Source: an optimization exercise on an open RTL-to-GDS flow (aim: small area and a short achievable clock period). Production flows keep margins and buffers that such runs may drop. At most, simulation tests tie the RTL to the original design; equivalence was not proved. The series may have gaps, and a smaller design here may also do less where the tests do not look. The RTL of run 2 was laid out without a check of its function. Power figures rest on the tool's default switching activity, not on a simulated workload.

[design.v]
module mac_pe #(
  parameter int unsigned DATA_WIDTH = 16,
  parameter int unsigned RESET_VAL  = 0
)(
  input  logic                     clk_i,
  input  logic                     rst_ni,
  input  logic [DATA_WIDTH-1:0]    a_i,
  input  logic [DATA_WIDTH-1:0]    b_i,
  input  logic                     a_valid_i,
  input  logic                     b_valid_i,
  input  logic                     a_clr_i,
  input  logic                     b_clr_i,
  output logic [DATA_WIDTH-1:0]    a_reg_o,
  output logic [DATA_WIDTH-1:0]    b_reg_o,
  input  logic                     acc_clr_i,
  output logic [DATA_WIDTH-1:0]    acc_o
);
  logic acc_valid;
  assign acc_valid = a_valid_i || b_valid_i;
  always_ff @(posedge clk_i or negedge rst_ni) begin
    if (!rst_ni) begin
      a_reg_o <= '0;
      b_reg_o <= '0;
    end else begin
      if (a_clr_i) begin
        a_reg_o <= '0;
      end else if (a_valid_i) begin
        a_reg_o <= a_i;
      end else begin
        a_reg_o <= a_reg_o;
      end
      if (b_clr_i) begin
        b_reg_o <= '0;
      end else if (b_valid_i) begin
        b_reg_o <= b_i;
      end else begin
        b_reg_o <= b_reg_o;
      end
    end
  end
  always_ff @(posedge clk_i or negedge rst_ni) begin
    if (!rst_ni) begin
      acc_o <= RESET_VAL;
    end else if (acc_clr_i) begin
      acc_o <= RESET_VAL;
    end else if (acc_valid) begin
      acc_o <= acc_o + (a_i * b_i);
    end else begin
      acc_o <= acc_o;
    end
  end
endmodule
module mac_array #(
  parameter int unsigned DATA_WIDTH = 16,
  parameter int unsigned RESET_VAL  = 0,
  parameter int unsigned M_ROWS     = 4,
  parameter int unsigned N_COLS     = 4,
  parameter int unsigned PE_COUNT   = M_ROWS * N_COLS
)(
  input  logic                                clk_i,
  input  logic                                rst_ni,
  input  logic [  M_ROWS-1:0][DATA_WIDTH-1:0] array_a_i,
  input  logic [  N_COLS-1:0][DATA_WIDTH-1:0] array_b_i,
  input  logic                                feed_a_valid_i,
  input  logic                                feed_b_valid_i,
  input  logic                                a_clr_i,
  input  logic                                b_clr_i,
  input  logic                                acc_clr_i,
  output logic [PE_COUNT-1:0][DATA_WIDTH-1:0] array_out_o
);
  logic [M_ROWS-1:0][N_COLS-1:0][DATA_WIDTH-1:0] acc_out;
  logic [M_ROWS-1:0][N_COLS-1:0][DATA_WIDTH-1:0] a_reg;
  logic [M_ROWS-1:0][N_COLS-1:0][DATA_WIDTH-1:0] b_reg;
  genvar i, j;
  generate
    for (i = 0; i < M_ROWS; i++) begin : array_row
      for (j = 0; j < N_COLS; j++) begin : array_col
        if (i == 0 && j == 0) begin: first_pe
          mac_pe #(
            .DATA_WIDTH ( DATA_WIDTH     ),
            .RESET_VAL  ( RESET_VAL      )
          ) i_mac_pe (
            .clk_i      ( clk_i          ),
            .rst_ni     ( rst_ni         ),
            .a_i        ( array_a_i[i]   ),
            .b_i        ( array_b_i[j]   ),
            .a_valid_i  ( feed_a_valid_i ),
            .b_valid_i  ( feed_b_valid_i ),
            .a_clr_i    ( a_clr_i        ),
            .b_clr_i    ( b_clr_i        ),
            .acc_clr_i  ( acc_clr_i      ),
            .a_reg_o    ( a_reg  [i][j]  ),
            .b_reg_o    ( b_reg  [i][j]  ),
            .acc_o      ( acc_out[i][j]  )
          );
        end else if (i==0) begin: first_row
          mac_pe #(
            .DATA_WIDTH ( DATA_WIDTH     ),
            .RESET_VAL  ( RESET_VAL      )
          ) i_mac_pe (
            .clk_i      ( clk_i          ),
            .rst_ni     ( rst_ni         ),
            .a_i        ( a_reg[i][j-1]  ),
            .b_i        ( array_b_i[j]   ),
            .a_valid_i  ( feed_a_valid_i ),
            .b_valid_i  ( feed_b_valid_i ),
            .a_clr_i    ( a_clr_i        ),
            .b_clr_i    ( b_clr_i        ),
            .acc_clr_i  ( acc_clr_i      ),
            .a_reg_o    ( a_reg  [i][j]  ),
            .b_reg_o    ( b_reg  [i][j]  ),
            .acc_o      ( acc_out[i][j]  )
          );
        end else if (j==0) begin: first_col
          mac_pe #(
            .DATA_WIDTH ( DATA_WIDTH     ),
            .RESET_VAL  ( RESET_VAL      )
          ) i_mac_pe (
            .clk_i      ( clk_i          ),
            .rst_ni     ( rst_ni         ),
            .a_i        ( array_a_i[i]   ),
            .b_i        ( b_reg[i-1][j]  ),
            .a_valid_i  ( feed_a_valid_i ),
            .b_valid_i  ( feed_b_valid_i ),
            .a_clr_i    ( a_clr_i        ),
            .b_clr_i    ( b_clr_i        ),
            .acc_clr_i  ( acc_clr_i      ),
            .a_reg_o    ( a_reg  [i][j]  ),
            .b_reg_o    ( b_reg  [i][j]  ),
            .acc_o      ( acc_out[i][j]  )
          );
        end else begin: inner_array
          mac_pe #(
            .DATA_WIDTH ( DATA_WIDTH     ),
            .RESET_VAL  ( RESET_VAL      )
          ) i_mac_pe (
            .clk_i      ( clk_i          ),
            .rst_ni     ( rst_ni         ),
            .a_i        ( a_reg[i][j-1]  ),
            .b_i        ( b_reg[i-1][j]  ),
            .a_valid_i  ( feed_a_valid_i ),
            .b_valid_i  ( feed_b_valid_i ),
            .a_clr_i    ( a_clr_i        ),
            .b_clr_i    ( b_clr_i        ),
            .acc_clr_i  ( acc_clr_i      ),
            .a_reg_o    ( a_reg  [i][j]  ),
            .b_reg_o    ( b_reg  [i][j]  ),
            .acc_o      ( acc_out[i][j]  )
          );
        end
      end
    end
  endgenerate
  always_comb begin
    for (int i = 0; i < M_ROWS; i++) begin
      for (int j = 0; j < N_COLS; j++) begin
        array_out_o[i * N_COLS + j] = acc_out[i][j];
      end
    end
  end
endmodule
module stream_out #(
  parameter int unsigned DATA_WIDTH = 16,
  parameter int unsigned RESET_VAL  = 0,
  parameter int unsigned TOTAL_ELEM = 10,
  parameter int unsigned IDX_WIDTH  = $clog2(TOTAL_ELEM)
)(
  input  logic                                  clk_i,
  input  logic                                  rst_ni,
  input  logic [TOTAL_ELEM-1:0][DATA_WIDTH-1:0] bus_data_i,
  input  logic                                  start_stream_i,
  input  logic                                  stream_clr_i,
  output logic                 [DATA_WIDTH-1:0] stream_data_o,
  output logic                                  stream_valid_o
);
  logic [IDX_WIDTH-1:0] index_reg;
  logic streaming_active;
  logic counter_done;
  assign counter_done = (index_reg == TOTAL_ELEM-1);
  always_ff @(posedge clk_i or negedge rst_ni) begin
    if (!rst_ni) begin
      streaming_active <= 1'b0;
    end else if (counter_done || stream_clr_i) begin
      streaming_active <= 1'b0;
    end else if (start_stream_i) begin
      streaming_active <= 1'b1;
    end else begin
      streaming_active <= streaming_active;
    end
  end
  always_ff @(posedge clk_i or negedge rst_ni) begin
    if (!rst_ni) begin
      index_reg <= {IDX_WIDTH{1'b0}};
    end else if (counter_done || stream_clr_i) begin
      index_reg <= {IDX_WIDTH{1'b0}};
    end else if (start_stream_i || streaming_active) begin
      index_reg <= index_reg + 1;
    end else begin
      index_reg <= index_reg;
    end
  end
  always_ff @(posedge clk_i or negedge rst_ni) begin
    if (!rst_ni) begin
      stream_data_o  <= {DATA_WIDTH{1'b0}};
      stream_valid_o <= 1'b0;
    end else if (stream_clr_i) begin
      stream_data_o  <= {DATA_WIDTH{1'b0}};
      stream_valid_o <= 1'b0;
    end else if (start_stream_i || streaming_active) begin
      stream_data_o  <= bus_data_i[index_reg];
      stream_valid_o <= 1;
    end else begin
      stream_data_o  <= stream_data_o;
      stream_valid_o <= 0;  
    end
  end
endmodule
module top_systolic_array #(
  parameter int unsigned DATA_WIDTH = 16,
  parameter int unsigned RESET_VAL  = 0,
  parameter int unsigned M_ROWS     = 4,
  parameter int unsigned N_COLS     = 4,
  parameter int unsigned TOTAL_ELEM = M_ROWS * N_COLS
)(
  input  logic clk_i,
  input  logic rst_ni,
  input  logic [M_ROWS*DATA_WIDTH-1:0] array_a_i,
  input  logic [N_COLS*DATA_WIDTH-1:0] array_b_i,
  input  logic feed_a_valid_i,
  input  logic feed_b_valid_i,
  input  logic a_clr_i,
  input  logic b_clr_i,
  input  logic acc_clr_i,
  input  logic start_stream_i,
  input  logic stream_clr_i,
  output logic stream_valid_o,
  output logic [DATA_WIDTH-1:0] stream_data_o
);
  logic [TOTAL_ELEM-1:0][DATA_WIDTH-1:0] bus_data;
  mac_array #(
    .DATA_WIDTH      ( DATA_WIDTH     ),
    .RESET_VAL       ( RESET_VAL      ),
    .M_ROWS          ( M_ROWS         ),
    .N_COLS          ( N_COLS         )
  ) i_mac_array (
    .clk_i           ( clk_i          ),
    .rst_ni          ( rst_ni         ),
    .array_a_i       ( array_a_i      ),
    .array_b_i       ( array_b_i      ),
    .feed_a_valid_i  ( feed_a_valid_i ),
    .feed_b_valid_i  ( feed_b_valid_i ),
    .a_clr_i         ( a_clr_i        ),
    .b_clr_i         ( b_clr_i        ),
    .acc_clr_i       ( acc_clr_i      ),
    .array_out_o     ( bus_data       )
  );
  stream_out #(
    .DATA_WIDTH      ( DATA_WIDTH     ),
    .RESET_VAL       ( RESET_VAL      ),
    .TOTAL_ELEM      ( TOTAL_ELEM     )
  ) i_stream_out (
    .clk_i           ( clk_i          ),
    .rst_ni          ( rst_ni         ),
    .bus_data_i      ( bus_data       ),
    .start_stream_i  ( start_stream_i ),
    .stream_clr_i    ( stream_clr_i   ),
    .stream_data_o   ( stream_data_o  ),
    .stream_valid_o  ( stream_valid_o )
  );
endmodule
[run.sh]
#!/bin/bash
# synth_recipe.tcl (not shown) runs the flow's synth.tcl, then flattens the netlist and writes it again
# the make line also repeats each setting of config.mk as NAME=value (left out here)
make -C /OpenROAD-flow-scripts/flow DESIGN_CONFIG=/design/flow/config.mk WORK_HOME=/design/flow/orfs CLKGATE_MAP_FILE= SYNTH_SCRIPT=/design/flow/synth_recipe.tcl finish
[config.mk]
export PLATFORM = sky130hd
export DESIGN_NAME = top_systolic_array
export DESIGN_NICKNAME = top_systolic_array
export VERILOG_FILES = /design/flow/design.v
export SDC_FILE = /design/flow/constraint.sdc
export NUM_CORES = 4
export LEC_CHECK = 0
export CAP_MARGIN = 20
export CORE_MARGIN = 2
export CORE_UTILIZATION = 40
export SLEW_MARGIN = 20
[constraint.sdc]
create_clock -name core_clock -period 8.0 [get_ports {clk_i}]
set_input_delay 1.6000 -clock core_clock [delete_from_list [all_inputs] [get_ports {clk_i}]]
set_output_delay 1.6000 -clock core_clock [all_outputs]
set_load 0.01 [all_outputs]
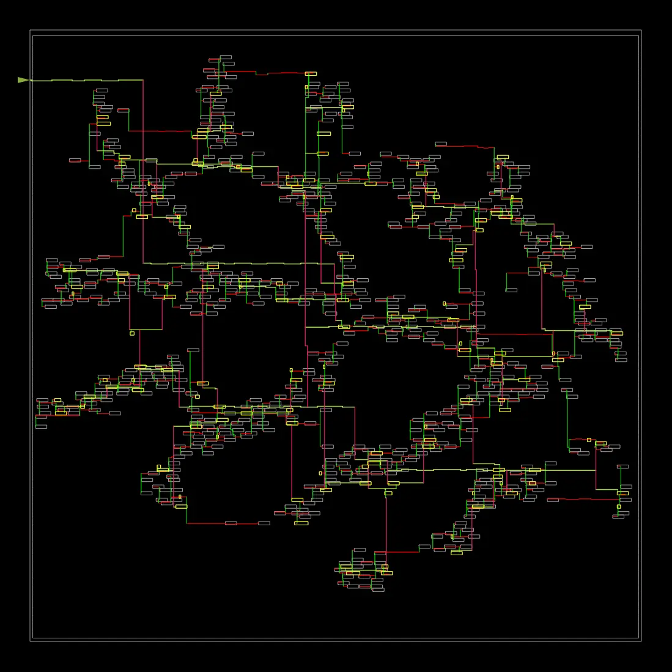
**Above:** run 1 (the clock network).
clkbuf count: 108
TritonCTS Buffers: 83
num sequential: 662
Worst Clk Skew: 0.0334 ns
Clk Latency, worst-skew pair: 0.74 ns

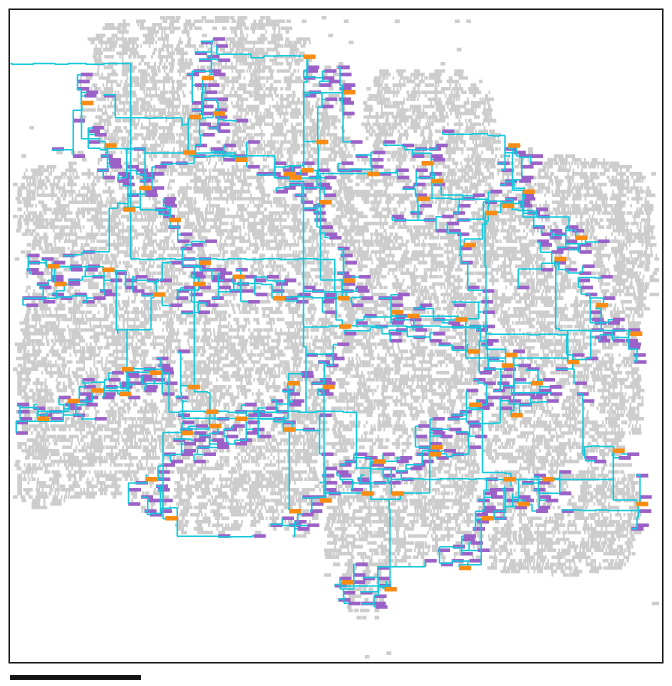
**Above:** run 1 (clock network drawn from the DEF).
The bar under the picture is 100 µm long.
legend:
  purple:
    item: flip-flops
    count: 662
  cyan:
    item: clock wires
    length: 11,600 µm
  orange:
    item: cells driving clock nets
    count: 83
routed clock nets: 84
Clk pwr share: 0.258
clock group power: 3.99 mW

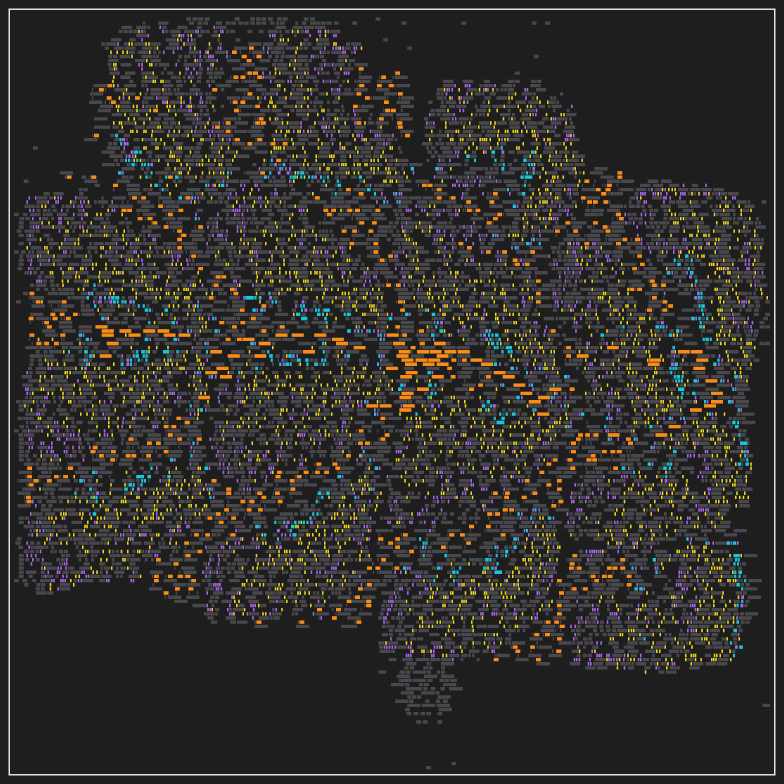
**Above:** run 1 (logic cells by family).
legend:
  cyan:
    family: inverting AOI/OAI gates
    cells: 429
    most_used: o21ai_0
  yellow:
    family: inverters
    cells: 2,567
    most_used: inv_1
  purple:
    family: NAND gates
    cells: 1,586
    most_used: nand2_1
    where: all over the die
  orange:
    family: multiplexers
    cells: 464
    most_used: mux2i_1

[run 1: cells in the final DEF (no fill, tap or decap), drive strengths merged, types with 6 or more instances in the layout]
cell type,Yosys,final
nand2,1536,1536
a31oi,18,18
ha,833,833
a31o,17,17
a21oi,106,106
nand3,6,6
clkinvlp,0,6
bufinv,0,10
or4,9,9
clkdlybuf4s50,0,147
o21ai,156,156
xnor2,487,487
buf,91,53
o31a,10,10
and2,864,864
inv,2567,2571
a22o,126,126
clkinv,0,18
mux2i,384,384
xor2,132,132
o21bai,28,28
dfrtp,662,662
fa,1504,1504
nor4,6,6
or3,7,7
nor2,437,437
clkbuf,412,108
nand2b,44,44
o31ai,74,74
mux4,80,80
a21o,54,54
o21a,21,21
nor3,20,20
a211oi,25,25
xnor3,16,16
or2,6,6
[run 1: layer usage]
metal	global-route usage	share of wire	vias to the layer above
met4	0.0911	0.046	10
li1	-	-	31700
met1	0.298	0.42	36200
met3	0.0288	0.049	421
met2	0.381	0.48	1659
met5	0	0.00020	-
[run 1: path summary, 6_finish.rpt]
| path | endpoint | slack (ns) | cells after the start |
|---|---|---|---|
| worst max-delay path | flop | 1.31 | 18 |
| worst min-delay path | flop | 0.50 | 2 |
| worst max register to register | flop | 2.02 | 17 |
| worst min register to register | flop | 0.50 | 2 |
| max in group asynchronous | async pin | 5.44 | 2 |
| min in group asynchronous | async pin | 0.85 | 1 |
[run 1: cells in the mapped netlist, drive strengths merged, types with 20 or more instances]
cell type  count
mux2i        384
nor2         437
nand2b        44
dfrtp        662
o31ai         74
ha           833
nand2       1536
o21bai        28
a22o         126
a21oi        106
buf           91
a21o          54
clkbuf       412
inv         2567
o21ai        156
fa          1504
xor2         132
and2         864
xnor2        487
a211oi        25
mux4          80
nor3          20
o21a          21
[run 1: where the power goes]
| part | internal, mW | switching [mW] | total [mW] |
|---|---|---|---|
| logic | 3.21 | 3.95 | 7.16 |
| clock network | 2.33 | 1.65 | 3.99 |
| registers | 3.65 | 0.650 | 4.30 |
[run 1: through the flow]
step                utilization  hold WS, ns  instances  worst slack (ns)
floorplan                     -        0.460      10800              1.55
global placement          0.420        0.488      13700             0.638
detailed placement        0.420        0.487      13700             0.580
CTS                       0.431        0.511      13800              1.34
global route              0.431        0.525      13800              1.06
finish                    0.431        0.502      13800              1.31
[run 1: worst max-delay path: cells and delay by family]
kind / cells / cell delay (ns)
xor+xnor: 6 / 1.36
compound gates: 1 / 0.20
simple gates: 1 / 0.30
fa+ha+maj: 6 / 2.97
buf+inv: 4 / 0.86
[run 1: area by class of cell]
cell class / instances / area [µm²]
sequential: 662 / 16600
clock buffer: 108 / 2280
clock inverter: 38 / 512
fill: 23800 / 139000
multi-input combinational: 7044 / 70100
antenna: 4 / 10.0
tap: 3202 / 4010
inverter: 2567 / 9640
timing repair buffer: 200 / 2000
[run 1: cells by family after synthesis]
family          count (synthesis)
buf+inv                      3070
mux                           464
flops                         662
compound gates                672
fa+ha+maj                    2337
simple gates                 2936
xor+xnor                      635
==> results_dict.tcl, run 1 <==
set metrics [dict create \
    via_per_inst 5.06 \
    drt_iter0_markers 4198 \
    crit_slowest_cell "clkdlybuf4s50_1" \
    yosysWarnings 3 \
    drc 0 \
    hold_path_class "reg2reg" \
    synth_edf_count 0 \
    cts-root-buf "clkbuf_16" \
    max-cap-violations 0 \
    grt_pass1_vias 76500 \
    arrival_ns 7.29 \
    placed_area_um2 102000 \
    finalPower_mw 15.4 \
    crit_path_max_incr_delay_ns 0.69 \
    end_kind "flop" \
    synthCells 10800 \
    via_count 70000 \
    synthFlopType "dfrtp_1" \
    ys_seq_elements 662 \
    synth_top_cell_by_area "fa_1" \
    wire_per_inst_um 19.8 \
    leakage_nw 52.7 \
    worstPathRequired_ns 8.61 \
    tightestPinTransition_ns 1.07 \
    status "finished clean" \
    synth_nets 13300 \
    drive_above_1_share 0.0282 \
    grt_max_degree 156 \
    ir_drop_mv 0.262 \
    syn_to_final_growth_pct 6.97 \
    cts_hold_buf 0 \
    track_usage 0.227 \
    post-route-period-util 0.836 \
    rows 181 \
    path_common_cell "fa_1" \
    synth_xor_xnor_area_share 0.0589 \
    finalHoldViolations 0 \
    place_congestion 0.899 \
    synthMuxAreaShare 0.0575 \
    worstSetupPathType "in2reg" \
    cts_resized 0 \
    initial_core_util 0.403 \
    critPathMaxFanout 9 \
    power_density_nw_per_um2 147 \
    cts_tree "yes" \
    drt_pass1_iterations 6 \
    setup_viol 0 \
    synth_area_um2 98200 \
    io_pins 154 \
    clk_pin_slew_ns 0.06 \
    rsz0062_at_grt "no" \
    slew_headroom 0.286 \
    synthArstFlopShare 1.00 \
    synth.area.top_cells "fa_1 31%, dfrtp_1 17%, ha_1 11%" \
    avgSynthCellArea_um2 9.12 \
    fmax_mhz 150 \
    die-area_um2 250000 \
    fin_area_um2 105000 \
    cp-start-kind "input port" \
    nets 13000 \
    hpwl_um 216000 \
    numPortBuffers 153 \
    grt-ovfl-total 0 \
]
**Run 1: wires at chosen ports, followed through buffers**

The bar under the picture is 100 µm long.
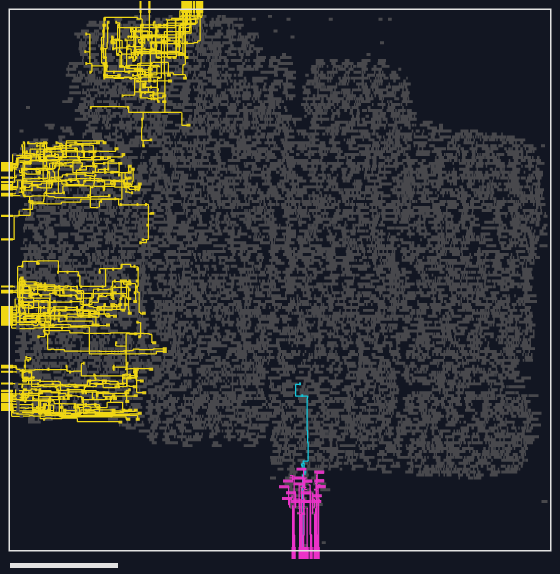

## Run 2: files that changed since run 1, shown whole
==> design.v <==
module mac_pe (
  input  logic        clk_i,
  input  logic        rst_ni,
  input  logic [15:0] a_i,
  input  logic [15:0] b_i,
  input  logic        a_valid_i,
  input  logic        b_valid_i,
  input  logic        a_clr_i,
  input  logic        b_clr_i,
  input  logic        acc_clr_i,
  output logic [15:0] a_reg_o,
  output logic [15:0] b_reg_o,
  output logic [15:0] acc_x_o,
  output logic [15:0] acc_y_o
);
  logic p1;
  logic p2;
  logic p3;
  logic p4;
  logic p5;
  logic p6;
  logic p7;
  logic p8;
  logic p9;
  logic p10;
  logic p11;
  logic p12;
  logic p13;
  logic p14;
  logic p15;
  logic p16;
  logic p17;
  logic p18;
  logic p19;
  logic p20;
  logic p21;
  logic p22;
  logic p23;
  logic p24;
  logic p25;
  logic p26;
  logic p27;
  logic p28;
  logic p29;
  logic p30;
  logic p31;
  logic p32;
  logic p33;
  logic p34;
  logic p35;
  logic p36;
  logic p37;
  logic p38;
  logic p39;
  logic p40;
  logic p41;
  logic p42;
  logic p43;
  logic p44;
  logic p45;
  logic p46;
  logic p47;
  logic p48;
  logic p49;
  logic p50;
  logic p51;
  logic p52;
  logic p53;
  logic p54;
  logic p55;
  logic p56;
  logic p57;
  logic p58;
  logic p59;
  logic p60;
  logic p61;
  logic p62;
  logic p63;
  logic p64;
  logic p65;
  logic p66;
  logic p67;
  logic p68;
  logic p69;
  logic p70;
  logic p71;
  logic p72;
  logic p73;
  logic p74;
  logic p75;
  logic p76;
  logic p77;
  logic p78;
  logic p79;
  logic p80;
  logic p81;
  logic p82;
  logic p83;
  logic p84;
  logic p85;
  logic p86;
  logic p87;
  logic p88;
  logic p89;
  logic p90;
  logic p91;
  logic p92;
  logic p93;
  logic p94;
  logic p95;
  logic p96;
  logic p97;
  logic p98;
  logic p99;
  logic p100;
  logic p101;
  logic p102;
  logic p103;
  logic p104;
  logic p105;
  logic p106;
  logic p107;
  logic p108;
  logic p109;
  logic p110;
  logic p111;
  logic p112;
  logic p113;
  logic p114;
  logic p115;
  logic p116;
  logic p117;
  logic p118;
  logic p119;
  logic p120;
  logic p121;
  logic p122;
  logic p123;
  logic p124;
  logic p125;
  logic p126;
  logic p127;
  logic p128;
  logic p129;
  logic p130;
  logic p131;
  logic p132;
  logic p133;
  logic p134;
  logic p135;
  logic p136;
  logic s137;
  logic k138;
  logic s139;
  logic k140;
  logic s141;
  logic k142;
  logic s143;
  logic k144;
  logic s145;
  logic k146;
  logic s147;
  logic k148;
  logic s149;
  logic k150;
  logic s151;
  logic k152;
  logic s153;
  logic k154;
  logic s155;
  logic k156;
  logic s157;
  logic s158;
  logic s159;
  logic s160;
  logic s161;
  logic s162;
  logic k163;
  logic s164;
  logic k165;
  logic s166;
  logic k167;
  logic s168;
  logic k169;
  logic s170;
  logic k171;
  logic s172;
  logic k173;
  logic s174;
  logic k175;
  logic s176;
  logic k177;
  logic s178;
  logic k179;
  logic s180;
  logic k181;
  logic s182;
  logic k183;
  logic s184;
  logic k185;
  logic s186;
  logic k187;
  logic s188;
  logic k189;
  logic s190;
  logic k191;
  logic s192;
  logic k193;
  logic s194;
  logic k195;
  logic s196;
  logic k197;
  logic s198;
  logic k199;
  logic s200;
  logic k201;
  logic s202;
  logic k203;
  logic s204;
  logic k205;
  logic s206;
  logic k207;
  logic s208;
  logic k209;
  logic s210;
  logic k211;
  logic s212;
  logic k213;
  logic s214;
  logic s215;
  logic s216;
  logic s217;
  logic s218;
  logic k219;
  logic s220;
  logic k221;
  logic s222;
  logic k223;
  logic s224;
  logic k225;
  logic s226;
  logic k227;
  logic s228;
  logic k229;
  logic s230;
  logic k231;
  logic s232;
  logic k233;
  logic s234;
  logic k235;
  logic s236;
  logic k237;
  logic s238;
  logic k239;
  logic s240;
  logic k241;
  logic s242;
  logic k243;
  logic s244;
  logic k245;
  logic s246;
  logic k247;
  logic s248;
  logic k249;
  logic s250;
  logic k251;
  logic s252;
  logic k253;
  logic s254;
  logic k255;
  logic s256;
  logic k257;
  logic s258;
  logic k259;
  logic s260;
  logic k261;
  logic s262;
  logic k263;
  logic s264;
  logic k265;
  logic s266;
  logic k267;
  logic s268;
  logic k269;
  logic s270;
  logic k271;
  logic s272;
  logic k273;
  logic s274;
  logic k275;
  logic s276;
  logic k277;
  logic s278;
  logic s279;
  logic s280;
  logic s281;
  logic k282;
  logic s283;
  logic k284;
  logic s285;
  logic k286;
  logic s287;
  logic k288;
  logic s289;
  logic k290;
  logic s291;
  logic k292;
  logic s293;
  logic k294;
  logic s295;
  logic k296;
  logic s297;
  logic k298;
  logic s299;
  logic k300;
  logic s301;
  logic k302;
  logic s303;
  logic k304;
  logic s305;
  logic k306;
  logic s307;
  logic k308;
  logic s309;
  logic k310;
  logic s311;
  logic k312;
  logic s313;
  logic k314;
  logic s315;
  logic k316;
  logic s317;
  logic k318;
  logic s319;
  logic k320;
  logic s321;
  logic k322;
  logic s323;
  logic k324;
  logic s325;
  logic k326;
  logic s327;
  logic k328;
  logic s329;
  logic k330;
  logic s331;
  logic s332;
  logic s333;
  logic k334;
  logic s335;
  logic k336;
  logic s337;
  logic k338;
  logic s339;
  logic k340;
  logic s341;
  logic k342;
  logic s343;
  logic k344;
  logic s345;
  logic k346;
  logic s347;
  logic k348;
  logic s349;
  logic k350;
  logic s351;
  logic k352;
  logic s353;
  logic k354;
  logic s355;
  logic k356;
  logic s357;
  logic k358;
  logic s359;
  logic k360;
  logic s361;
  logic s362;
  logic k363;
  logic s364;
  logic k365;
  logic s366;
  logic k367;
  logic s368;
  logic k369;
  logic s370;
  logic k371;
  logic s372;
  logic k373;
  logic s374;
  logic k375;
  logic s376;
  logic k377;
  logic s378;
  logic k379;
  logic s380;
  logic k381;
  logic s382;
  logic k383;
  logic s384;
  logic k385;
  logic s386;
  logic k387;
  logic s388;
  logic k389;
  logic s390;
  logic k391;
  logic s392;
  logic [15:0] nx, ny;
  assign p1 = a_i[0] & b_i[0];
  assign p2 = a_i[0] & b_i[1];
  assign p3 = a_i[0] & b_i[2];
  assign p4 = a_i[0] & b_i[3];
  assign p5 = a_i[0] & b_i[4];
  assign p6 = a_i[0] & b_i[5];
  assign p7 = a_i[0] & b_i[6];
  assign p8 = a_i[0] & b_i[7];
  assign p9 = a_i[0] & b_i[8];
  assign p10 = a_i[0] & b_i[9];
  assign p11 = a_i[0] & b_i[10];
  assign p12 = a_i[0] & b_i[11];
  assign p13 = a_i[0] & b_i[12];
  assign p14 = a_i[0] & b_i[13];
  assign p15 = a_i[0] & b_i[14];
  assign p16 = a_i[0] & b_i[15];
  assign p17 = a_i[1] & b_i[0];
  assign p18 = a_i[1] & b_i[1];
  assign p19 = a_i[1] & b_i[2];
  assign p20 = a_i[1] & b_i[3];
  assign p21 = a_i[1] & b_i[4];
  assign p22 = a_i[1] & b_i[5];
  assign p23 = a_i[1] & b_i[6];
  assign p24 = a_i[1] & b_i[7];
  assign p25 = a_i[1] & b_i[8];
  assign p26 = a_i[1] & b_i[9];
  assign p27 = a_i[1] & b_i[10];
  assign p28 = a_i[1] & b_i[11];
  assign p29 = a_i[1] & b_i[12];
  assign p30 = a_i[1] & b_i[13];
  assign p31 = a_i[1] & b_i[14];
  assign p32 = a_i[2] & b_i[0];
  assign p33 = a_i[2] & b_i[1];
  assign p34 = a_i[2] & b_i[2];
  assign p35 = a_i[2] & b_i[3];
  assign p36 = a_i[2] & b_i[4];
  assign p37 = a_i[2] & b_i[5];
  assign p38 = a_i[2] & b_i[6];
  assign p39 = a_i[2] & b_i[7];
  assign p40 = a_i[2] & b_i[8];
  assign p41 = a_i[2] & b_i[9];
  assign p42 = a_i[2] & b_i[10];
  assign p43 = a_i[2] & b_i[11];
  assign p44 = a_i[2] & b_i[12];
  assign p45 = a_i[2] & b_i[13];
  assign p46 = a_i[3] & b_i[0];
  assign p47 = a_i[3] & b_i[1];
  assign p48 = a_i[3] & b_i[2];
  assign p49 = a_i[3] & b_i[3];
  assign p50 = a_i[3] & b_i[4];
  assign p51 = a_i[3] & b_i[5];
  assign p52 = a_i[3] & b_i[6];
  assign p53 = a_i[3] & b_i[7];
  assign p54 = a_i[3] & b_i[8];
  assign p55 = a_i[3] & b_i[9];
  assign p56 = a_i[3] & b_i[10];
  assign p57 = a_i[3] & b_i[11];
  assign p58 = a_i[3] & b_i[12];
  assign p59 = a_i[4] & b_i[0];
  assign p60 = a_i[4] & b_i[1];
  assign p61 = a_i[4] & b_i[2];
  assign p62 = a_i[4] & b_i[3];
  assign p63 = a_i[4] & b_i[4];
  assign p64 = a_i[4] & b_i[5];
  assign p65 = a_i[4] & b_i[6];
  assign p66 = a_i[4] & b_i[7];
  assign p67 = a_i[4] & b_i[8];
  assign p68 = a_i[4] & b_i[9];
  assign p69 = a_i[4] & b_i[10];
  assign p70 = a_i[4] & b_i[11];
  assign p71 = a_i[5] & b_i[0];
  assign p72 = a_i[5] & b_i[1];
  assign p73 = a_i[5] & b_i[2];
  assign p74 = a_i[5] & b_i[3];
  assign p75 = a_i[5] & b_i[4];
  assign p76 = a_i[5] & b_i[5];
  assign p77 = a_i[5] & b_i[6];
  assign p78 = a_i[5] & b_i[7];
  assign p79 = a_i[5] & b_i[8];
  assign p80 = a_i[5] & b_i[9];
  assign p81 = a_i[5] & b_i[10];
  assign p82 = a_i[6] & b_i[0];
  assign p83 = a_i[6] & b_i[1];
  assign p84 = a_i[6] & b_i[2];
  assign p85 = a_i[6] & b_i[3];
  assign p86 = a_i[6] & b_i[4];
  assign p87 = a_i[6] & b_i[5];
  assign p88 = a_i[6] & b_i[6];
  assign p89 = a_i[6] & b_i[7];
  assign p90 = a_i[6] & b_i[8];
  assign p91 = a_i[6] & b_i[9];
  assign p92 = a_i[7] & b_i[0];
  assign p93 = a_i[7] & b_i[1];
  assign p94 = a_i[7] & b_i[2];
  assign p95 = a_i[7] & b_i[3];
  assign p96 = a_i[7] & b_i[4];
  assign p97 = a_i[7] & b_i[5];
  assign p98 = a_i[7] & b_i[6];
  assign p99 = a_i[7] & b_i[7];
  assign p100 = a_i[7] & b_i[8];
  assign p101 = a_i[8] & b_i[0];
  assign p102 = a_i[8] & b_i[1];
  assign p103 = a_i[8] & b_i[2];
  assign p104 = a_i[8] & b_i[3];
  assign p105 = a_i[8] & b_i[4];
  assign p106 = a_i[8] & b_i[5];
  assign p107 = a_i[8] & b_i[6];
  assign p108 = a_i[8] & b_i[7];
  assign p109 = a_i[9] & b_i[0];
  assign p110 = a_i[9] & b_i[1];
  assign p111 = a_i[9] & b_i[2];
  assign p112 = a_i[9] & b_i[3];
  assign p113 = a_i[9] & b_i[4];
  assign p114 = a_i[9] & b_i[5];
  assign p115 = a_i[9] & b_i[6];
  assign p116 = a_i[10] & b_i[0];
  assign p117 = a_i[10] & b_i[1];
  assign p118 = a_i[10] & b_i[2];
  assign p119 = a_i[10] & b_i[3];
  assign p120 = a_i[10] & b_i[4];
  assign p121 = a_i[10] & b_i[5];
  assign p122 = a_i[11] & b_i[0];
  assign p123 = a_i[11] & b_i[1];
  assign p124 = a_i[11] & b_i[2];
  assign p125 = a_i[11] & b_i[3];
  assign p126 = a_i[11] & b_i[4];
  assign p127 = a_i[12] & b_i[0];
  assign p128 = a_i[12] & b_i[1];
  assign p129 = a_i[12] & b_i[2];
  assign p130 = a_i[12] & b_i[3];
  assign p131 = a_i[13] & b_i[0];
  assign p132 = a_i[13] & b_i[1];
  assign p133 = a_i[13] & b_i[2];
  assign p134 = a_i[14] & b_i[0];
  assign p135 = a_i[14] & b_i[1];
  assign p136 = a_i[15] & b_i[0];
  assign s137 = acc_x_o[11] ^ acc_y_o[11];
  assign k138 = acc_x_o[11] & acc_y_o[11];
  assign s139 = acc_x_o[12] ^ acc_y_o[12] ^ p13;
  assign k140 = (acc_x_o[12] & acc_y_o[12]) | (acc_x_o[12] & p13) | (acc_y_o[12] & p13);
  assign s141 = p28 ^ p42;
  assign k142 = p28 & p42;
  assign s143 = acc_x_o[13] ^ acc_y_o[13] ^ p14;
  assign k144 = (acc_x_o[13] & acc_y_o[13]) | (acc_x_o[13] & p14) | (acc_y_o[13] & p14);
  assign s145 = p29 ^ p43 ^ p56;
  assign k146 = (p29 & p43) | (p29 & p56) | (p43 & p56);
  assign s147 = p68 ^ p79;
  assign k148 = p68 & p79;
  assign s149 = acc_x_o[14] ^ acc_y_o[14] ^ p15;
  assign k150 = (acc_x_o[14] & acc_y_o[14]) | (acc_x_o[14] & p15) | (acc_y_o[14] & p15);
  assign s151 = p30 ^ p44 ^ p57;
  assign k152 = (p30 & p44) | (p30 & p57) | (p44 & p57);
  assign s153 = p69 ^ p80 ^ p90;
  assign k154 = (p69 & p80) | (p69 & p90) | (p80 & p90);
  assign s155 = p99 ^ p107;
  assign k156 = p99 & p107;
  assign s157 = acc_x_o[15] ^ acc_y_o[15] ^ p16;
  assign s158 = p31 ^ p45 ^ p58;
  assign s159 = p70 ^ p81 ^ p91;
  assign s160 = p100 ^ p108 ^ p115;
  assign s161 = p121 ^ p126;
  assign s162 = acc_x_o[7] ^ acc_y_o[7];
  assign k163 = acc_x_o[7] & acc_y_o[7];
  assign s164 = acc_x_o[8] ^ acc_y_o[8] ^ p9;
  assign k165 = (acc_x_o[8] & acc_y_o[8]) | (acc_x_o[8] & p9) | (acc_y_o[8] & p9);
  assign s166 = p24 ^ p38;
  assign k167 = p24 & p38;
  assign s168 = acc_x_o[9] ^ acc_y_o[9] ^ p10;
  assign k169 = (acc_x_o[9] & acc_y_o[9]) | (acc_x_o[9] & p10) | (acc_y_o[9] & p10);
  assign s170 = p25 ^ p39 ^ p52;
  assign k171 = (p25 & p39) | (p25 & p52) | (p39 & p52);
  assign s172 = p64 ^ p75;
  assign k173 = p64 & p75;
  assign s174 = acc_x_o[10] ^ acc_y_o[10] ^ p11;
  assign k175 = (acc_x_o[10] & acc_y_o[10]) | (acc_x_o[10] & p11) | (acc_y_o[10] & p11);
  assign s176 = p26 ^ p40 ^ p53;
  assign k177 = (p26 & p40) | (p26 & p53) | (p40 & p53);
  assign s178 = p65 ^ p76 ^ p86;
  assign k179 = (p65 & p76) | (p65 & p86) | (p76 & p86);
  assign s180 = p95 ^ p103;
  assign k181 = p95 & p103;
  assign s182 = p12 ^ p27 ^ p41;
  assign k183 = (p12 & p27) | (p12 & p41) | (p27 & p41);
  assign s184 = p54 ^ p66 ^ p77;
  assign k185 = (p54 & p66) | (p54 & p77) | (p66 & p77);
  assign s186 = p87 ^ p96 ^ p104;
  assign k187 = (p87 & p96) | (p87 & p104) | (p96 & p104);
  assign s188 = p111 ^ p117 ^ p122;
  assign k189 = (p111 & p117) | (p111 & p122) | (p117 & p122);
  assign s190 = p55 ^ p67 ^ p78;
  assign k191 = (p55 & p67) | (p55 & p78) | (p67 & p78);
  assign s192 = p88 ^ p97 ^ p105;
  assign k193 = (p88 & p97) | (p88 & p105) | (p97 & p105);
  assign s194 = p112 ^ p118 ^ p123;
  assign k195 = (p112 & p118) | (p112 & p123) | (p118 & p123);
  assign s196 = p127 ^ k138 ^ s139;
  assign k197 = (p127 & k138) | (p127 & s139) | (k138 & s139);
  assign s198 = p89 ^ p98 ^ p106;
  assign k199 = (p89 & p98) | (p89 & p106) | (p98 & p106);
  assign s200 = p113 ^ p119 ^ p124;
  assign k201 = (p113 & p119) | (p113 & p124) | (p119 & p124);
  assign s202 = p128 ^ p131 ^ k140;
  assign k203 = (p128 & p131) | (p128 & k140) | (p131 & k140);
  assign s204 = k142 ^ s143 ^ s145;
  assign k205 = (k142 & s143) | (k142 & s145) | (s143 & s145);
  assign s206 = p114 ^ p120 ^ p125;
  assign k207 = (p114 & p120) | (p114 & p125) | (p120 & p125);
  assign s208 = p129 ^ p132 ^ p134;
  assign k209 = (p129 & p132) | (p129 & p134) | (p132 & p134);
  assign s210 = k144 ^ k146 ^ k148;
  assign k211 = (k144 & k146) | (k144 & k148) | (k146 & k148);
  assign s212 = s149 ^ s151 ^ s153;
  assign k213 = (s149 & s151) | (s149 & s153) | (s151 & s153);
  assign s214 = p130 ^ p133 ^ p135;
  assign s215 = p136 ^ k150 ^ k152;
  assign s216 = k154 ^ k156 ^ s157;
  assign s217 = s158 ^ s159 ^ s160;
  assign s218 = acc_x_o[4] ^ acc_y_o[4];
  assign k219 = acc_x_o[4] & acc_y_o[4];
  assign s220 = acc_x_o[5] ^ acc_y_o[5] ^ p6;
  assign k221 = (acc_x_o[5] & acc_y_o[5]) | (acc_x_o[5] & p6) | (acc_y_o[5] & p6);
  assign s222 = p21 ^ p35;
  assign k223 = p21 & p35;
  assign s224 = acc_x_o[6] ^ acc_y_o[6] ^ p7;
  assign k225 = (acc_x_o[6] & acc_y_o[6]) | (acc_x_o[6] & p7) | (acc_y_o[6] & p7);
  assign s226 = p22 ^ p36 ^ p49;
  assign k227 = (p22 & p36) | (p22 & p49) | (p36 & p49);
  assign s228 = p61 ^ p72;
  assign k229 = p61 & p72;
  assign s230 = p8 ^ p23 ^ p37;
  assign k231 = (p8 & p23) | (p8 & p37) | (p23 & p37);
  assign s232 = p50 ^ p62 ^ p73;
  assign k233 = (p50 & p62) | (p50 & p73) | (p62 & p73);
  assign s234 = p83 ^ p92 ^ s162;
  assign k235 = (p83 & p92) | (p83 & s162) | (p92 & s162);
  assign s236 = p51 ^ p63 ^ p74;
  assign k237 = (p51 & p63) | (p51 & p74) | (p63 & p74);
  assign s238 = p84 ^ p93 ^ p101;
  assign k239 = (p84 & p93) | (p84 & p101) | (p93 & p101);
  assign s240 = k163 ^ s164 ^ s166;
  assign k241 = (k163 & s164) | (k163 & s166) | (s164 & s166);
  assign s242 = p85 ^ p94 ^ p102;
  assign k243 = (p85 & p94) | (p85 & p102) | (p94 & p102);
  assign s244 = p109 ^ k165 ^ k167;
  assign k245 = (p109 & k165) | (p109 & k167) | (k165 & k167);
  assign s246 = s168 ^ s170 ^ s172;
  assign k247 = (s168 & s170) | (s168 & s172) | (s170 & s172);
  assign s248 = p110 ^ p116 ^ k169;
  assign k249 = (p110 & p116) | (p110 & k169) | (p116 & k169);
  assign s250 = k171 ^ k173 ^ s174;
  assign k251 = (k171 & k173) | (k171 & s174) | (k173 & s174);
  assign s252 = s176 ^ s178 ^ s180;
  assign k253 = (s176 & s178) | (s176 & s180) | (s178 & s180);
  assign s254 = s137 ^ k175 ^ k177;
  assign k255 = (s137 & k175) | (s137 & k177) | (k175 & k177);
  assign s256 = k179 ^ k181 ^ s182;
  assign k257 = (k179 & k181) | (k179 & s182) | (k181 & s182);
  assign s258 = s184 ^ s186 ^ s188;
  assign k259 = (s184 & s186) | (s184 & s188) | (s186 & s188);
  assign s260 = s141 ^ k183 ^ k185;
  assign k261 = (s141 & k183) | (s141 & k185) | (k183 & k185);
  assign s262 = k187 ^ k189 ^ s190;
  assign k263 = (k187 & k189) | (k187 & s190) | (k189 & s190);
  assign s264 = s192 ^ s194 ^ s196;
  assign k265 = (s192 & s194) | (s192 & s196) | (s194 & s196);
  assign s266 = s147 ^ k191 ^ k193;
  assign k267 = (s147 & k191) | (s147 & k193) | (k191 & k193);
  assign s268 = k195 ^ k197 ^ s198;
  assign k269 = (k195 & k197) | (k195 & s198) | (k197 & s198);
  assign s270 = s200 ^ s202 ^ s204;
  assign k271 = (s200 & s202) | (s200 & s204) | (s202 & s204);
  assign s272 = s155 ^ k199 ^ k201;
  assign k273 = (s155 & k199) | (s155 & k201) | (k199 & k201);
  assign s274 = k203 ^ k205 ^ s206;
  assign k275 = (k203 & k205) | (k203 & s206) | (k205 & s206);
  assign s276 = s208 ^ s210 ^ s212;
  assign k277 = (s208 & s210) | (s208 & s212) | (s210 & s212);
  assign s278 = s161 ^ k207 ^ k209;
  assign s279 = k211 ^ k213 ^ s214;
  assign s280 = s215 ^ s216 ^ s217;
  assign s281 = acc_x_o[2] ^ acc_y_o[2];
  assign k282 = acc_x_o[2] & acc_y_o[2];
  assign s283 = acc_x_o[3] ^ acc_y_o[3] ^ p4;
  assign k284 = (acc_x_o[3] & acc_y_o[3]) | (acc_x_o[3] & p4) | (acc_y_o[3] & p4);
  assign s285 = p19 ^ p33;
  assign k286 = p19 & p33;
  assign s287 = p5 ^ p20 ^ p34;
  assign k288 = (p5 & p20) | (p5 & p34) | (p20 & p34);
  assign s289 = p47 ^ p59 ^ s218;
  assign k290 = (p47 & p59) | (p47 & s218) | (p59 & s218);
  assign s291 = p48 ^ p60 ^ p71;
  assign k292 = (p48 & p60) | (p48 & p71) | (p60 & p71);
  assign s293 = k219 ^ s220 ^ s222;
  assign k294 = (k219 & s220) | (k219 & s222) | (s220 & s222);
  assign s295 = p82 ^ k221 ^ k223;
  assign k296 = (p82 & k221) | (p82 & k223) | (k221 & k223);
  assign s297 = s224 ^ s226 ^ s228;
  assign k298 = (s224 & s226) | (s224 & s228) | (s226 & s228);
  assign s299 = k225 ^ k227 ^ k229;
  assign k300 = (k225 & k227) | (k225 & k229) | (k227 & k229);
  assign s301 = s230 ^ s232 ^ s234;
  assign k302 = (s230 & s232) | (s230 & s234) | (s232 & s234);
  assign s303 = k231 ^ k233 ^ k235;
  assign k304 = (k231 & k233) | (k231 & k235) | (k233 & k235);
  assign s305 = s236 ^ s238 ^ s240;
  assign k306 = (s236 & s238) | (s236 & s240) | (s238 & s240);
  assign s307 = k237 ^ k239 ^ k241;
  assign k308 = (k237 & k239) | (k237 & k241) | (k239 & k241);
  assign s309 = s242 ^ s244 ^ s246;
  assign k310 = (s242 & s244) | (s242 & s246) | (s244 & s246);
  assign s311 = k243 ^ k245 ^ k247;
  assign k312 = (k243 & k245) | (k243 & k247) | (k245 & k247);
  assign s313 = s248 ^ s250 ^ s252;
  assign k314 = (s248 & s250) | (s248 & s252) | (s250 & s252);
  assign s315 = k249 ^ k251 ^ k253;
  assign k316 = (k249 & k251) | (k249 & k253) | (k251 & k253);
  assign s317 = s254 ^ s256 ^ s258;
  assign k318 = (s254 & s256) | (s254 & s258) | (s256 & s258);
  assign s319 = k255 ^ k257 ^ k259;
  assign k320 = (k255 & k257) | (k255 & k259) | (k257 & k259);
  assign s321 = s260 ^ s262 ^ s264;
  assign k322 = (s260 & s262) | (s260 & s264) | (s262 & s264);
  assign s323 = k261 ^ k263 ^ k265;
  assign k324 = (k261 & k263) | (k261 & k265) | (k263 & k265);
  assign s325 = s266 ^ s268 ^ s270;
  assign k326 = (s266 & s268) | (s266 & s270) | (s268 & s270);
  assign s327 = k267 ^ k269 ^ k271;
  assign k328 = (k267 & k269) | (k267 & k271) | (k269 & k271);
  assign s329 = s272 ^ s274 ^ s276;
  assign k330 = (s272 & s274) | (s272 & s276) | (s274 & s276);
  assign s331 = k273 ^ k275 ^ k277;
  assign s332 = s278 ^ s279 ^ s280;
  assign s333 = acc_x_o[1] ^ acc_y_o[1];
  assign k334 = acc_x_o[1] & acc_y_o[1];
  assign s335 = p3 ^ p18 ^ p32;
  assign k336 = (p3 & p18) | (p3 & p32) | (p18 & p32);
  assign s337 = p46 ^ k282 ^ s283;
  assign k338 = (p46 & k282) | (p46 & s283) | (k282 & s283);
  assign s339 = k284 ^ k286 ^ s287;
  assign k340 = (k284 & k286) | (k284 & s287) | (k286 & s287);
  assign s341 = k288 ^ k290 ^ s291;
  assign k342 = (k288 & k290) | (k288 & s291) | (k290 & s291);
  assign s343 = k292 ^ k294 ^ s295;
  assign k344 = (k292 & k294) | (k292 & s295) | (k294 & s295);
  assign s345 = k296 ^ k298 ^ s299;
  assign k346 = (k296 & k298) | (k296 & s299) | (k298 & s299);
  assign s347 = k300 ^ k302 ^ s303;
  assign k348 = (k300 & k302) | (k300 & s303) | (k302 & s303);
  assign s349 = k304 ^ k306 ^ s307;
  assign k350 = (k304 & k306) | (k304 & s307) | (k306 & s307);
  assign s351 = k308 ^ k310 ^ s311;
  assign k352 = (k308 & k310) | (k308 & s311) | (k310 & s311);
  assign s353 = k312 ^ k314 ^ s315;
  assign k354 = (k312 & k314) | (k312 & s315) | (k314 & s315);
  assign s355 = k316 ^ k318 ^ s319;
  assign k356 = (k316 & k318) | (k316 & s319) | (k318 & s319);
  assign s357 = k320 ^ k322 ^ s323;
  assign k358 = (k320 & k322) | (k320 & s323) | (k322 & s323);
  assign s359 = k324 ^ k326 ^ s327;
  assign k360 = (k324 & k326) | (k324 & s327) | (k326 & s327);
  assign s361 = k328 ^ k330 ^ s331;
  assign s362 = acc_x_o[0] ^ p1;
  assign k363 = acc_x_o[0] & p1;
  assign s364 = p2 ^ p17 ^ s333;
  assign k365 = (p2 & p17) | (p2 & s333) | (p17 & s333);
  assign s366 = s281 ^ k334 ^ s335;
  assign k367 = (s281 & k334) | (s281 & s335) | (k334 & s335);
  assign s368 = s285 ^ k336 ^ s337;
  assign k369 = (s285 & k336) | (s285 & s337) | (k336 & s337);
  assign s370 = s289 ^ k338 ^ s339;
  assign k371 = (s289 & k338) | (s289 & s339) | (k338 & s339);
  assign s372 = s293 ^ k340 ^ s341;
  assign k373 = (s293 & k340) | (s293 & s341) | (k340 & s341);
  assign s374 = s297 ^ k342 ^ s343;
  assign k375 = (s297 & k342) | (s297 & s343) | (k342 & s343);
  assign s376 = s301 ^ k344 ^ s345;
  assign k377 = (s301 & k344) | (s301 & s345) | (k344 & s345);
  assign s378 = s305 ^ k346 ^ s347;
  assign k379 = (s305 & k346) | (s305 & s347) | (k346 & s347);
  assign s380 = s309 ^ k348 ^ s349;
  assign k381 = (s309 & k348) | (s309 & s349) | (k348 & s349);
  assign s382 = s313 ^ k350 ^ s351;
  assign k383 = (s313 & k350) | (s313 & s351) | (k350 & s351);
  assign s384 = s317 ^ k352 ^ s353;
  assign k385 = (s317 & k352) | (s317 & s353) | (k352 & s353);
  assign s386 = s321 ^ k354 ^ s355;
  assign k387 = (s321 & k354) | (s321 & s355) | (k354 & s355);
  assign s388 = s325 ^ k356 ^ s357;
  assign k389 = (s325 & k356) | (s325 & s357) | (k356 & s357);
  assign s390 = s329 ^ k358 ^ s359;
  assign k391 = (s329 & k358) | (s329 & s359) | (k358 & s359);
  assign s392 = s332 ^ k360 ^ s361;
  assign nx = {k391, k389, k387, k385, k383, k381, k379, k377, k375, k373, k371, k369, k367, k365, k363, s362};
  assign ny = {s392, s390, s388, s386, s384, s382, s380, s378, s376, s374, s372, s370, s368, s366, s364, 1'b0};
  always_ff @(posedge clk_i or negedge rst_ni) begin
    if (!rst_ni) begin
      a_reg_o <= '0;
      b_reg_o <= '0;
    end else begin
      if (a_clr_i)        a_reg_o <= '0;
      else if (a_valid_i) a_reg_o <= a_i;
      if (b_clr_i)        b_reg_o <= '0;
      else if (b_valid_i) b_reg_o <= b_i;
    end
  end
  always_ff @(posedge clk_i or negedge rst_ni) begin
    if (!rst_ni) begin
      acc_x_o <= '0;
      acc_y_o <= '0;
    end else if (acc_clr_i) begin
      acc_x_o <= '0;
      acc_y_o <= '0;
    end else if (a_valid_i || b_valid_i) begin
      acc_x_o <= nx;
      acc_y_o <= ny;
    end
  end
endmodule
module mac_array #(
  parameter int unsigned DATA_WIDTH = 16,
  parameter int unsigned M_ROWS     = 4,
  parameter int unsigned N_COLS     = 4,
  parameter int unsigned PE_COUNT   = M_ROWS * N_COLS
)(
  input  logic                                clk_i,
  input  logic                                rst_ni,
  input  logic [  M_ROWS-1:0][DATA_WIDTH-1:0] array_a_i,
  input  logic [  N_COLS-1:0][DATA_WIDTH-1:0] array_b_i,
  input  logic                                feed_a_valid_i,
  input  logic                                feed_b_valid_i,
  input  logic                                a_clr_i,
  input  logic                                b_clr_i,
  input  logic                                acc_clr_i,
  output logic [PE_COUNT-1:0][DATA_WIDTH-1:0] acc_x_o,
  output logic [PE_COUNT-1:0][DATA_WIDTH-1:0] acc_y_o
);
  logic [M_ROWS-1:0][N_COLS-1:0][DATA_WIDTH-1:0] a_reg;
  logic [M_ROWS-1:0][N_COLS-1:0][DATA_WIDTH-1:0] b_reg;
  genvar i, j;
  generate
    for (i = 0; i < M_ROWS; i++) begin : array_row
      for (j = 0; j < N_COLS; j++) begin : array_col
        logic [DATA_WIDTH-1:0] a_in, b_in;
        if (j == 0) begin : a_port
          assign a_in = array_a_i[i];
        end else begin : a_chain
          assign a_in = a_reg[i][j-1];
        end
        if (i == 0) begin : b_port
          assign b_in = array_b_i[j];
        end else begin : b_chain
          assign b_in = b_reg[i-1][j];
        end
        mac_pe i_mac_pe (
          .clk_i      ( clk_i                      ),
          .rst_ni     ( rst_ni                     ),
          .a_i        ( a_in                       ),
          .b_i        ( b_in                       ),
          .a_valid_i  ( feed_a_valid_i             ),
          .b_valid_i  ( feed_b_valid_i             ),
          .a_clr_i    ( a_clr_i                    ),
          .b_clr_i    ( b_clr_i                    ),
          .acc_clr_i  ( acc_clr_i                  ),
          .a_reg_o    ( a_reg[i][j]                ),
          .b_reg_o    ( b_reg[i][j]                ),
          .acc_x_o    ( acc_x_o[i * N_COLS + j]    ),
          .acc_y_o    ( acc_y_o[i * N_COLS + j]    )
        );
      end
    end
  endgenerate
endmodule
module stream_out #(
  parameter int unsigned DATA_WIDTH = 16,
  parameter int unsigned TOTAL_ELEM = 16,
  parameter int unsigned IDX_WIDTH  = $clog2(TOTAL_ELEM)
)(
  input  logic                                  clk_i,
  input  logic                                  rst_ni,
  input  logic [TOTAL_ELEM-1:0][DATA_WIDTH-1:0] bus_x_i,
  input  logic [TOTAL_ELEM-1:0][DATA_WIDTH-1:0] bus_y_i,
  input  logic                                  start_stream_i,
  input  logic                                  stream_clr_i,
  output logic                 [DATA_WIDTH-1:0] stream_data_o,
  output logic                                  stream_valid_o
);
  logic [IDX_WIDTH-1:0] index_reg;
  logic streaming_active;
  logic counter_done;
  logic [DATA_WIDTH-1:0] sel_x, sel_y;
  assign counter_done = (index_reg == TOTAL_ELEM-1);
  assign sel_x = bus_x_i[index_reg];
  assign sel_y = bus_y_i[index_reg];
  always_ff @(posedge clk_i or negedge rst_ni) begin
    if (!rst_ni) begin
      streaming_active <= 1'b0;
    end else if (counter_done || stream_clr_i) begin
      streaming_active <= 1'b0;
    end else if (start_stream_i) begin
      streaming_active <= 1'b1;
    end
  end
  always_ff @(posedge clk_i or negedge rst_ni) begin
    if (!rst_ni) begin
      index_reg <= '0;
    end else if (counter_done || stream_clr_i) begin
      index_reg <= '0;
    end else if (start_stream_i || streaming_active) begin
      index_reg <= index_reg + 1'b1;
    end
  end
  always_ff @(posedge clk_i or negedge rst_ni) begin
    if (!rst_ni) begin
      stream_data_o  <= '0;
      stream_valid_o <= 1'b0;
    end else if (stream_clr_i) begin
      stream_data_o  <= '0;
      stream_valid_o <= 1'b0;
    end else if (start_stream_i || streaming_active) begin
      stream_data_o  <= sel_x + sel_y;
      stream_valid_o <= 1'b1;
    end else begin
      stream_valid_o <= 1'b0;
    end
  end
endmodule
module top_systolic_array #(
  parameter int unsigned DATA_WIDTH = 16,
  parameter int unsigned RESET_VAL  = 0,
  parameter int unsigned M_ROWS     = 4,
  parameter int unsigned N_COLS     = 4,
  parameter int unsigned TOTAL_ELEM = M_ROWS * N_COLS
)(
  input  logic clk_i,
  input  logic rst_ni,
  input  logic [M_ROWS*DATA_WIDTH-1:0] array_a_i,
  input  logic [N_COLS*DATA_WIDTH-1:0] array_b_i,
  input  logic feed_a_valid_i,
  input  logic feed_b_valid_i,
  input  logic a_clr_i,
  input  logic b_clr_i,
  input  logic acc_clr_i,
  input  logic start_stream_i,
  input  logic stream_clr_i,
  output logic stream_valid_o,
  output logic [DATA_WIDTH-1:0] stream_data_o
);
  logic [TOTAL_ELEM-1:0][DATA_WIDTH-1:0] bus_x, bus_y;
  mac_array #(
    .DATA_WIDTH      ( DATA_WIDTH     ),
    .M_ROWS          ( M_ROWS         ),
    .N_COLS          ( N_COLS         )
  ) i_mac_array (
    .clk_i           ( clk_i          ),
    .rst_ni          ( rst_ni         ),
    .array_a_i       ( array_a_i      ),
    .array_b_i       ( array_b_i      ),
    .feed_a_valid_i  ( feed_a_valid_i ),
    .feed_b_valid_i  ( feed_b_valid_i ),
    .a_clr_i         ( a_clr_i        ),
    .b_clr_i         ( b_clr_i        ),
    .acc_clr_i       ( acc_clr_i      ),
    .acc_x_o         ( bus_x          ),
    .acc_y_o         ( bus_y          )
  );
  stream_out #(
    .DATA_WIDTH      ( DATA_WIDTH     ),
    .TOTAL_ELEM      ( TOTAL_ELEM     )
  ) i_stream_out (
    .clk_i           ( clk_i          ),
    .rst_ni          ( rst_ni         ),
    .bus_x_i         ( bus_x          ),
    .bus_y_i         ( bus_y          ),
    .start_stream_i  ( start_stream_i ),
    .stream_clr_i    ( stream_clr_i   ),
    .stream_data_o   ( stream_data_o  ),
    .stream_valid_o  ( stream_valid_o )
  );
endmodule
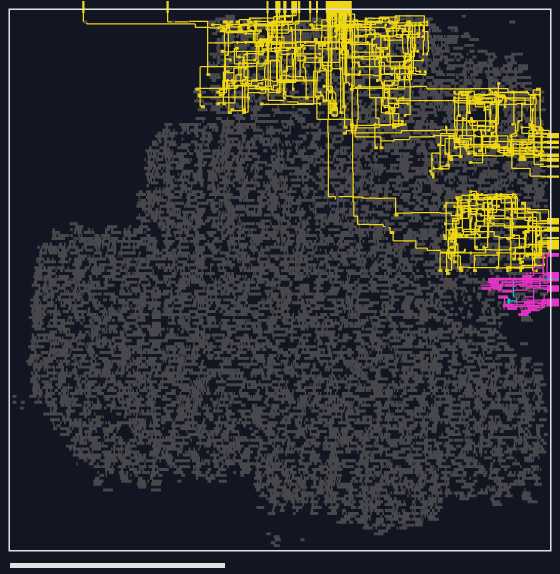
**Above:** run 2 (wires at chosen ports, followed through buffers).
The bar under the picture is 200 µm long.
legend:
  magenta:
    port: stream_data_o
    bits: 16
    direction: output
    edge: east
    end_cells: 16
    wire: 763 µm
  cyan:
    port: start_stream_i
    bits: 1
    direction: input
    edge: east
    end_cells: 2
    wire: 63.3 µm
  yellow:
    port: array_b_i
    bits: 64
    direction: input
    edge: 38 north, 26 east
    end_cells: 608
    wire: 15,400 µm

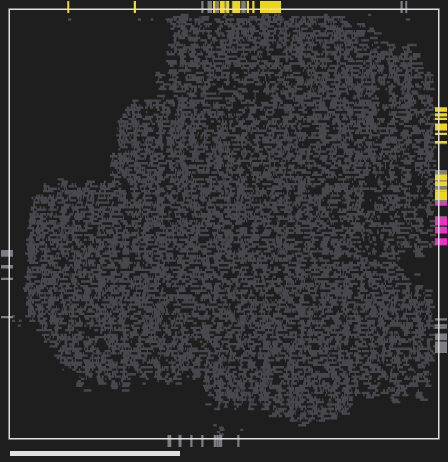
**Above:** run 2 (I/O pins on the die edge).
The bar under the picture is 200 µm long. Pins as bars across the die edge, other pins in gray.
legend:
  magenta:
    port: stream_data_o
    pins: 16
    direction: output
    edge: east
  cyan:
    port: start_stream_i
    pins: 1
    direction: input
    edge: east
  yellow:
    port: array_b_i
    pins: 64
    direction: input
    edge: 38 north, 26 east
IO buf count: 153
die width: 502 µm
Die Height: 502 µm

==> run 2 against run 1 <==
Still clean. First-iteration DRC count up 60%. Cell count down 4.4%. Global-route usage up 5.5 points. Area after synthesis up 1.0%. Non-clock buffer count up 102. Wire length up 26%. Synthesized cell count down 7.7%. Total power up 8.3%. Sequential power up 33%. Clock skew up 0.031 ns. Hold slack better by 0.0028 ns. Highest routed layer unchanged.
==> results_dict.tcl, run 2 <==
set metrics [dict create \
    syn_to_final_growth_pct 8.90 \
    nets 11900 \
    tightestPinTransition_ns 1.20 \
    synth.area.top_cells "fa_1 34%, dfrtp_1 23%, and2_1 7.7%" \
    critPathMaxFanout 17 \
    worstPathRequired_ns 8.70 \
    avgSynthCellArea_um2 9.97 \
    max-cap-violations 0 \
    cts_max_level 3 \
    cp-start-kind "input port" \
    netlist.area_leader.share 0.339 \
    io_pins 154 \
    slew_headroom 0.198 \
    largestRegisters "i_mac_array.array_row.array_col.i_mac_pe.acc_x_o x256, i_mac_array.array_row.array_col.i_mac_pe.acc_y_o x240" \
    drt_pass1_iterations 8 \
    ys_seq_elements 902 \
    synthArstFlopShare 1.00 \
    finalPower_mw 16.7 \
    end_kind "flop" \
    grt_max_degree 231 \
    cts_hold_buf 0 \
    fmax_mhz 175 \
    final_cell_mix "1,780 x inv_1, 1,681 x fa_1, 1,478 x nand2_1, 1,216 x and2_1, 899 x dfrtp_1" \
    clock_sinks 902 \
    drive_above_1_share 0.0502 \
    finalHoldViolations 0 \
    mostFrequentLayoutCell "inv_1" \
    cts-root-buf "clkbuf_16" \
    setup_tns_ns 0 \
    status "finished clean" \
    track_usage 0.283 \
    grt_pass1_vias 75200 \
    place_congestion 0.952 \
    worstSetupPathType "in2reg" \
    synth_top_cell_by_area "fa_1" \
    via_per_inst 5.36 \
    synth_cell_types 41 \
    period_needed_ns 5.70 \
    cts_buffer_depth 3 \
    synthFlopType "dfrtp_1" \
    synth-seq-area-share 0.227 \
    largest_register "i_mac_array.array_row.array_col.i_mac_pe.acc_x_o" \
    drt_iter0_markers 6706 \
    cts_setup_buffers 0 \
    wl_um 347000 \
    clk_latency_ns 0.81 \
    hpwl_um 266000 \
    via_count 70900 \
    grt_pass1_wl_um 521000 \
    post-route-period-util 0.713 \
    leakage_nw 45.2 \
    maxSlewViolCount 0 \
    clock_skew_ns 0.0648 \
    synthTopCellsByCount "1,780 x inv_1, 1,681 x fa_1, 1,478 x nand2_1, 1,216 x and2_1, 902 x dfrtp_1" \
    core-area_um2 246000 \
    rsz0062_at_grt "no" \
    n_fill_cell 23600 \
    initial_core_util 0.403 \
    ir_drop_mv 0.196 \
    yosysMostFrequentCell "inv_1" \
    largest_reg_flops 256 \
    rows 182 \
    synth_area_um2 99200 \
    clk_pin_slew_ns 0.06 \
    antenna_found_initial 57 \
    die-area_um2 252000 \
    setup_viol 0 \
    synth_nets 12000 \
    drc 0 \
    cts_tree "yes" \
    ant_nets 0 \
    cts_resized 0 \
    yosysWarnings 2 \
    arrival_ns 6.40 \
    power_density_nw_per_um2 155 \
    numCtsBuffers 115 \
    synth_edf_count 0 \
    hold_path_class "reg2reg" \
    grt-ovfl-total 0 \
    synthCells 9950 \
    wire_per_inst_um 26.2 \
]
[run 2: cell count changes in the layout (fill, tap and decap cells not counted), moves of 107 or more]
cell / change
and2_1: +352
ha_1: -578
dfrtp_1: +240
fa_1: +177
a22o_1: -126
xnor2_1: -107
inv_1: -786
o31ai_1: +358
[run 2: per-layer routing]
layer / vias to the layer above / part of all wire / GRT usage
li1: 29700 / - / -
met3: 706 / 0.10 / 0.0724
met4: 30 / 0.048 / 0.116
met2: 3100 / 0.45 / 0.428
met1: 37400 / 0.41 / 0.386
met5: - / 0.00056 / 0
[run 2: cell families after synthesis]
group,share of synthesized area
AND/OR/NAND/NOR,0.153
buffers and inverters,0.0894
adder cells (fa/ha/maj),0.371
flip-flops,0.227
AO/OA/AOI/OAI,0.0390
multiplexers,0.0740
XOR/XNOR,0.0460
[run 2: worst paths after layout]
check | start | to | slack, ns | cells past startpoint
worst max-delay path | array_a_i[16] | flop | 2.30 | 15
worst min-delay path | flop | flop | 0.50 | 2
worst max register to register | i_stream_out.index_reg[0]$_DFFE_PN0P_ | i_stream_out.stream_data_o[15]$_DFFE_PN0P_ | 2.98 | 11
worst min register to register | flop | flop | 0.50 | 2
max in group asynchronous | rst_ni | async pin | 5.27 | 3
min in group asynchronous | rst_ni | async pin | 0.87 | 1
[run 2: power breakdown]
group	total, mW	internal, mW	switching, mW
Sequential	5.70	4.92	0.780
Combinational	5.38	2.32	3.07
Clock	5.65	3.28	2.37
[run 2: layout make-up]
cell class | count | area (µm²) | share of cell area
multi-input cells | 6690 | 67800 | 0.627
flip-flops and latches | 902 | 22600 | 0.209
inverters | 1780 | 6680 | 0.0618
well taps | 3312 | 4140 | 0.0383
clock buffers | 163 | 3330 | 0.0308
repair buffers | 302 | 2820 | 0.0261
clock inverters | 48 | 649 | 0.00601
diodes | 25 | 62.6 | 0.000579
[run 2: stage by stage]
step	worst slack [ns]	utilization	instance area [µm²]	hold WS [ns]	cells
final	2.30	0.439	108000	0.505	13200
after detailed placement	1.48	0.422	104000	0.494	13000
after global placement	1.59	0.422	104000	0.487	13000
after floorplan	2.64	-	99200	0.465	9950
after global routing	2.16	0.438	108000	0.542	13200
after CTS	2.31	0.438	108000	0.506	13200
[run 2: critical path, cell delays in order]
cell	delay, ns
clkdlybuf4s50_1	1.02
nand2_1	0.16
fa_1	0.52
inv_1	0.05
fa_1	0.48
inv_1	0.05
fa_1	0.38
fa_1	0.44
fa_1	0.46
xnor2_1	0.22
xnor2_1	0.16
xnor2_1	0.16
xnor2_1	0.17
xnor3_1	0.34
o31ai_1	0.19
==> run 3: changes to the inputs <==
--- a/design.v
+++ b/design.v
@@ -5,8 +5,7 @@
   input  logic [15:0] b_i,
   input  logic        a_valid_i,
   input  logic        b_valid_i,
-  input  logic        a_clr_i,
-  input  logic        b_clr_i,
+  input  logic        acc_en_i,
   input  logic        acc_clr_i,
   output logic [15:0] a_reg_o,
   output logic [15:0] b_reg_o,
@@ -800,16 +799,9 @@
   assign s392 = s332 ^ k360 ^ s361;
   assign nx = {k391, k389, k387, k385, k383, k381, k379, k377, k375, k373, k371, k369, k367, k365, k363, s362};
   assign ny = {s392, s390, s388, s386, s384, s382, s380, s378, s376, s374, s372, s370, s368, s366, s364, 1'b0};
-  always_ff @(posedge clk_i or negedge rst_ni) begin
-    if (!rst_ni) begin
-      a_reg_o <= '0;
-      b_reg_o <= '0;
-    end else begin
-      if (a_clr_i)        a_reg_o <= '0;
-      else if (a_valid_i) a_reg_o <= a_i;
-      if (b_clr_i)        b_reg_o <= '0;
-      else if (b_valid_i) b_reg_o <= b_i;
-    end
+  always_ff @(posedge clk_i) begin
+    if (a_valid_i) a_reg_o <= a_i;
+    if (b_valid_i) b_reg_o <= b_i;
   end
   always_ff @(posedge clk_i or negedge rst_ni) begin
     if (!rst_ni) begin
@@ -818,7 +810,7 @@
     end else if (acc_clr_i) begin
       acc_x_o <= '0;
       acc_y_o <= '0;
-    end else if (a_valid_i || b_valid_i) begin
+    end else if (acc_en_i) begin
       acc_x_o <= nx;
       acc_y_o <= ny;
     end
@@ -844,20 +836,47 @@
 );
   logic [M_ROWS-1:0][N_COLS-1:0][DATA_WIDTH-1:0] a_reg;
   logic [M_ROWS-1:0][N_COLS-1:0][DATA_WIDTH-1:0] b_reg;
+  logic [N_COLS-1:0] a_live;
+  logic [M_ROWS-1:0] b_live;
+  logic              acc_valid;
+  assign acc_valid = feed_a_valid_i | feed_b_valid_i;
+  always_ff @(posedge clk_i or negedge rst_ni) begin
+    if (!rst_ni) begin
+      a_live <= '0;
+    end else if (a_clr_i) begin
+      a_live <= '0;
+    end else if (feed_a_valid_i) begin
+      a_live <= {a_live[N_COLS-2:0], 1'b1};
+    end
+  end
+  always_ff @(posedge clk_i or negedge rst_ni) begin
+    if (!rst_ni) begin
+      b_live <= '0;
+    end else if (b_clr_i) begin
+      b_live <= '0;
+    end else if (feed_b_valid_i) begin
+      b_live <= {b_live[M_ROWS-2:0], 1'b1};
+    end
+  end
   genvar i, j;
   generate
     for (i = 0; i < M_ROWS; i++) begin : array_row
       for (j = 0; j < N_COLS; j++) begin : array_col
         logic [DATA_WIDTH-1:0] a_in, b_in;
+        logic                  a_in_live, b_in_live;
         if (j == 0) begin : a_port
-          assign a_in = array_a_i[i];
+          assign a_in      = array_a_i[i];
+          assign a_in_live = 1'b1;
         end else begin : a_chain
-          assign a_in = a_reg[i][j-1];
+          assign a_in      = a_reg[i][j-1];
+          assign a_in_live = a_live[j-1];
         end
         if (i == 0) begin : b_port
-          assign b_in = array_b_i[j];
+          assign b_in      = array_b_i[j];
+          assign b_in_live = 1'b1;
         end else begin : b_chain
-          assign b_in = b_reg[i-1][j];
+          assign b_in      = b_reg[i-1][j];
+          assign b_in_live = b_live[i-1];
         end
         mac_pe i_mac_pe (
           .clk_i      ( clk_i                      ),
@@ -866,8 +885,7 @@
           .b_i        ( b_in                       ),
           .a_valid_i  ( feed_a_valid_i             ),
           .b_valid_i  ( feed_b_valid_i             ),
-          .a_clr_i    ( a_clr_i                    ),
-          .b_clr_i    ( b_clr_i                    ),
+          .acc_en_i   ( acc_valid & a_in_live & b_in_live ),
           .acc_clr_i  ( acc_clr_i                  ),
           .a_reg_o    ( a_reg[i][j]                ),
           .b_reg_o    ( b_reg[i][j]                ),
--- a/config.mk
+++ b/config.mk
@@ -7,5 +7,6 @@
 export LEC_CHECK = 0
 export CAP_MARGIN = 20
 export CORE_MARGIN = 2
-export CORE_UTILIZATION = 40
+export CORE_UTILIZATION = 50
+export SETUP_SLACK_MARGIN = 3.5
 export SLEW_MARGIN = 20
==> run 3 against run 2 <==
Still clean. Fmax increased by 23%. Clock power shrank 8.1%. Total power increased by 43%. Flip-flop and latch count rose by 6. Via count is 10% lower. Register-to-register slack better by 0.59 ns.
==> results_dict.tcl, run 3 <==
set metrics [dict create \
    via_per_inst 5.47 \
    die_w_um 438 \
    initial_core_util 0.502 \
    rsz0062_at_grt "yes" \
    via_count 63500 \
    hold_path_class "reg2reg" \
    n_fill_cell 16500 \
    period_needed_ns 4.62 \
    arrival_ns 5.23 \
    finalHoldViolations 0 \
    post-route-period-util 0.578 \
    power_density_nw_per_um2 233 \
    rows 159 \
    setup_ws_ns 3.38 \
    max-cap-violations 0 \
    setup_viol 0 \
    cts_tree "yes" \
    netlist.area_leader.share 0.358 \
    grt_pass1_vias 69700 \
    io_pins 154 \
    synth_top_cell_by_area "fa_1" \
    nets 11100 \
    numPortBuffers 153 \
    synthArstFlopShare 0.577 \
    largest_register "i_mac_array.array_row.array_col.i_mac_pe.acc_x_o" \
    critPathMaxFanout 15 \
    die-area_um2 192000 \
    leakage_nw 45.1 \
    clk_latency_ns 0.78 \
    antenna_found_initial 6 \
    fin_area_um2 103000 \
    ir_drop_mv 0.229 \
    synthFlopType "dfrtp_1" \
    synth-seq-area-share 0.262 \
    drc 0 \
    ant_nets 0 \
    cts_max_level 3 \
    synthTopCellsByCount "1,777 x inv_1, 1,681 x fa_1, 1,422 x nand2_1, 1,221 x and2_1, 524 x dfrtp_1" \
    tightestPinTransition_ns 1.09 \
    mostFrequentLayoutCell "inv_1" \
    end_kind "flop" \
    final_cells 11600 \
    dp_slack_ns 1.78 \
    avgSynthCellArea_um2 10.6 \
    synthCells 8910 \
    grt_max_degree 135 \
    hold_depth 2 \
    synth_area_um2 94000 \
    grt_pass1_wl_um 459000 \
    grt-ovfl-total 0 \
    hpwl_um 232000 \
    final_cell_mix "1,761 x inv_1, 1,609 x fa_1, 1,413 x nand2_1, 1,204 x and2_1, 521 x dfrtp_1" \
    worstPathRequired_ns 8.61 \
    whs_ns 0.516 \
    yosysMostFrequentCell "inv_1" \
    largestRegisters "i_mac_array.array_row.array_col.i_mac_pe.acc_x_o x256, i_mac_array.array_row.array_col.i_mac_pe.acc_y_o x240" \
    synth_cell_types 42 \
    clock_sinks 908 \
    ys_seq_elements 908 \
    status "finished clean" \
    slew_headroom 0.271 \
    r2r_cells 15 \
    setup_tns_ns 0 \
    synth.area.top_cells "fa_1 36%, dfrtp_1 14%, edfxtp_1 12%" \
    drive_above_1_share 0.0811 \
    core-area_um2 187000 \
    maxSlewViolCount 0 \
    drt_pass1_iterations 6 \
    largest_reg_flops 256 \
    cts-root-buf "clkbuf_16" \
    worstSetupPathType "in2reg" \
    synth_edf_count 384 \
    place_inst 11300 \
    cts_buffer_depth 3 \
    clk_pin_slew_ns 0.07 \
    fmax_mhz 216 \
    cp-start-kind "input port" \
    wire_per_inst_um 26.4 \
    synth_nets 11000 \
    wl_um 306000 \
    numCtsBuffers 109 \
    placed_area_um2 98300 \
    yosysWarnings 3 \
    place_congestion 0.960 \
    track_usage 0.331 \
    die_y_um 438 \
    drt_iter0_markers 5065 \
    r2r_slack_ns 3.57 \
    syn_to_final_growth_pct 9.51 \
]
[run 3: cell count changes after synthesis, sizes merged, moves of 205 or more]
cell and change:
o31ai -406, edfxtp +384, mux2i -380, dfrtp -378
nor2 -351, o21ai +318, clkbuf -205
[run 3: timing repair]
item | 4_1_cts | 5_1_grt
cloned | 1 | 0
hold buffers | 0 | 0
setup endpoints to repair | 96 | 24
gates resized for setup | 327 | 99
setup buffers | 79 | 25
pin swaps | 56 | 59
[run 3: power by group]
part | internal [mW] | switching [mW]
Sequential | 5.32 | 0.998
Combinational | 5.75 | 6.73
Clock | 2.96 | 2.23
[run 3: metrics by stage]
step | total power [mW] | util
2_1_floorplan | 14.8 | -
3_3_place_gp | 18.4 | 0.525
3_5_place_dp | 18.7 | 0.525
4_1_cts | 24.1 | 0.548
5_1_grt | 26.1 | 0.549
6_report | 24.0 | 0.549
[run 3: how the worst max path moves through the flow]
| stage | startpoint | to | slack, ns | depth (start not counted) |
|---|---|---|---|---|
| after floorplan | array_a_i[0] | flop | 2.87 | 15 |
| after global placement | array_a_i[48] | flop | 1.80 | 15 |
| after detailed placement | array_a_i[16] | flop | 1.78 | 15 |
| after CTS | array_a_i[22] | flop | 3.36 | 14 |
| after global routing | array_b_i[13] | flop | 3.27 | 15 |
| final | array_b_i[2] | flop | 3.38 | 13 |
[run 3: routing by layer]
| metal | track usage | wire length (µm) |
|---|---|---|
| met1 | 0.407 | 113000 |
| met2 | 0.532 | 145000 |
| met3 | 0.0567 | 20600 |
| met4 | 0.234 | 26900 |
| met5 | 0 | 41 |
[run 3: kinds of logic (layout without fill, tap and decap cells)]
group / Yosys count / count (layout) / synth area share
AO/OA/AOI/OAI: 554 / 554 / 0.0338
XOR/XNOR: 510 / 510 / 0.0477
adder cells (fa/ha/maj): 1936 / 1936 / 0.392
buffers and inverters: 2113 / 2305 / 0.0846
flip-flops: 908 / 908 / 0.262
multiplexers: 158 / 158 / 0.0376
other: 0 / 3 / 0
AND/OR/NAND/NOR: 2731 / 2731 / 0.143
[run 3: worst max-delay path, stage by stage]
cell and delay (ns):
dlygate4sd2_1 0.68, nand2_1 0.17, fa_1 0.47, fa_1 0.46, fa_2 0.41, fa_2 0.42
xnor2_2 0.15, xnor2_1 0.18, xnor2_1 0.15, xnor2_1 0.15, xnor3_1 0.23, nand2_1 0.08
a21oi_1 0.07
[run 3: layout make-up]
class | count | area (µm²) | share of cell area
inverters | 1777 | 6670 | 0.0648
well taps | 2495 | 3120 | 0.0303
clock inverters | 57 | 541 | 0.00525
repair buffers | 322 | 2890 | 0.0281
flip-flops and latches | 908 | 24700 | 0.239
multi-input cells | 5889 | 61900 | 0.602
diodes | 3 | 7.51 | 0.0000729
clock buffers | 149 | 3140 | 0.0305
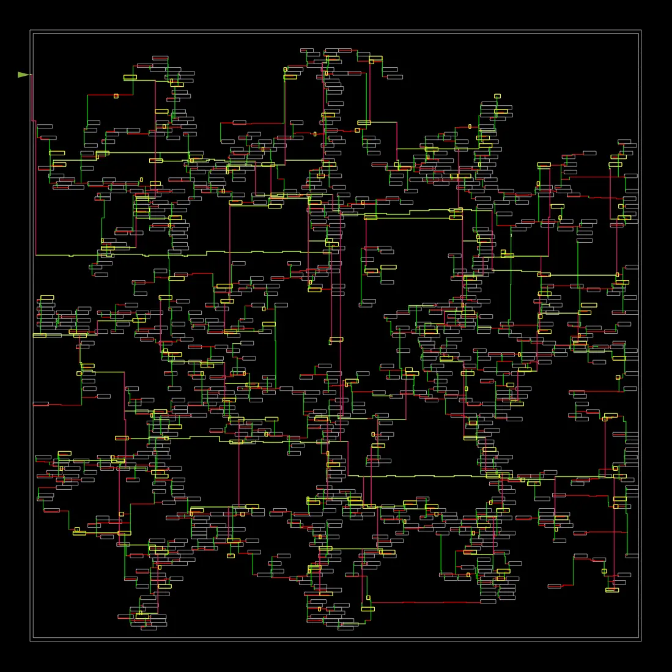
**Above:** run 3 (the clock network).
clkbuf count: 149
Worst Clk Skew: 0.0500 ns
num sequential: 908

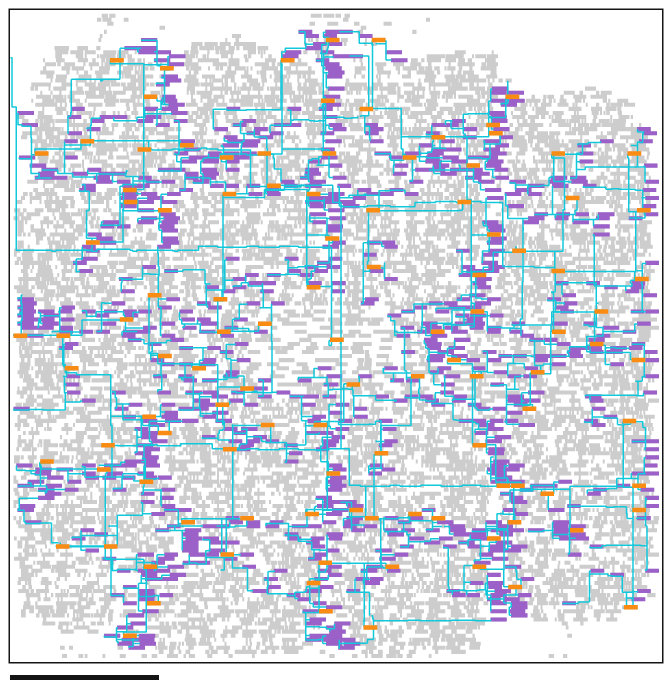
**Above:** run 3 (clock network drawn from the DEF).
The bar under the picture is 100 µm long.
legend:
  cyan:
    item: clock wires
    length: 14,600 µm
  purple:
    item: flip-flops
    count: 908
  orange:
    item: cells driving clock nets
    count: 109
flops lie: all over the die
routed clock nets: 110

==> run 4: changes to the inputs <==
==> flow/run.sh (new file) <==
#!/bin/bash
# Layout flow: the standard ORFS flow with two changes.
#  1. After the standard synthesis, flow/polarity.py re-phases the full-adder
#     cells (a full adder is self-dual) so fewer inverters are needed between
#     them. Registers and every other cell are kept as synthesised.
#  2. Ports are buffered with a plain buffer (buf_4) instead of the delay
#     cell buffer_ports picks by default.
# Each tool's output goes to a log file of its own in this folder.
set -euo pipefail
R=orfs/results/sky130hd/top_systolic_array/base
EXTRA=("BUFFER_PORTS_ARGS=-buffer_cell sky130_fd_sc_hd__buf_4")
if [[ -f flow/extra.txt ]]; then
  while read -r l; do [[ -n "$l" ]] && EXTRA+=("$l"); done < flow/extra.txt
fi
export BUFFER_PORTS_ARGS="-buffer_cell sky130_fd_sc_hd__buf_4"
bash standard.sh "${EXTRA[@]}" synth > make_synth.log 2>&1
cp $R/1_2_yosys.v 1_2_yosys.standard.v
python3 flow/polarity.py 1_2_yosys.standard.v $R/1_2_yosys.v > polarity.log 2>&1
touch $R/1_2_yosys.v
bash standard.sh "${EXTRA[@]}" finish > make_finish.log 2>&1
==> flow/polarity.py (new file) <==
#!/usr/bin/env python3
"""Re-phase full adders in a mapped sky130 netlist to remove inverters.

A full adder is self-dual: FA(~a,~b,~c) = (~sum, ~cout). Flipping the phase of
an adder cell inverts what it needs on its inputs and what it drives on its
outputs, without changing the cell. This script picks a phase per sky130 fa_*
cell (greedy local search) to minimise the number of inverters needed, then
rebuilds the inverter trees it touched. Registers and all other cells are left
as they are. Usage: polarity.py IN.v OUT.v
"""
import re, sys, random

OUTS = {'X', 'Y', 'Q', 'Q_N', 'SUM', 'COUT', 'HI', 'LO'}
src = open(sys.argv[1]).read()

inst_re = re.compile(r'^(\s*)(sky130_fd_sc_hd__\w+)\s+(\S+)\s*\((.*?)\n\s*\);\n', re.S | re.M)
pin_re = re.compile(r'\.(\w+)\((.*?)\)\s*(?:,|$)', re.M)

cells = []
for m in inst_re.finditer(src):
    typ, name, body = m.group(2), m.group(3), m.group(4)
    pins = [(p, n.strip()) for p, n in pin_re.findall(body)]
    cells.append(dict(typ=typ, name=name, pins=pins, span=m.span(), indent=m.group(1)))

# module ports
hdr = src[:src.index(');')]
ports = set()
for m in re.finditer(r'^\s*(input|output|inout)\s+(?:wire\s+)?(\[[^\]]*\]\s*)?(\S+?)\s*;', src, re.M):
    ports.add(m.group(3))
def base(n):
    n = n.strip()
    if n.startswith('\\'):
        b = n.split(' ')[0]
    else:
        b = n
    return re.sub(r'\[\d+\]$', '', b) if not n.startswith('\\') else b.rstrip()

def is_port(n):
    b = n.strip()
    if b.startswith('\\'):
        return b.split(' ')[0] in ports or b in ports
    return re.sub(r'\s*\[\d+\]$', '', b) in ports

driver = {}
loads = {}
for ci, c in enumerate(cells):
    for p, n in c['pins']:
        if not n or n.startswith("1'") or n.startswith('{'):
            continue
        if p in OUTS:
            driver[n] = (ci, p)
        else:
            loads.setdefault(n, []).append((ci, p))

def is_inv(ci):
    return re.match(r'sky130_fd_sc_hd__(clk)?inv_\d+$', cells[ci]['typ']) is not None
def is_fa(ci):
    return re.match(r'sky130_fd_sc_hd__fa_\d+$', cells[ci]['typ']) is not None

# roots: nets not driven by an inverter
def pinnet(ci, p):
    for q, n in cells[ci]['pins']:
        if q == p:
            return n
roots = {}
for n in set(list(driver) + list(loads)):
    d = driver.get(n)
    if d is not None and is_inv(d[0]):
        continue
    # walk the inverter tree
    cons = []  # (ci, pin, polarity)
    invs = []
    nets = [n]
    stack = [(n, 0)]
    bad = is_port(n)
    while stack:
        m, q = stack.pop()
        for ci, p in loads.get(m, []):
            if is_inv(ci):
                invs.append(ci)
                y = pinnet(ci, 'Y')
                nets.append(y)
                if is_port(y):
                    bad = True
                stack.append((y, q ^ 1))
            else:
                cons.append((ci, p, q))
    roots[n] = dict(cons=cons, invs=invs, nets=nets, bad=bad,
                    src=d[0] if d is not None else None)

fas = [ci for ci in range(len(cells)) if is_fa(ci)]
x = {ci: 0 for ci in fas}
fixed = set()
for r, R in roots.items():
    if R['bad'] or R['src'] is None:
        for ci, p, q in R['cons']:
            if ci in x:
                fixed.add(ci)
        if R['src'] in x:
            fixed.add(R['src'])

def need(R, ci, q):
    xs = x.get(R['src'], 0) if R['src'] is not None else 0
    return q ^ xs ^ x.get(ci, 0)

def cost(R):
    if not R['cons']:
        return 0
    return 1 if any(need(R, ci, q) for ci, p, q in R['cons']) else 0

fa_roots = {ci: set() for ci in fas}
for r, R in roots.items():
    if R['src'] in x:
        fa_roots[R['src']].add(r)
    for ci, p, q in R['cons']:
        if ci in x:
            fa_roots[ci].add(r)

total0 = sum(cost(R) for R in roots.values())
orig_inv = sum(len(R['invs']) for R in roots.values())
random.seed(1)
order = [f for f in fas if f not in fixed]
for it in range(30):
    improved = 0
    random.shuffle(order)
    for f in order:
        rs = fa_roots[f]
        before = sum(cost(roots[r]) for r in rs)
        x[f] ^= 1
        after = sum(cost(roots[r]) for r in rs)
        if after < before or (after == before and random.random() < 0.3):
            improved += before - after
        else:
            x[f] ^= 1
    if improved == 0 and it > 5:
        break
total1 = sum(cost(R) for R in roots.values())
sys.stderr.write(f"fa={len(fas)} fixed={len(fixed)} flipped={sum(x.values())} "
                 f"inverters: original {orig_inv}, needed before {total0}, after {total1}\n")

# rebuild: for every root touching an FA, drop its inverters and reconnect.
edits = {}      # ci -> {pin: newnet}
remove = set()
newcells = []
newwires = []
k = 0
for r, R in roots.items():
    touches = (R['src'] in x) or any(ci in x for ci, p, q in R['cons'])
    if not touches or R['bad'] or not R['cons']:
        continue
    inv_net = None
    for ci in R['invs']:
        remove.add(ci)
    for ci, p, q in R['cons']:
        if need(R, ci, q):
            if inv_net is None:
                k += 1
                inv_net = f"_pol_net_{k}_"
                newwires.append(inv_net)
                newcells.append((f"_pol_inv_{k}_", r, inv_net))
            edits.setdefault(ci, {})[p] = inv_net
        else:
            edits.setdefault(ci, {})[p] = r

def esc(n):
    return n + ' ' if n.startswith('\\') else n

out = []
pos = 0
for ci, c in enumerate(cells):
    s, e = c['span']
    out.append(src[pos:s])
    pos = e
    if ci in remove:
        continue
    pins = c['pins']
    ed = edits.get(ci, {})
    body = ",\n".join(f"{c['indent']}  .{p}({esc(ed.get(p, n))})" for p, n in pins)
    out.append(f"{c['indent']}{c['typ']} {c['name']} (\n{body}\n{c['indent']});\n")
rest = src[pos:]
i = rest.rindex('endmodule')
add = "".join(f"  wire {w};\n" for w in newwires)
add += "".join(f"  sky130_fd_sc_hd__inv_1 {n} (\n    .A({esc(a)}),\n    .Y({y})\n  );\n" for n, a, y in newcells)
out.append(rest[:i] + add + rest[i:])
open(sys.argv[2], 'w').write("".join(out))
sys.stderr.write(f"removed {len(remove)} inverters, added {len(newcells)}\n")
==> standard.sh (new file) <==
#!/bin/bash
# synth_recipe.tcl (not shown) runs the flow's synth.tcl, then flattens the netlist and writes it again
# the make line also repeats each setting of config.mk as NAME=value (left out here)
make -C /OpenROAD-flow-scripts/flow DESIGN_CONFIG=/design/flow/config.mk WORK_HOME=/design/flow/orfs CLKGATE_MAP_FILE= SYNTH_SCRIPT=/design/flow/synth_recipe.tcl "${@:-finish}"
removed: run.sh
==> run 4 against run 3 <==
Die area decreased by 3.4%. Via count decreased by 4.7%. Fmax grew 1.2%. Largest cell class unchanged. First-iteration DRC count is 1.9% higher. Area after synthesis decreased by 3.4%. Register-to-register slack gained 0.04 ns. Critical path depth up 2. Still clean on timing, DRC and antenna.
==> results_dict.tcl, run 4 <==
set metrics [dict create \
    power_density_nw_per_um2 242 \
    synth_nets 10100 \
    period_needed_ns 4.57 \
    nets 10200 \
    critPathMaxFanout 17 \
    final_cell_mix "1,631 x fa_1, 1,419 x nand2_1, 1,214 x and2_1, 911 x inv_1, 521 x dfrtp_1" \
    hold_path_class "reg2reg" \
    setup_tns_ns 0 \
    ant_nets 0 \
    status "finished clean" \
    largest_register "i_mac_array.array_row.array_col.i_mac_pe.acc_x_o" \
    cts_hold_buf 0 \
    maxSlewViolCount 0 \
    pwr-share-comb 0.514 \
    post-route-period-util 0.571 \
    drc 0 \
    grt_pass1_vias 66800 \
    finalPower_mw 24.1 \
    end_kind "flop" \
    largestRegisters "i_mac_array.array_row.array_col.i_mac_pe.acc_x_o x256, i_mac_array.array_row.array_col.i_mac_pe.acc_y_o x240" \
    grt_max_degree 138 \
    setup_viol 0 \
    synth_area_um2 90800 \
    arrival_ns 5.16 \
    place_congestion 0.982 \
    grt-ovfl-total 0 \
    fmax_mhz 219 \
    cts_max_level 3 \
    hpwl_um 228000 \
    wl_met2_um 143000 \
    worstSetupPathType "in2reg" \
    wire_per_inst_um 28.4 \
    leakage_nw 41.0 \
    grt_pass1_wl_um 452000 \
    track_usage 0.338 \
    die-area_um2 185000 \
    avgSynthCellArea_um2 11.3 \
    io_pins 154 \
    core-area_um2 181000 \
    via_per_inst 5.70 \
    drt_iter0_markers 5160 \
    numPortBuffers 153 \
    rows 156 \
    cts_buffer_depth 3 \
    drt_pass1_iterations 6 \
    via_count 60500 \
    finalHoldViolations 0 \
    drive_above_1_share 0.0916 \
    slew_headroom 0.316 \
    top_layer "met5" \
    switching_share 0.406 \
    tightestPinTransition_ns 1.02 \
    syn_to_final_growth_pct 9.50 \
    placed_area_um2 94400 \
    max-cap-violations 0 \
    met3_length_um 21000 \
    cts_tree "yes" \
    cell_internal_pwr_mw 14.3 \
    fin_area_um2 99400 \
    antenna_found_initial 21 \
    cp-start-kind "input port" \
    switchingPower_mw 9.77 \
    yosysWarnings 3 \
    cts-root-buf "clkbuf_16" \
    power_frac_seq 0.265 \
    wl_met1_um 108000 \
    r2r_cells 15 \
    hold_depth 0 \
    largest_reg_flops 256 \
    clk_pin_slew_ns 0.07 \
    worstPathRequired_ns 8.59 \
    initial_core_util 0.503 \
    r2r_slack_ns 3.61 \
    wl_um 301000 \
    synthCells 8047 \
    ir_drop_mv 0.187 \
    mostFrequentLayoutCell "fa_1" \
    p_clk_frac 0.221 \
    rsz0062_at_grt "yes" \
]
-- run 4: metrics by stage --
step	utilization	cells	hold WS (ns)	worst slack [ns]
finish	0.551	10600	0.443	3.43
global route	0.551	10600	0.468	3.31
CTS	0.548	10600	0.445	3.42
detailed placement	0.523	10300	0.441	2.56
global placement	0.523	10300	0.439	2.58
floorplan	-	8047	0.427	2.87
-- run 4: repair_timing --
item | CTS | global route
pin swaps | 48 | 79
cloned | 1 | 0
buffers inserted | 66 | 34
gates resized for setup | 20 | 54
endpoints found under the setup margin | 22 | 20
-- run 4: cell type report --
| cell class | count | area, µm² |
|---|---|---|
| fill | 15600 | 81100 |
| multi-input combinational | 5889 | 61900 |
| sequential | 908 | 24700 |
| inverter | 914 | 3430 |
| clock buffer | 148 | 3130 |
| tap | 2370 | 2970 |
| timing repair buffer | 311 | 2690 |
| clock inverter | 60 | 673 |
| antenna | 5 | 12.5 |
-- run 4: layer usage --
layer	vias up	global-route usage
met3	820	0.0575
met2	2515	0.543
met1	32000	0.414
met5	-	0
li1	25200	-
met4	8	0.248
-- run 4: worst max-delay path, cell delays in order --
cell and delay, ns:
buf_6 0.13, and2_4 0.14, fa_1 0.47, inv_1 0.06, fa_1 0.52, fa_2 0.46, fa_2 0.36, fa_2 0.38
xnor2_2 0.14, xnor2_1 0.13, xnor2_1 0.15, xnor2_1 0.22, xnor3_1 0.25, nand2_1 0.07, a21oi_1 0.06
-- run 4: path summary, 6_finish.rpt --
| path | startpoint | endpoint |
|---|---|---|
| max | array_a_i[0] | flop |
| min | flop | flop |
| max reg2reg | flop | flop |
| min reg2reg | flop | flop |
| max in group asynchronous | rst_ni | async pin |
| min in group asynchronous | rst_ni | async pin |
-- run 4: power groups by stage --
stage,Sequential (mW),Combinational [mW],Clock (mW)
finish,6.37,12.4,5.32
global route,6.38,14.1,5.57
CTS,6.38,12.3,5.39
detailed placement,6.52,12.1,0
global placement,6.52,11.9,0
floorplan,5.72,9.09,0
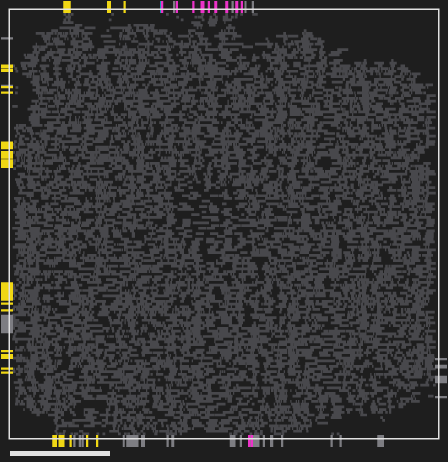
**Above:** run 4 (I/O pins on the die edge).
The bar under the picture is 100 µm long. Pins as bars across the die edge, other pins in gray.
Die Height: 430 µm
die width: 430 µm

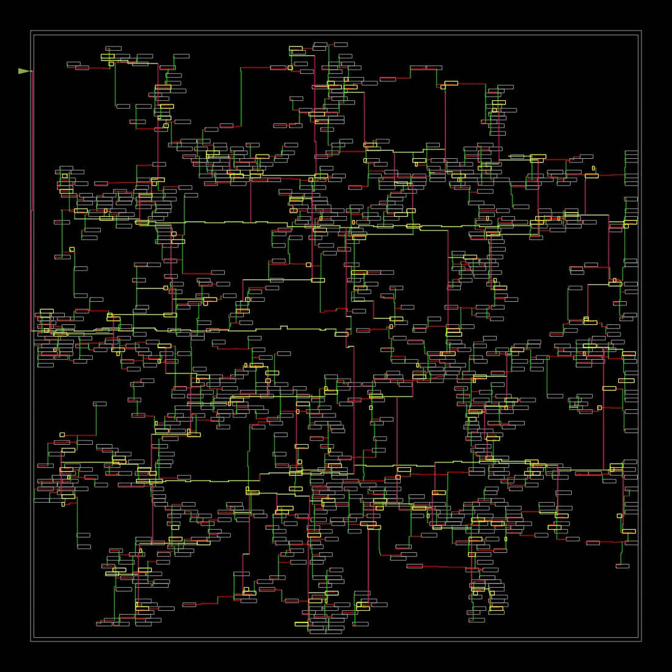
**Above:** run 4 (the clock network).
TritonCTS Buffers: 109
Worst Clk Skew: 0.0336 ns
Clock Sinks: 908
clkbuf count: 148
Clk Latency, worst-skew pair: 0.78 ns

==> run 5: changes to the inputs <==
--- a/flow/polarity.py
+++ b/flow/polarity.py
@@ -119,21 +119,29 @@
 total0 = sum(cost(R) for R in roots.values())
 orig_inv = sum(len(R['invs']) for R in roots.values())
 random.seed(1)
+import math
 order = [f for f in fas if f not in fixed]
-for it in range(30):
-    improved = 0
-    random.shuffle(order)
-    for f in order:
-        rs = fa_roots[f]
-        before = sum(cost(roots[r]) for r in rs)
+cur = total0
+best = cur
+bestx = dict(x)
+T = 2.0
+steps = 400 * max(1, len(order))
+for step in range(steps):
+    f = order[random.randrange(len(order))]
+    rs = fa_roots[f]
+    before = sum(cost(roots[r]) for r in rs)
+    x[f] ^= 1
+    after = sum(cost(roots[r]) for r in rs)
+    d = after - before
+    if d <= 0 or random.random() < math.exp(-d / T):
+        cur += d
+        if cur < best:
+            best = cur
+            bestx = dict(x)
+    else:
         x[f] ^= 1
-        after = sum(cost(roots[r]) for r in rs)
-        if after < before or (after == before and random.random() < 0.3):
-            improved += before - after
-        else:
-            x[f] ^= 1
-    if improved == 0 and it > 5:
-        break
+    T = max(0.02, 2.0 * (1 - step / steps))
+x = bestx
 total1 = sum(cost(R) for R in roots.values())
 sys.stderr.write(f"fa={len(fas)} fixed={len(fixed)} flipped={sum(x.values())} "
                  f"inverters: original {orig_inv}, needed before {total0}, after {total1}\n")
--- a/config.mk
+++ b/config.mk
@@ -5,8 +5,9 @@
 export SDC_FILE = /design/flow/constraint.sdc
 export NUM_CORES = 4
 export LEC_CHECK = 0
+export ABC_CLOCK_PERIOD_IN_PS = 3000
 export CAP_MARGIN = 20
 export CORE_MARGIN = 2
 export CORE_UTILIZATION = 50
-export SETUP_SLACK_MARGIN = 3.5
+export SETUP_SLACK_MARGIN = 4.0
 export SLEW_MARGIN = 20
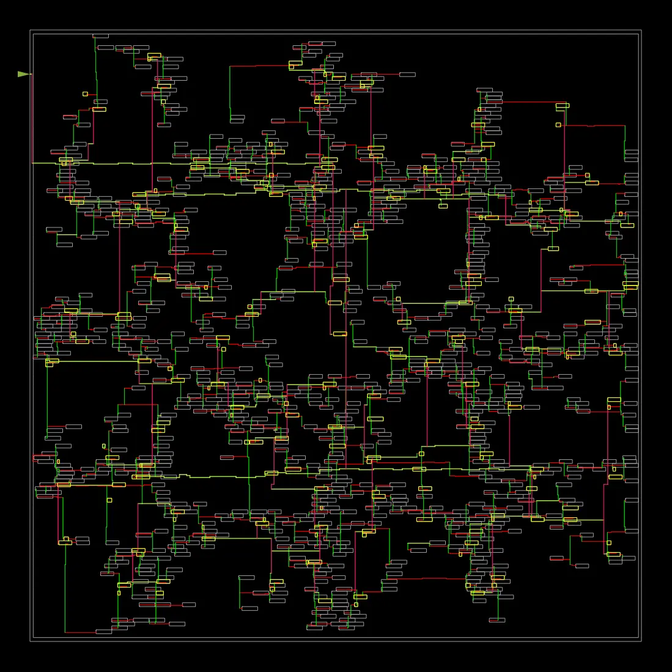
**Above:** run 5 (the clock network).
clock group power: 5.41 mW
Clk Latency, worst-skew pair: 0.79 ns
clkbuf count: 128
Worst Clk Skew: 0.0377 ns

==> run 5 against run 4 <==
Still clean on timing, DRC and antenna. Synthesized cell count decreased by 0.35%. Design area grew 1.6%. First-iteration DRC count down 1.3%. Total power grew 3.6%. Count of clock-buffer cells in the layout decreased by 20. Worst setup slack gained 0.041 ns. Die area shrank 0.12%. Non-clock buffer count is 75 higher. Global-route usage decreased by 0.071 points. Critical path depth is the same. Hold slack better by 0.011 ns. Largest power group unchanged.
==> results_dict.tcl, run 5 <==
set metrics [dict create \
    largest_reg_flops 256 \
    power_density_nw_per_um2 247 \
    place_inst 10300 \
    maxSlewViolCount 0 \
    syn_to_final_growth_pct 11.4 \
    slew_headroom 0.252 \
    clock_sinks 908 \
    hpwl_um 227000 \
    grt_max_degree 138 \
    hold_path_class "reg2reg" \
    synth_area_um2 90700 \
    tightestPinTransition_ns 1.12 \
    pwr-share-comb 0.528 \
    drc 0 \
    switching_share 0.408 \
    avgSynthCellArea_um2 11.3 \
    cts_hold_buf 0 \
    placed_area_um2 94900 \
    cts-root-buf "clkbuf_16" \
    end_kind "flop" \
    setup_tns_ns 0 \
    fmax_mhz 221 \
    mostFrequentLayoutCell "fa_1" \
    largestRegisters "i_mac_array.array_row.array_col.i_mac_pe.acc_x_o x256, i_mac_array.array_row.array_col.i_mac_pe.acc_y_o x240" \
    ant_nets 0 \
    rsz0062_at_grt "yes" \
    core-area_um2 181000 \
    via_count 60700 \
    worstPathRequired_ns 8.63 \
    post-route-period-util 0.566 \
    status "finished clean" \
    drt_pass1_iterations 8 \
    cp-start-kind "input port" \
    finalHoldViolations 0 \
    setup_viol 0 \
    largest_register "i_mac_array.array_row.array_col.i_mac_pe.acc_x_o" \
    leakage_nw 42.8 \
    nets 10300 \
    drt_iter0_markers 5091 \
    critPathMaxFanout 2 \
    drive_above_1_share 0.134 \
    numCtsBuffers 109 \
    die_y_um 430 \
    rows 156 \
    antenna_found_initial 22 \
    io_pins 154 \
    wl_um 301000 \
    startpoint "array_b_i[45]" \
    numPortBuffers 153 \
    via_per_inst 5.70 \
    grt-ovfl-total 0 \
    cts_buffer_depth 3 \
    max-cap-violations 0 \
    whs_ns 0.454 \
    grt_pass1_vias 67200 \
    place_congestion 1.01 \
    synthCells 8019 \
    grt_pass1_wl_um 450000 \
    wire_per_inst_um 28.3 \
    synth_nets 10100 \
    cts_tree "yes" \
    die_w_um 430 \
    power_frac_seq 0.254 \
    clk_pin_slew_ns 0.06 \
    ir_drop_mv 0.238 \
    period_needed_ns 4.53 \
    final_cells 10700 \
    die-area_um2 185000 \
    final_cell_mix "1,483 x fa_1, 1,374 x nand2_1, 1,178 x and2_1, 862 x inv_1, 520 x dfrtp_1" \
    fin_area_um2 101000 \
    initial_core_util 0.502 \
    arrival_ns 5.15 \
    finalPower_mw 24.9 \
    worstSetupPathType "in2reg" \
    yosysWarnings 3 \
    switchingPower_mw 10.2 \
    cts_max_level 3 \
    track_usage 0.338 \
    cell_internal_pwr_mw 14.7 \
]
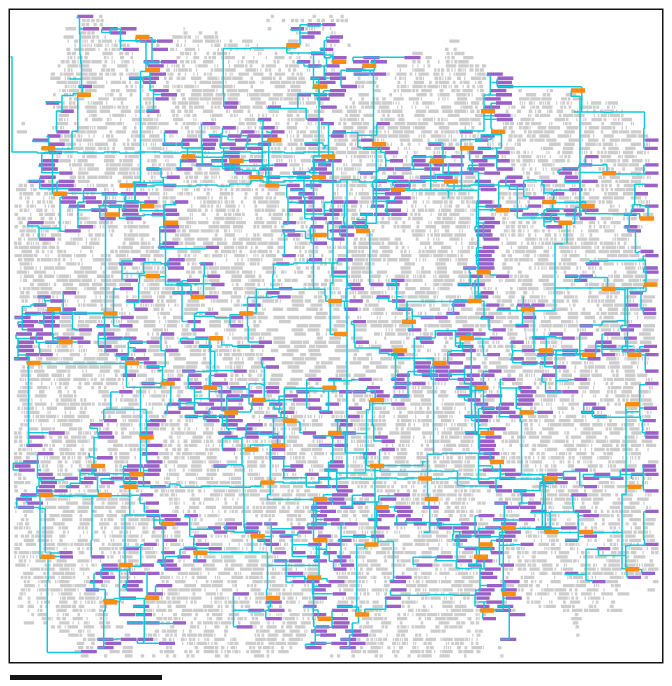
**Above:** run 5 (clock network drawn from the DEF).
The bar under the picture is 100 µm long.
Clk pwr share: 0.217

-- run 5: cell types whose count changed in the layout (fill, tap and decap cells not counted), moves of 12 or more --
cell	previous run	this run
nand2_4	0	18
and2_1	1214	1178
o21ai_1	21	82
nand2_2	3	30
clkbuf_1	22	10
and2_4	7	43
inv_1	911	862
fa_2	50	198
inv_2	3	24
buf_4	274	316
fa_1	1631	1483
buf_12	14	31
nand2_1	1419	1374
o21ai_0	370	301
-- run 5: power by group through the flow --
stage / logic, mW / registers (mW) / clock network (mW)
3_3_place_gp: 12.3 / 6.51 / 0
6_report: 13.2 / 6.34 / 5.41
4_1_cts: 13.1 / 6.33 / 5.48
5_1_grt: 14.9 / 6.35 / 5.64
2_1_floorplan: 9.56 / 5.73 / 0
3_5_place_dp: 12.6 / 6.51 / 0
-- run 5: per-layer routing --
metal | part of all wire | GRT usage
met1 | 0.36 | 0.407
met2 | 0.48 | 0.547
met3 | 0.076 | 0.0684
met4 | 0.088 | 0.235
met5 | 0.000027 | 0
-- run 5: critical path, cell delays in order --
cell     delay (ns)
buf_8          0.09
and2_4         0.14
fa_1           0.47
inv_1          0.05
fa_1           0.52
fa_2           0.47
fa_2           0.40
fa_2           0.36
xnor2_2        0.17
xnor2_1        0.15
xnor2_1        0.16
xnor2_1        0.16
xnor2_1        0.17
xnor2_1        0.16
o21ai_1        0.07
-- run 5: what timing repair did --
item / 4_1_cts / 5_1_grt
pin swaps: 114 / 120
hold endpoints to repair: 0 / 0
setup buffers: 136 / 37
cloned: 1 / 0
gates resized for setup: 118 / 125
endpoints found under the setup margin: 147 / 210
-- run 5: cell type report --
| type | instances | area, µm² |
|---|---|---|
| Fill cell | 15300 | 79600 |
| Multi-Input combinational cell | 5889 | 62700 |
| Sequential cell | 908 | 24700 |
| Timing Repair Buffer | 386 | 3530 |
| Inverter | 886 | 3330 |
| Tap cell | 2370 | 2970 |
| Clock buffer | 128 | 2900 |
| Clock inverter | 80 | 916 |
| Antenna cell | 8 | 20.0 |
-- run 5: through the flow --
step	setup WS (ns)	utilization
floorplan	2.87	-
global placement	2.58	0.526
detailed placement	2.58	0.526
CTS	3.50	0.555
global route	3.35	0.559
finish	3.47	0.559
-- run 5: worst paths after layout --
| check | endpoint | slack [ns] | cells past startpoint |
|---|---|---|---|
| worst max-delay path | flop | 3.47 | 15 |
| worst min-delay path | flop | 0.45 | 0 |
| worst max register to register | flop | 3.55 | 13 |
| worst min register to register | flop | 0.45 | 0 |
| max in group asynchronous | async pin | 5.46 | 2 |
| min in group asynchronous | async pin | 0.82 | 1 |
==> run 6: changes to the inputs <==
==> flow/extra.txt (new file) <==
MATCH_CELL_FOOTPRINT=0
--- a/config.mk
+++ b/config.mk
@@ -5,7 +5,6 @@
 export SDC_FILE = /design/flow/constraint.sdc
 export NUM_CORES = 4
 export LEC_CHECK = 0
-export ABC_CLOCK_PERIOD_IN_PS = 3000
 export CAP_MARGIN = 20
 export CORE_MARGIN = 2
 export CORE_UTILIZATION = 50
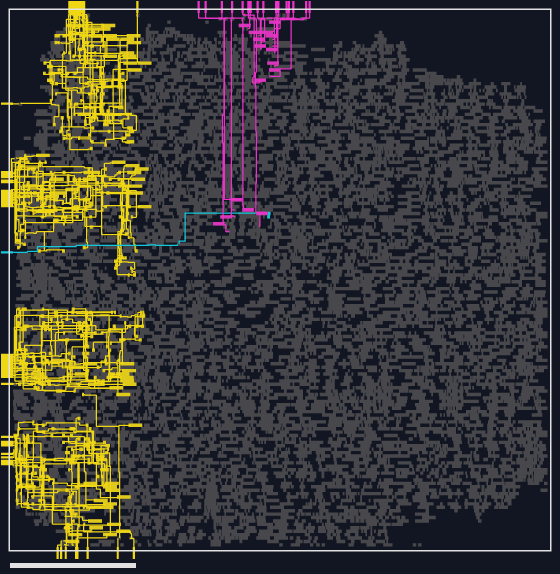
**Above:** run 6 (wires at chosen ports, followed through buffers).
The bar under the picture is 100 µm long.
legend:
  yellow:
    port: array_b_i
    bits: 64
    direction: input
    edge: 41 west, 15 north, 8 south
    end_cells: 608
    wire: 11,800 µm
  cyan:
    port: start_stream_i
    bits: 1
    direction: input
    edge: west
    end_cells: 2
    wire: 241 µm
  magenta:
    port: stream_data_o
    bits: 16
    direction: output
    edge: north
    end_cells: 16
    wire: 1,430 µm

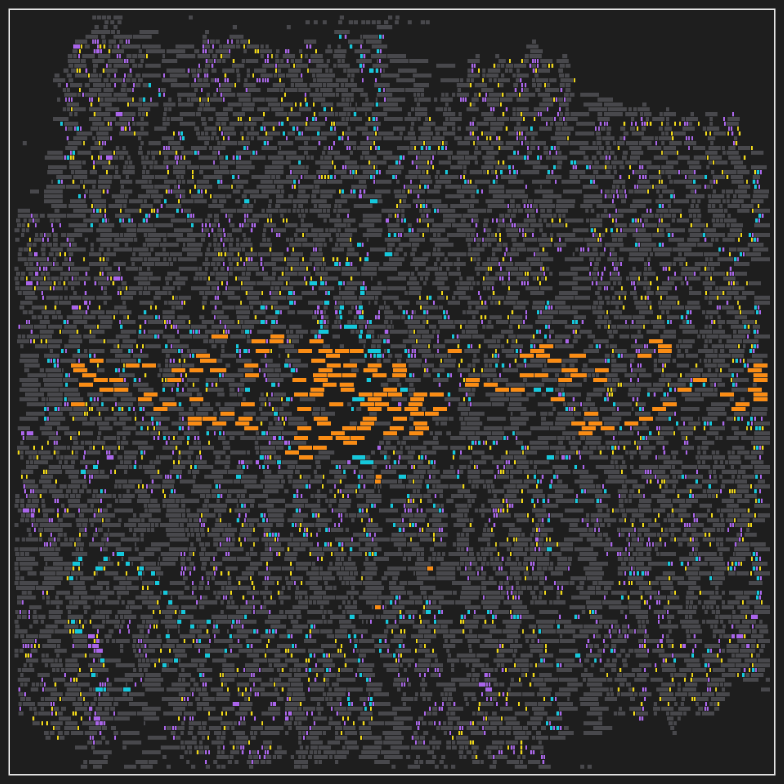
**Above:** run 6 (logic cells by family).
legend:
  orange:
    family: multiplexers
    cells: 158
    most_used: mux4_2
    where: a band across the middle
  cyan:
    family: inverting AOI/OAI gates
    cells: 491
    most_used: o21ai_0
    where: all over the die
  yellow:
    family: inverters
    cells: 886
    most_used: inv_1
    where: all over the die
  purple:
    family: NAND gates
    cells: 1,436
    most_used: nand2_1
    where: all over the die
most common cell after layout, fill and taps aside: fa_1
multi-input gate share of total cell area: 0.621
final cell count without fillers: 10,600

==> run 6 against run 5 <==
Sequential power about the same. Flip-flop and latch count unchanged. Largest cell class unchanged. Global-route usage increased by 0.13 points. Utilization decreased by 0.055 points.
==> results_dict.tcl, run 6 <==
set metrics [dict create \
    largest_register "i_mac_array.array_row.array_col.i_mac_pe.acc_x_o" \
    drive_above_1_share 0.130 \
    setup_tns_ns 0 \
    hold_depth 0 \
    postLayoutCoreUtil 0.559 \
    die-area_um2 185000 \
    grt_max_degree 149 \
    synthCells 8019 \
    largestRegisters "i_mac_array.array_row.array_col.i_mac_pe.acc_x_o x256, i_mac_array.array_row.array_col.i_mac_pe.acc_y_o x240" \
    slew_headroom 0.282 \
    grt-ovfl-total 0 \
    cts_buffer_depth 3 \
    wl_um 302000 \
    worstSetupPathType "in2reg" \
    hold_path_class "reg2reg" \
    max-cap-violations 0 \
    clk_latency_ns 0.78 \
    numPortBuffers 153 \
    fmax_mhz 222 \
    yosysWarnings 3 \
    clk_pin_slew_ns 0.06 \
    cts_tree "yes" \
    drc 0 \
    clock_sinks 908 \
    rows 156 \
    antenna_found_initial 23 \
    arrival_ns 5.12 \
    fin_area_um2 101000 \
    maxSlewViolCount 0 \
    r2r_cells 13 \
    initial_core_util 0.502 \
    critPathMaxFanout 4 \
    r2r_slack_ns 3.60 \
    finalPower_mw 24.9 \
    die_w_um 430 \
    synth_nets 10100 \
    drt_pass1_iterations 5 \
    syn_to_final_growth_pct 11.2 \
    ir_drop_mv 0.199 \
    wire_per_inst_um 28.4 \
    grt_pass1_vias 66800 \
    grt_pass1_wl_um 453000 \
    ant_nets 0 \
    place_inst 10300 \
    setup_viol 0 \
    avgSynthCellArea_um2 11.3 \
    power_density_nw_per_um2 247 \
    core-area_um2 181000 \
    nets 10200 \
    largest_reg_flops 256 \
    status "finished clean" \
    via_count 60700 \
    final_cell_mix "1,485 x fa_1, 1,375 x nand2_1, 1,182 x and2_1, 861 x inv_1, 521 x dfrtp_1" \
    place_congestion 0.986 \
    die_y_um 430 \
    end_kind "flop" \
    cts-root-buf "clkbuf_16" \
    leakage_nw 42.8 \
    worstPathRequired_ns 8.62 \
    track_usage 0.339 \
    cts_hold_buf 0 \
    numCtsBuffers 108 \
    cp-start-kind "input port" \
    finalHoldViolations 0 \
    cts_max_level 3 \
    clock_skew_ns 0.0470 \
    post-route-period-util 0.563 \
    rsz0062_at_grt "yes" \
    placed_area_um2 94900 \
    tightestPinTransition_ns 1.07 \
    drt_iter0_markers 5220 \
    hpwl_um 228000 \
    synth_area_um2 90700 \
    period_needed_ns 4.50 \
    via_per_inst 5.70 \
    io_pins 154 \
]
-- run 6: final cells by class --
cell class	count	area, µm²
multi-input combinational	5889	62700
clock buffer	151	3080
fill	15400	79700
inverter	886	3330
timing repair buffer	377	3410
tap	2370	2970
sequential	908	24700
antenna	10	25.0
clock inverter	54	727
-- run 6: worst max-delay path by stage --
| stage | endpoint | slack, ns | depth (start not counted) | start |
|---|---|---|---|---|
| after floorplan | flop | 2.88 | 15 | array_a_i[32] |
| after global routing | flop | 3.36 | 15 | array_a_i[48] |
| after CTS | flop | 3.48 | 15 | array_a_i[48] |
| final | flop | 3.50 | 15 | array_a_i[48] |
| after detailed placement | flop | 2.53 | 14 | array_a_i[49] |
| after global placement | flop | 2.57 | 16 | array_a_i[1] |
-- run 6: where the power goes --
part | internal (mW) | switching [mW] | total [mW]
Sequential | 5.32 | 1.05 | 6.37
Clock | 3.15 | 2.22 | 5.37
Combinational | 6.32 | 6.84 | 13.2
-- run 6: repair_timing --
action / in CTS / in global routing
pin swaps: 176 / 117
setup buffers: 119 / 41
cloned: 2 / 0
endpoints found under the setup margin: 97 / 202
gates resized for setup: 114 / 120
-- run 6: through the flow --
step                      setup WS [ns]  hold WS, ns
final                              3.50        0.494
after global routing               3.36        0.486
after CTS                          3.48        0.482
after detailed placement           2.53        0.462
after global placement             2.57        0.450
after floorplan                    2.88        0.427
-- run 6: critical path, stage by stage --
cell	delay, ns
buf_12	0.11
and2_4	0.13
fa_1	0.47
inv_1	0.05
fa_1	0.47
fa_2	0.36
fa_1	0.47
fa_2	0.40
xnor2_2	0.19
xnor2_1	0.16
xnor2_1	0.16
xnor2_1	0.16
xnor2_1	0.16
xnor2_1	0.14
o21ai_1	0.07
-- run 6: layer usage --
layer  up-vias  share of wire  track usage
met5         -              0      0.00937
met4         0          0.090        0.241
met3       743          0.069       0.0617
met2      2506           0.48        0.542
met1     32200           0.36        0.417
li1      25200              -            -
--- run 7: outline of the changes from run 6 ---
design.v: 1005 -> 977 lines; modules unchanged: 3
  mac_pe: edited, 818 -> 790 lines
removed: flow/extra.txt
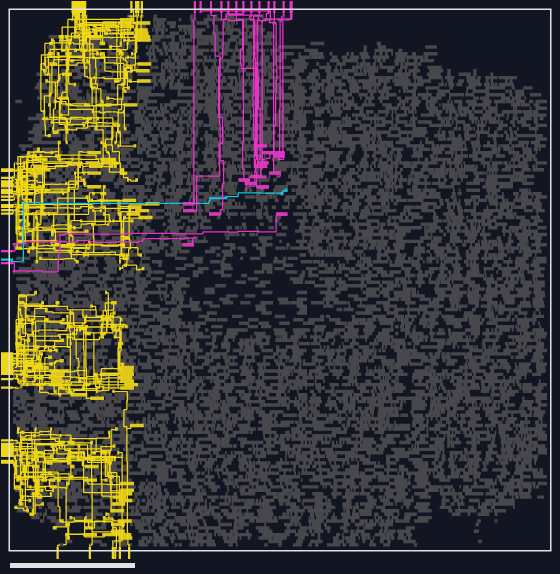
**Above:** run 7 (wires at chosen ports, followed through buffers).
The bar under the picture is 100 µm long.
# IOs: 154

==> run 7 against run 6 <==
Die area increased by 0.37%. Critical path type unchanged. Largest power group unchanged. Global-route usage increased by 0.41 points. Worst setup slack improved by 0.22 ns. Total power decreased by 3.3%. Register-to-register slack improved by 0.25 ns. Design area increased by 0.64%.
==> results_dict.tcl, run 7 <==
set metrics [dict create \
    dp_slack_ns 2.83 \
    finalPower_mw 24.1 \
    fmax_mhz 234 \
    ir_drop_mv 0.170 \
    rows 156 \
    critPathMaxFanout 6 \
    cts-root-buf "clkbuf_16" \
    mostFrequentLayoutCell "fa_1" \
    rsz0062_at_grt "yes" \
    whs_ns 0.460 \
    antenna_found_initial 22 \
    drt_pass1_iterations 6 \
    via_per_inst 5.73 \
    setup_viol 0 \
    synthCells 8001 \
    leakage_nw 44.0 \
    grt-ovfl-total 0 \
    hold_path_class "reg2reg" \
    ant_nets 0 \
    cts_tree "yes" \
    place_inst 10200 \
    numCtsBuffers 108 \
    final_cell_mix "1,479 x fa_1, 1,275 x nand2_1, 1,237 x and2_1, 799 x inv_1, 521 x dfrtp_1" \
    post-route-period-util 0.535 \
    clock_sinks 908 \
    largestRegisters "i_mac_array.array_row.array_col.i_mac_pe.acc_x_o x256, i_mac_array.array_row.array_col.i_mac_pe.acc_y_o x240" \
    drt_iter0_markers 5149 \
    grt_pass1_vias 66600 \
    place_congestion 0.944 \
    avgSynthCellArea_um2 11.4 \
    wl_um 309000 \
    finalHoldViolations 0 \
    initial_core_util 0.504 \
    postLayoutCoreUtil 0.562 \
    cts_max_level 3 \
    die_y_um 431 \
    final_cells 10600 \
    status "finished clean" \
    grt_pass1_wl_um 457000 \
    largest_reg_flops 256 \
    via_count 61000 \
    cts_hold_buf 0 \
    period_needed_ns 4.28 \
    wire_per_inst_um 29.0 \
    hpwl_um 232000 \
    arrival_ns 4.94 \
    yosysWarnings 3 \
    worstPathRequired_ns 8.66 \
    setup_tns_ns 0 \
    max-cap-violations 0 \
    clk_pin_slew_ns 0.07 \
    numPortBuffers 153 \
    grt_max_degree 142 \
    drive_above_1_share 0.144 \
    drc 0 \
    placed_area_um2 94700 \
    cp-start-kind "input port" \
    setup_ws_ns 3.72 \
    end_kind "flop" \
    maxSlewViolCount 0 \
    clk_latency_ns 0.77 \
    fin_area_um2 102000 \
    worstSetupPathType "in2reg" \
    synth_area_um2 91000 \
    tightestPinTransition_ns 1.06 \
]
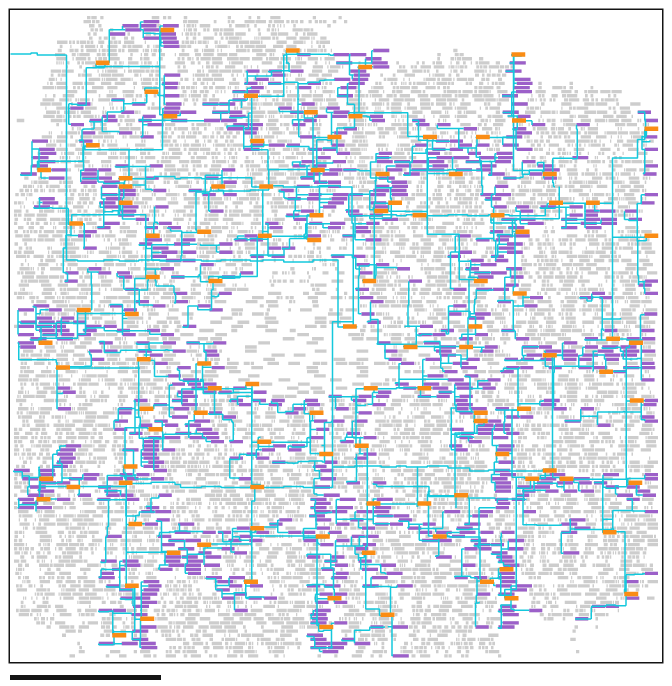
**Above:** run 7 (clock network drawn from the DEF).
The bar under the picture is 100 µm long.
legend:
  purple:
    item: flip-flops
    count: 908
  cyan:
    item: clock wires
    length: 14,300 µm
  orange:
    item: cells driving clock nets
    count: 108
flops lie: all over the die
Worst Clk Skew: 0.0291 ns
clock group power: 5.30 mW

-- run 7: final timing paths --
check / from / end / slack, ns / cells past startpoint
worst min register to register: flop / flop / 0.46 / 0
worst min-delay path: flop / flop / 0.46 / 0
worst max register to register: flop / flop / 3.85 / 11
min in group asynchronous: rst_ni / async pin / 0.79 / 1
max in group asynchronous: rst_ni / async pin / 5.77 / 2
worst max-delay path: array_a_i[2] / flop / 3.72 / 12
-- run 7: report_power, final --
group | switching [mW] | internal (mW)
sequential | 1.04 | 5.30
combinational | 6.52 | 5.91
clock | 2.25 | 3.05
-- run 7: final cells by class --
type	instances	area, µm²
Antenna cell	5	12.5
Clock inverter	71	787
Timing Repair Buffer	436	4130
Tap cell	2370	2970
Inverter	834	3130
Clock buffer	135	2980
Fill cell	15400	79200
Multi-Input combinational cell	5888	62900
Sequential cell	908	24700
-- run 7: timing repair --
action / CTS / global route
endpoints found under the setup margin: 130 / 180
resized for setup: 148 / 224
buffers inserted: 114 / 111
pin swaps: 89 / 180
cloned: 1 / 5
-- run 7: per-layer routing --
| metal | up-vias | GRT usage | share of wire |
|---|---|---|---|
| li1 | 25200 | - | - |
| met1 | 32500 | 0.431 | 0.37 |
| met2 | 2605 | 0.552 | 0.47 |
| met3 | 718 | 0.0546 | 0.067 |
| met4 | 14 | 0.227 | 0.085 |
| met5 | - | 0 | 0.00029 |
-- run 7: worst max-delay path, stage by stage --
cell and delay (ns):
buf_12 0.11, buf_4 0.13, buf_6 0.11, buf_12 0.12, and2_4 0.15, fa_1 0.59, fa_2 0.47, fa_2 0.37
fa_1 0.50, fa_2 0.55, inv_2 0.04, a211oi_2 0.20
**Run 7: logic cells by family**

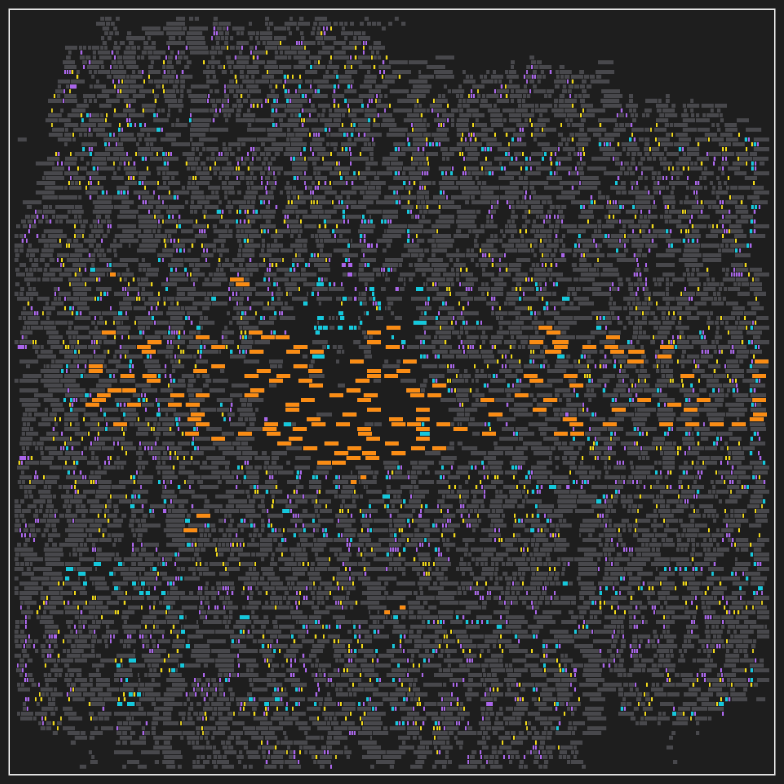

==> run 8: changes to the inputs <==
==> flow/extra.txt (new file) <==
MATCH_CELL_FOOTPRINT=0
--- a/flow/polarity.py
+++ b/flow/polarity.py
@@ -10,6 +10,7 @@
 """
 import re, sys, random
 
+LIB = '/OpenROAD-flow-scripts/flow/platforms/sky130hd/lib/sky130_fd_sc_hd__tt_025C_1v80.lib'
 OUTS = {'X', 'Y', 'Q', 'Q_N', 'SUM', 'COUT', 'HI', 'LO'}
 src = open(sys.argv[1]).read()
 
@@ -89,7 +90,30 @@
                     src=d[0] if d is not None else None)
 
 fas = [ci for ci in range(len(cells)) if is_fa(ci)]
+fa_set = set(fas)
 x = {ci: 0 for ci in fas}
+
+# Simple gates whose output phase can be swapped by using the complementary
+# cell (and2 <-> nand2, or2 <-> nor2, xor2 <-> xnor2).
+lib = open(LIB).read()
+AREA = {m.group(1): float(m.group(2)) for m in re.finditer(
+    r'cell \(\"?(sky130_fd_sc_hd__\w+)\"?\)\s*\{.*?area\s*:\s*([0-9.]+)', lib, re.S)}
+PAIRS = [('and2', 'nand2', 'X', 'Y'), ('or2', 'nor2', 'X', 'Y'), ('xor2', 'xnor2', 'X', 'Y')]
+swap = {}   # ci -> (newtype, oldout, newout, area delta)
+for ci, c in enumerate(cells):
+    m = re.match(r'sky130_fd_sc_hd__(\w+?)_(\d+)$', c['typ'])
+    if not m:
+        continue
+    fam, sz = m.group(1), m.group(2)
+    for a, b, pa, pb in PAIRS:
+        for f1, f2, p1, p2 in ((a, b, pa, pb), (b, a, pb, pa)):
+            if fam == f1:
+                nt = f"sky130_fd_sc_hd__{f2}_{sz}"
+                if nt in AREA:
+                    swap[ci] = (nt, p1, p2, AREA[nt] - AREA[c['typ']])
+for ci in swap:
+    x[ci] = 0
+INV = AREA['sky130_fd_sc_hd__inv_1']
 fixed = set()
 for r, R in roots.items():
     if R['bad'] or R['src'] is None:
@@ -101,14 +125,16 @@
 
 def need(R, ci, q):
     xs = x.get(R['src'], 0) if R['src'] is not None else 0
-    return q ^ xs ^ x.get(ci, 0)
+    return q ^ xs ^ (x[ci] if ci in fa_set else 0)
 
 def cost(R):
+    g = R['src']
+    c0 = swap[g][3] if (g in swap and x[g]) else 0.0
     if not R['cons']:
-        return 0
-    return 1 if any(need(R, ci, q) for ci, p, q in R['cons']) else 0
-
-fa_roots = {ci: set() for ci in fas}
+        return c0
+    return c0 + (INV if any(need(R, ci, q) for ci, p, q in R['cons']) else 0)
+
+fa_roots = {ci: set() for ci in x}
 for r, R in roots.items():
     if R['src'] in x:
         fa_roots[R['src']].add(r)
@@ -120,12 +146,12 @@
 orig_inv = sum(len(R['invs']) for R in roots.values())
 random.seed(1)
 import math
-order = [f for f in fas if f not in fixed]
+order = [f for f in x if f not in fixed]
 cur = total0
 best = cur
 bestx = dict(x)
-T = 2.0
-steps = 400 * max(1, len(order))
+T = 2.0 * INV
+steps = 300 * max(1, len(order))
 for step in range(steps):
     f = order[random.randrange(len(order))]
     rs = fa_roots[f]
@@ -140,11 +166,12 @@
             bestx = dict(x)
     else:
         x[f] ^= 1
-    T = max(0.02, 2.0 * (1 - step / steps))
+    T = max(0.02, 2.0 * INV * (1 - step / steps))
 x = bestx
 total1 = sum(cost(R) for R in roots.values())
-sys.stderr.write(f"fa={len(fas)} fixed={len(fixed)} flipped={sum(x.values())} "
-                 f"inverters: original {orig_inv}, needed before {total0}, after {total1}\n")
+sys.stderr.write(f"fa={len(fas)} swappable gates={len(swap)} fixed={len(fixed)} "
+                 f"flipped fa={sum(x[f] for f in fas)} gates={sum(x[g] for g in swap)} "
+                 f"inverters: original {orig_inv}; cost (um2) before {total0:.1f}, after {total1:.1f}\n")
 
 # rebuild: for every root touching an FA, drop its inverters and reconnect.
 edits = {}      # ci -> {pin: newnet}
@@ -153,7 +180,7 @@
 newwires = []
 k = 0
 for r, R in roots.items():
-    touches = (R['src'] in x) or any(ci in x for ci, p, q in R['cons'])
+    touches = (R['src'] in x and (R['src'] not in swap or x[R['src']])) or any(ci in fas and x[ci] for ci, p, q in R['cons']) or (R['src'] in fas) or any(ci in fas for ci, p, q in R['cons'])
     if not touches or R['bad'] or not R['cons']:
         continue
     inv_net = None
@@ -183,8 +210,13 @@
         continue
     pins = c['pins']
     ed = edits.get(ci, {})
-    body = ",\n".join(f"{c['indent']}  .{p}({esc(ed.get(p, n))})" for p, n in pins)
-    out.append(f"{c['indent']}{c['typ']} {c['name']} (\n{body}\n{c['indent']});\n")
+    typ = c['typ']
+    ren = {}
+    if ci in swap and x[ci]:
+        typ, po, pn, _ = swap[ci]
+        ren = {po: pn}
+    body = ",\n".join(f"{c['indent']}  .{ren.get(p, p)}({esc(ed.get(p, n))})" for p, n in pins)
+    out.append(f"{c['indent']}{typ} {c['name']} (\n{body}\n{c['indent']});\n")
 rest = src[pos:]
 i = rest.rindex('endmodule')
 add = "".join(f"  wire {w};\n" for w in newwires)
--- a/config.mk
+++ b/config.mk
@@ -8,5 +8,5 @@
 export CAP_MARGIN = 20
 export CORE_MARGIN = 2
 export CORE_UTILIZATION = 50
-export SETUP_SLACK_MARGIN = 4.0
+export SETUP_SLACK_MARGIN = 4.5
 export SLEW_MARGIN = 20
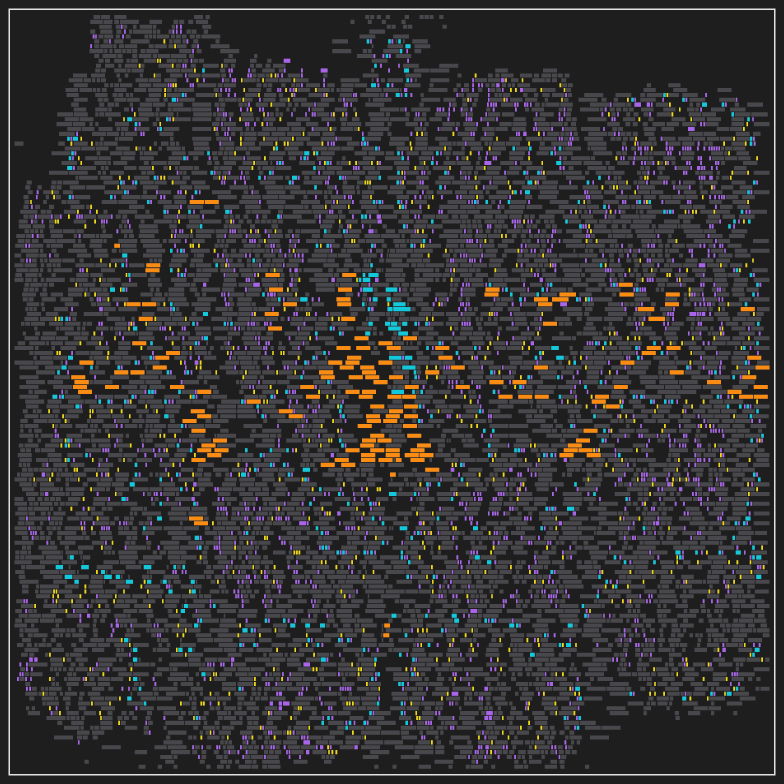
**Above:** run 8 (logic cells by family).
legend:
  orange:
    family: multiplexers
    cells: 158
    most_used: mux4_2
    where: a band across the middle
  purple:
    family: NAND gates
    cells: 1,866
    most_used: nand2_1
    where: all over the die
  yellow:
    family: inverters
    cells: 789
    most_used: inv_1
    where: all over the die
  cyan:
    family: inverting AOI/OAI gates
    cells: 490
    most_used: o21ai_0
    where: all over the die

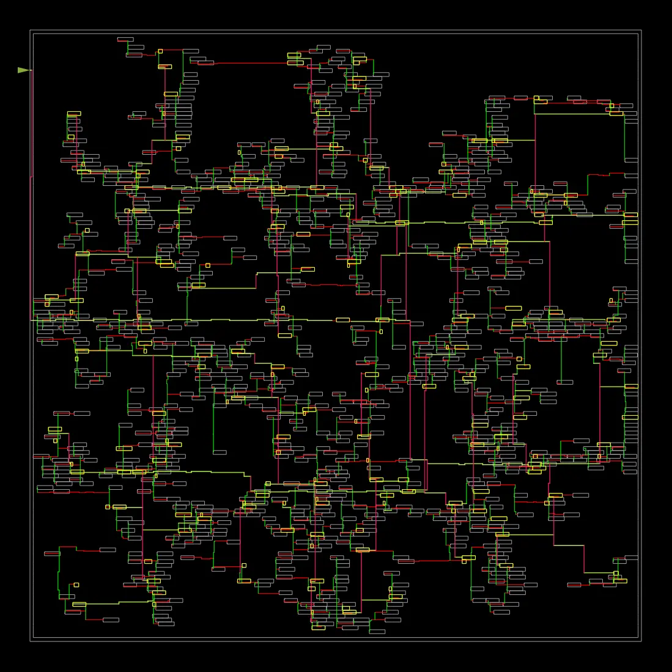
**Above:** run 8 (the clock network).
clock group power: 5.40 mW
clkbuf count: 139
Worst Clk Skew: 0.0301 ns

==> run 8 against run 7 <==
Register-to-register slack lost 0.10 ns. Non-clock buffer count grew 327. Synthesized cell count shrank 0.56%. Via count grew 2.3%. Total power grew 2.4%. Design area grew 3.3%. Highest routed layer unchanged.
==> results_dict.tcl, run 8 <==
set metrics [dict create \
    via_count 62400 \
    leakage_nw 42.2 \
    place_congestion 0.949 \
    period_needed_ns 4.34 \
    final_cell_mix "1,794 x nand2_1, 1,228 x fa_1, 735 x inv_1, 605 x and2_1, 540 x buf_4" \
    cts_max_level 3 \
    grt_pass1_wl_um 453000 \
    worstPathRequired_ns 8.67 \
    largest_register "i_mac_array.array_row.array_col.i_mac_pe.acc_x_o" \
    fmax_mhz 230 \
    avgSynthCellArea_um2 11.2 \
    maxSlewViolCount 0 \
    numPortBuffers 153 \
    end_kind "flop" \
    grt_max_degree 127 \
    synthCells 7956 \
    multiInputGateArea_um2 62900 \
    drt_pass1_iterations 6 \
    synth_area_um2 89400 \
    cts-root-buf "clkbuf_16" \
    cts_buffer_depth 3 \
    whs_ns 0.479 \
    regArea_um2 24700 \
    via_per_inst 5.72 \
    hold_path_class "reg2reg" \
    synth_nets 10000 \
    r2r_slack_ns 3.75 \
    wl_um 306000 \
    drt_iter0_markers 5885 \
    tightestPinTransition_ns 1.12 \
    ir_drop_mv 0.199 \
    yosysWarnings 3 \
    status "finished clean" \
    die-area_um2 182000 \
    clk_pin_slew_ns 0.06 \
    rsz0062_at_grt "yes" \
    die_y_um 427 \
    die_w_um 427 \
    numCtsBuffers 109 \
    cp-start-kind "input port" \
    clock_sinks 908 \
    nets 10500 \
    ant_nets 0 \
    clk_latency_ns 0.79 \
    io_pins 154 \
    syn_to_final_growth_pct 17.3 \
    hold_depth 0 \
    crit_path_max_incr_delay_ns 0.58 \
    mostFrequentLayoutCell "nand2_1" \
    post-route-period-util 0.543 \
    cts_tree "yes" \
    critPathMaxFanout 5 \
    hpwl_um 224000 \
    setup_viol 0 \
    grt-ovfl-total 0 \
    drive_above_1_share 0.232 \
    initial_core_util 0.502 \
    track_usage 0.346 \
    power_density_nw_per_um2 235 \
    drc 0 \
    largest_reg_flops 256 \
    finalHoldViolations 0 \
    crit_slowest_cell "fa_1" \
    arrival_ns 5.01 \
    largestRegisters "i_mac_array.array_row.array_col.i_mac_pe.acc_x_o x256, i_mac_array.array_row.array_col.i_mac_pe.acc_y_o x240" \
    rows 155 \
    grt_pass1_vias 67400 \
    wire_per_inst_um 28.1 \
    antenna_found_initial 17 \
    core-area_um2 178000 \
    max-cap-violations 0 \
    slew_headroom 0.249 \
    n_fill_cell 14700 \
    r2r_cells 10 \
    worstPathCellList "buf_8, and2_4, fa_1, fa_1, fa_2, fa_2, fa_1, inv_2, fa_2, xor2_1, o31ai_1" \
    setup_tns_ns 0 \
    worstSetupPathType "in2reg" \
]
[run 8: routing by layer]
metal / track usage / share of wire / vias to the layer above
met4: 0.236 / 0.086 / 4
met1: 0.432 / 0.36 / 32800
met2: 0.551 / 0.47 / 3003
li1: - / - / 25800
met5: 0 / 0.000088 / -
met3: 0.0652 / 0.081 / 786
[run 8: per-stage QoR]
stage | setup WS, ns | instance area [µm²] | power [mW] | instances | util
after floorplan | 3.08 | 91300 | 14.7 | 7956 | -
after global placement | 2.84 | 93900 | 17.9 | 10200 | 0.527
after detailed placement | 2.79 | 93900 | 18.2 | 10200 | 0.527
after CTS | 3.68 | 103000 | 24.3 | 10800 | 0.578
after global routing | 3.59 | 105000 | 26.6 | 10900 | 0.589
final | 3.66 | 105000 | 24.6 | 10900 | 0.589
[run 8: critical path, delay by kind of cell]
family          cells  cell delay (ns)
fa+ha+maj           6             2.75
simple gates        1             0.13
xor+xnor            1             0.15
compound gates      1             0.24
buf+inv             2             0.14
[run 8: worst max path at each step]
stage	depth (start not counted)	from	end
2_1_floorplan	11	array_a_i[17]	flop
3_3_place_gp	12	array_a_i[0]	flop
3_5_place_dp	11	array_a_i[16]	flop
4_1_cts	11	array_b_i[61]	flop
5_1_grt	11	array_b_i[59]	flop
6_report	11	array_b_i[59]	flop
[run 8: cell type report]
cell class / count / share of cell area
multi-input combinational: 5888 / 0.600
timing repair buffer: 763 / 0.0719
tap: 2355 / 0.0281
clock buffer: 139 / 0.0286
sequential: 908 / 0.235
antenna: 2 / 0.0000477
inverter: 789 / 0.0282
clock inverter: 69 / 0.00766
[run 8: where the power goes]
| group | internal [mW] | total (mW) | switching (mW) |
|---|---|---|---|
| Sequential | 5.30 | 6.20 | 0.899 |
| Combinational | 6.33 | 13.0 | 6.71 |
| Clock | 3.10 | 5.40 | 2.30 |
| Total | 14.7 | 24.6 | 9.91 |
[run 8: repair_timing]
item,in CTS,in global routing
hold buffers,0,0
gates resized for setup,488,349
gates cloned,9,1
endpoints found under the setup margin,381,261
setup buffers,421,122
pin swaps,312,353

port drivers added, routing unchanged:
Ports are ideal in the flow. The routed layouts listed here were re-timed in OpenROAD.
Step 1 assumes that a clkbuf_16 drives the clock port and a buf_2 every other input.
Step 2 moves the port delays by t, midway between the first and last clock arrival at a register: inputs arrive t later, outputs are due t later. That takes back most of the time a late clock gives input paths.
Three values: no drivers, after step 1, after step 2; two values: the first two.
run | t (ns) | slack for setup (ns) | hold slack, ns | worst setup path at the end | worst data-port slew with drivers (ns)
run 1 | 0.823 | 1.313 / 1.387 / 0.564 | 0.502 / 0.502 / 0.502 | input to register | 0.21
run 2 | 0.881 | 2.296 / 2.303 / 1.422 | 0.505 / 0.505 / 0.505 | input to register | 0.20
run 3 | 0.846 | 3.380 / 3.455 / 2.609 | 0.516 / 0.516 / 0.516 | input to register | 0.05
run 4 | 0.849 | 3.433 / 3.482 / 2.633 | 0.443 / 0.443 / 0.443 | input to register | 0.08
run 5 | 0.853 | 3.475 / 3.520 / 2.666 | 0.454 / 0.454 / 0.454 | input to register | 0.21
run 6 | 0.847 | 3.498 / 3.535 / 2.688 | 0.494 / 0.494 / 0.494 | input to register | 0.14
run 7 | 0.854 | 3.719 / 3.769 / 2.915 | 0.460 / 0.460 / 0.460 | input to register | 0.14
run 8 | 0.859 | 3.659 / 3.703 / 2.844 | 0.479 / 0.479 / 0.479 | input to register | 0.14
After both steps setup and hold are still met in every run listed. The setup slack of run 2, which loses most, moves by +0.007 ns with the drivers and by -0.874 ns with both steps.
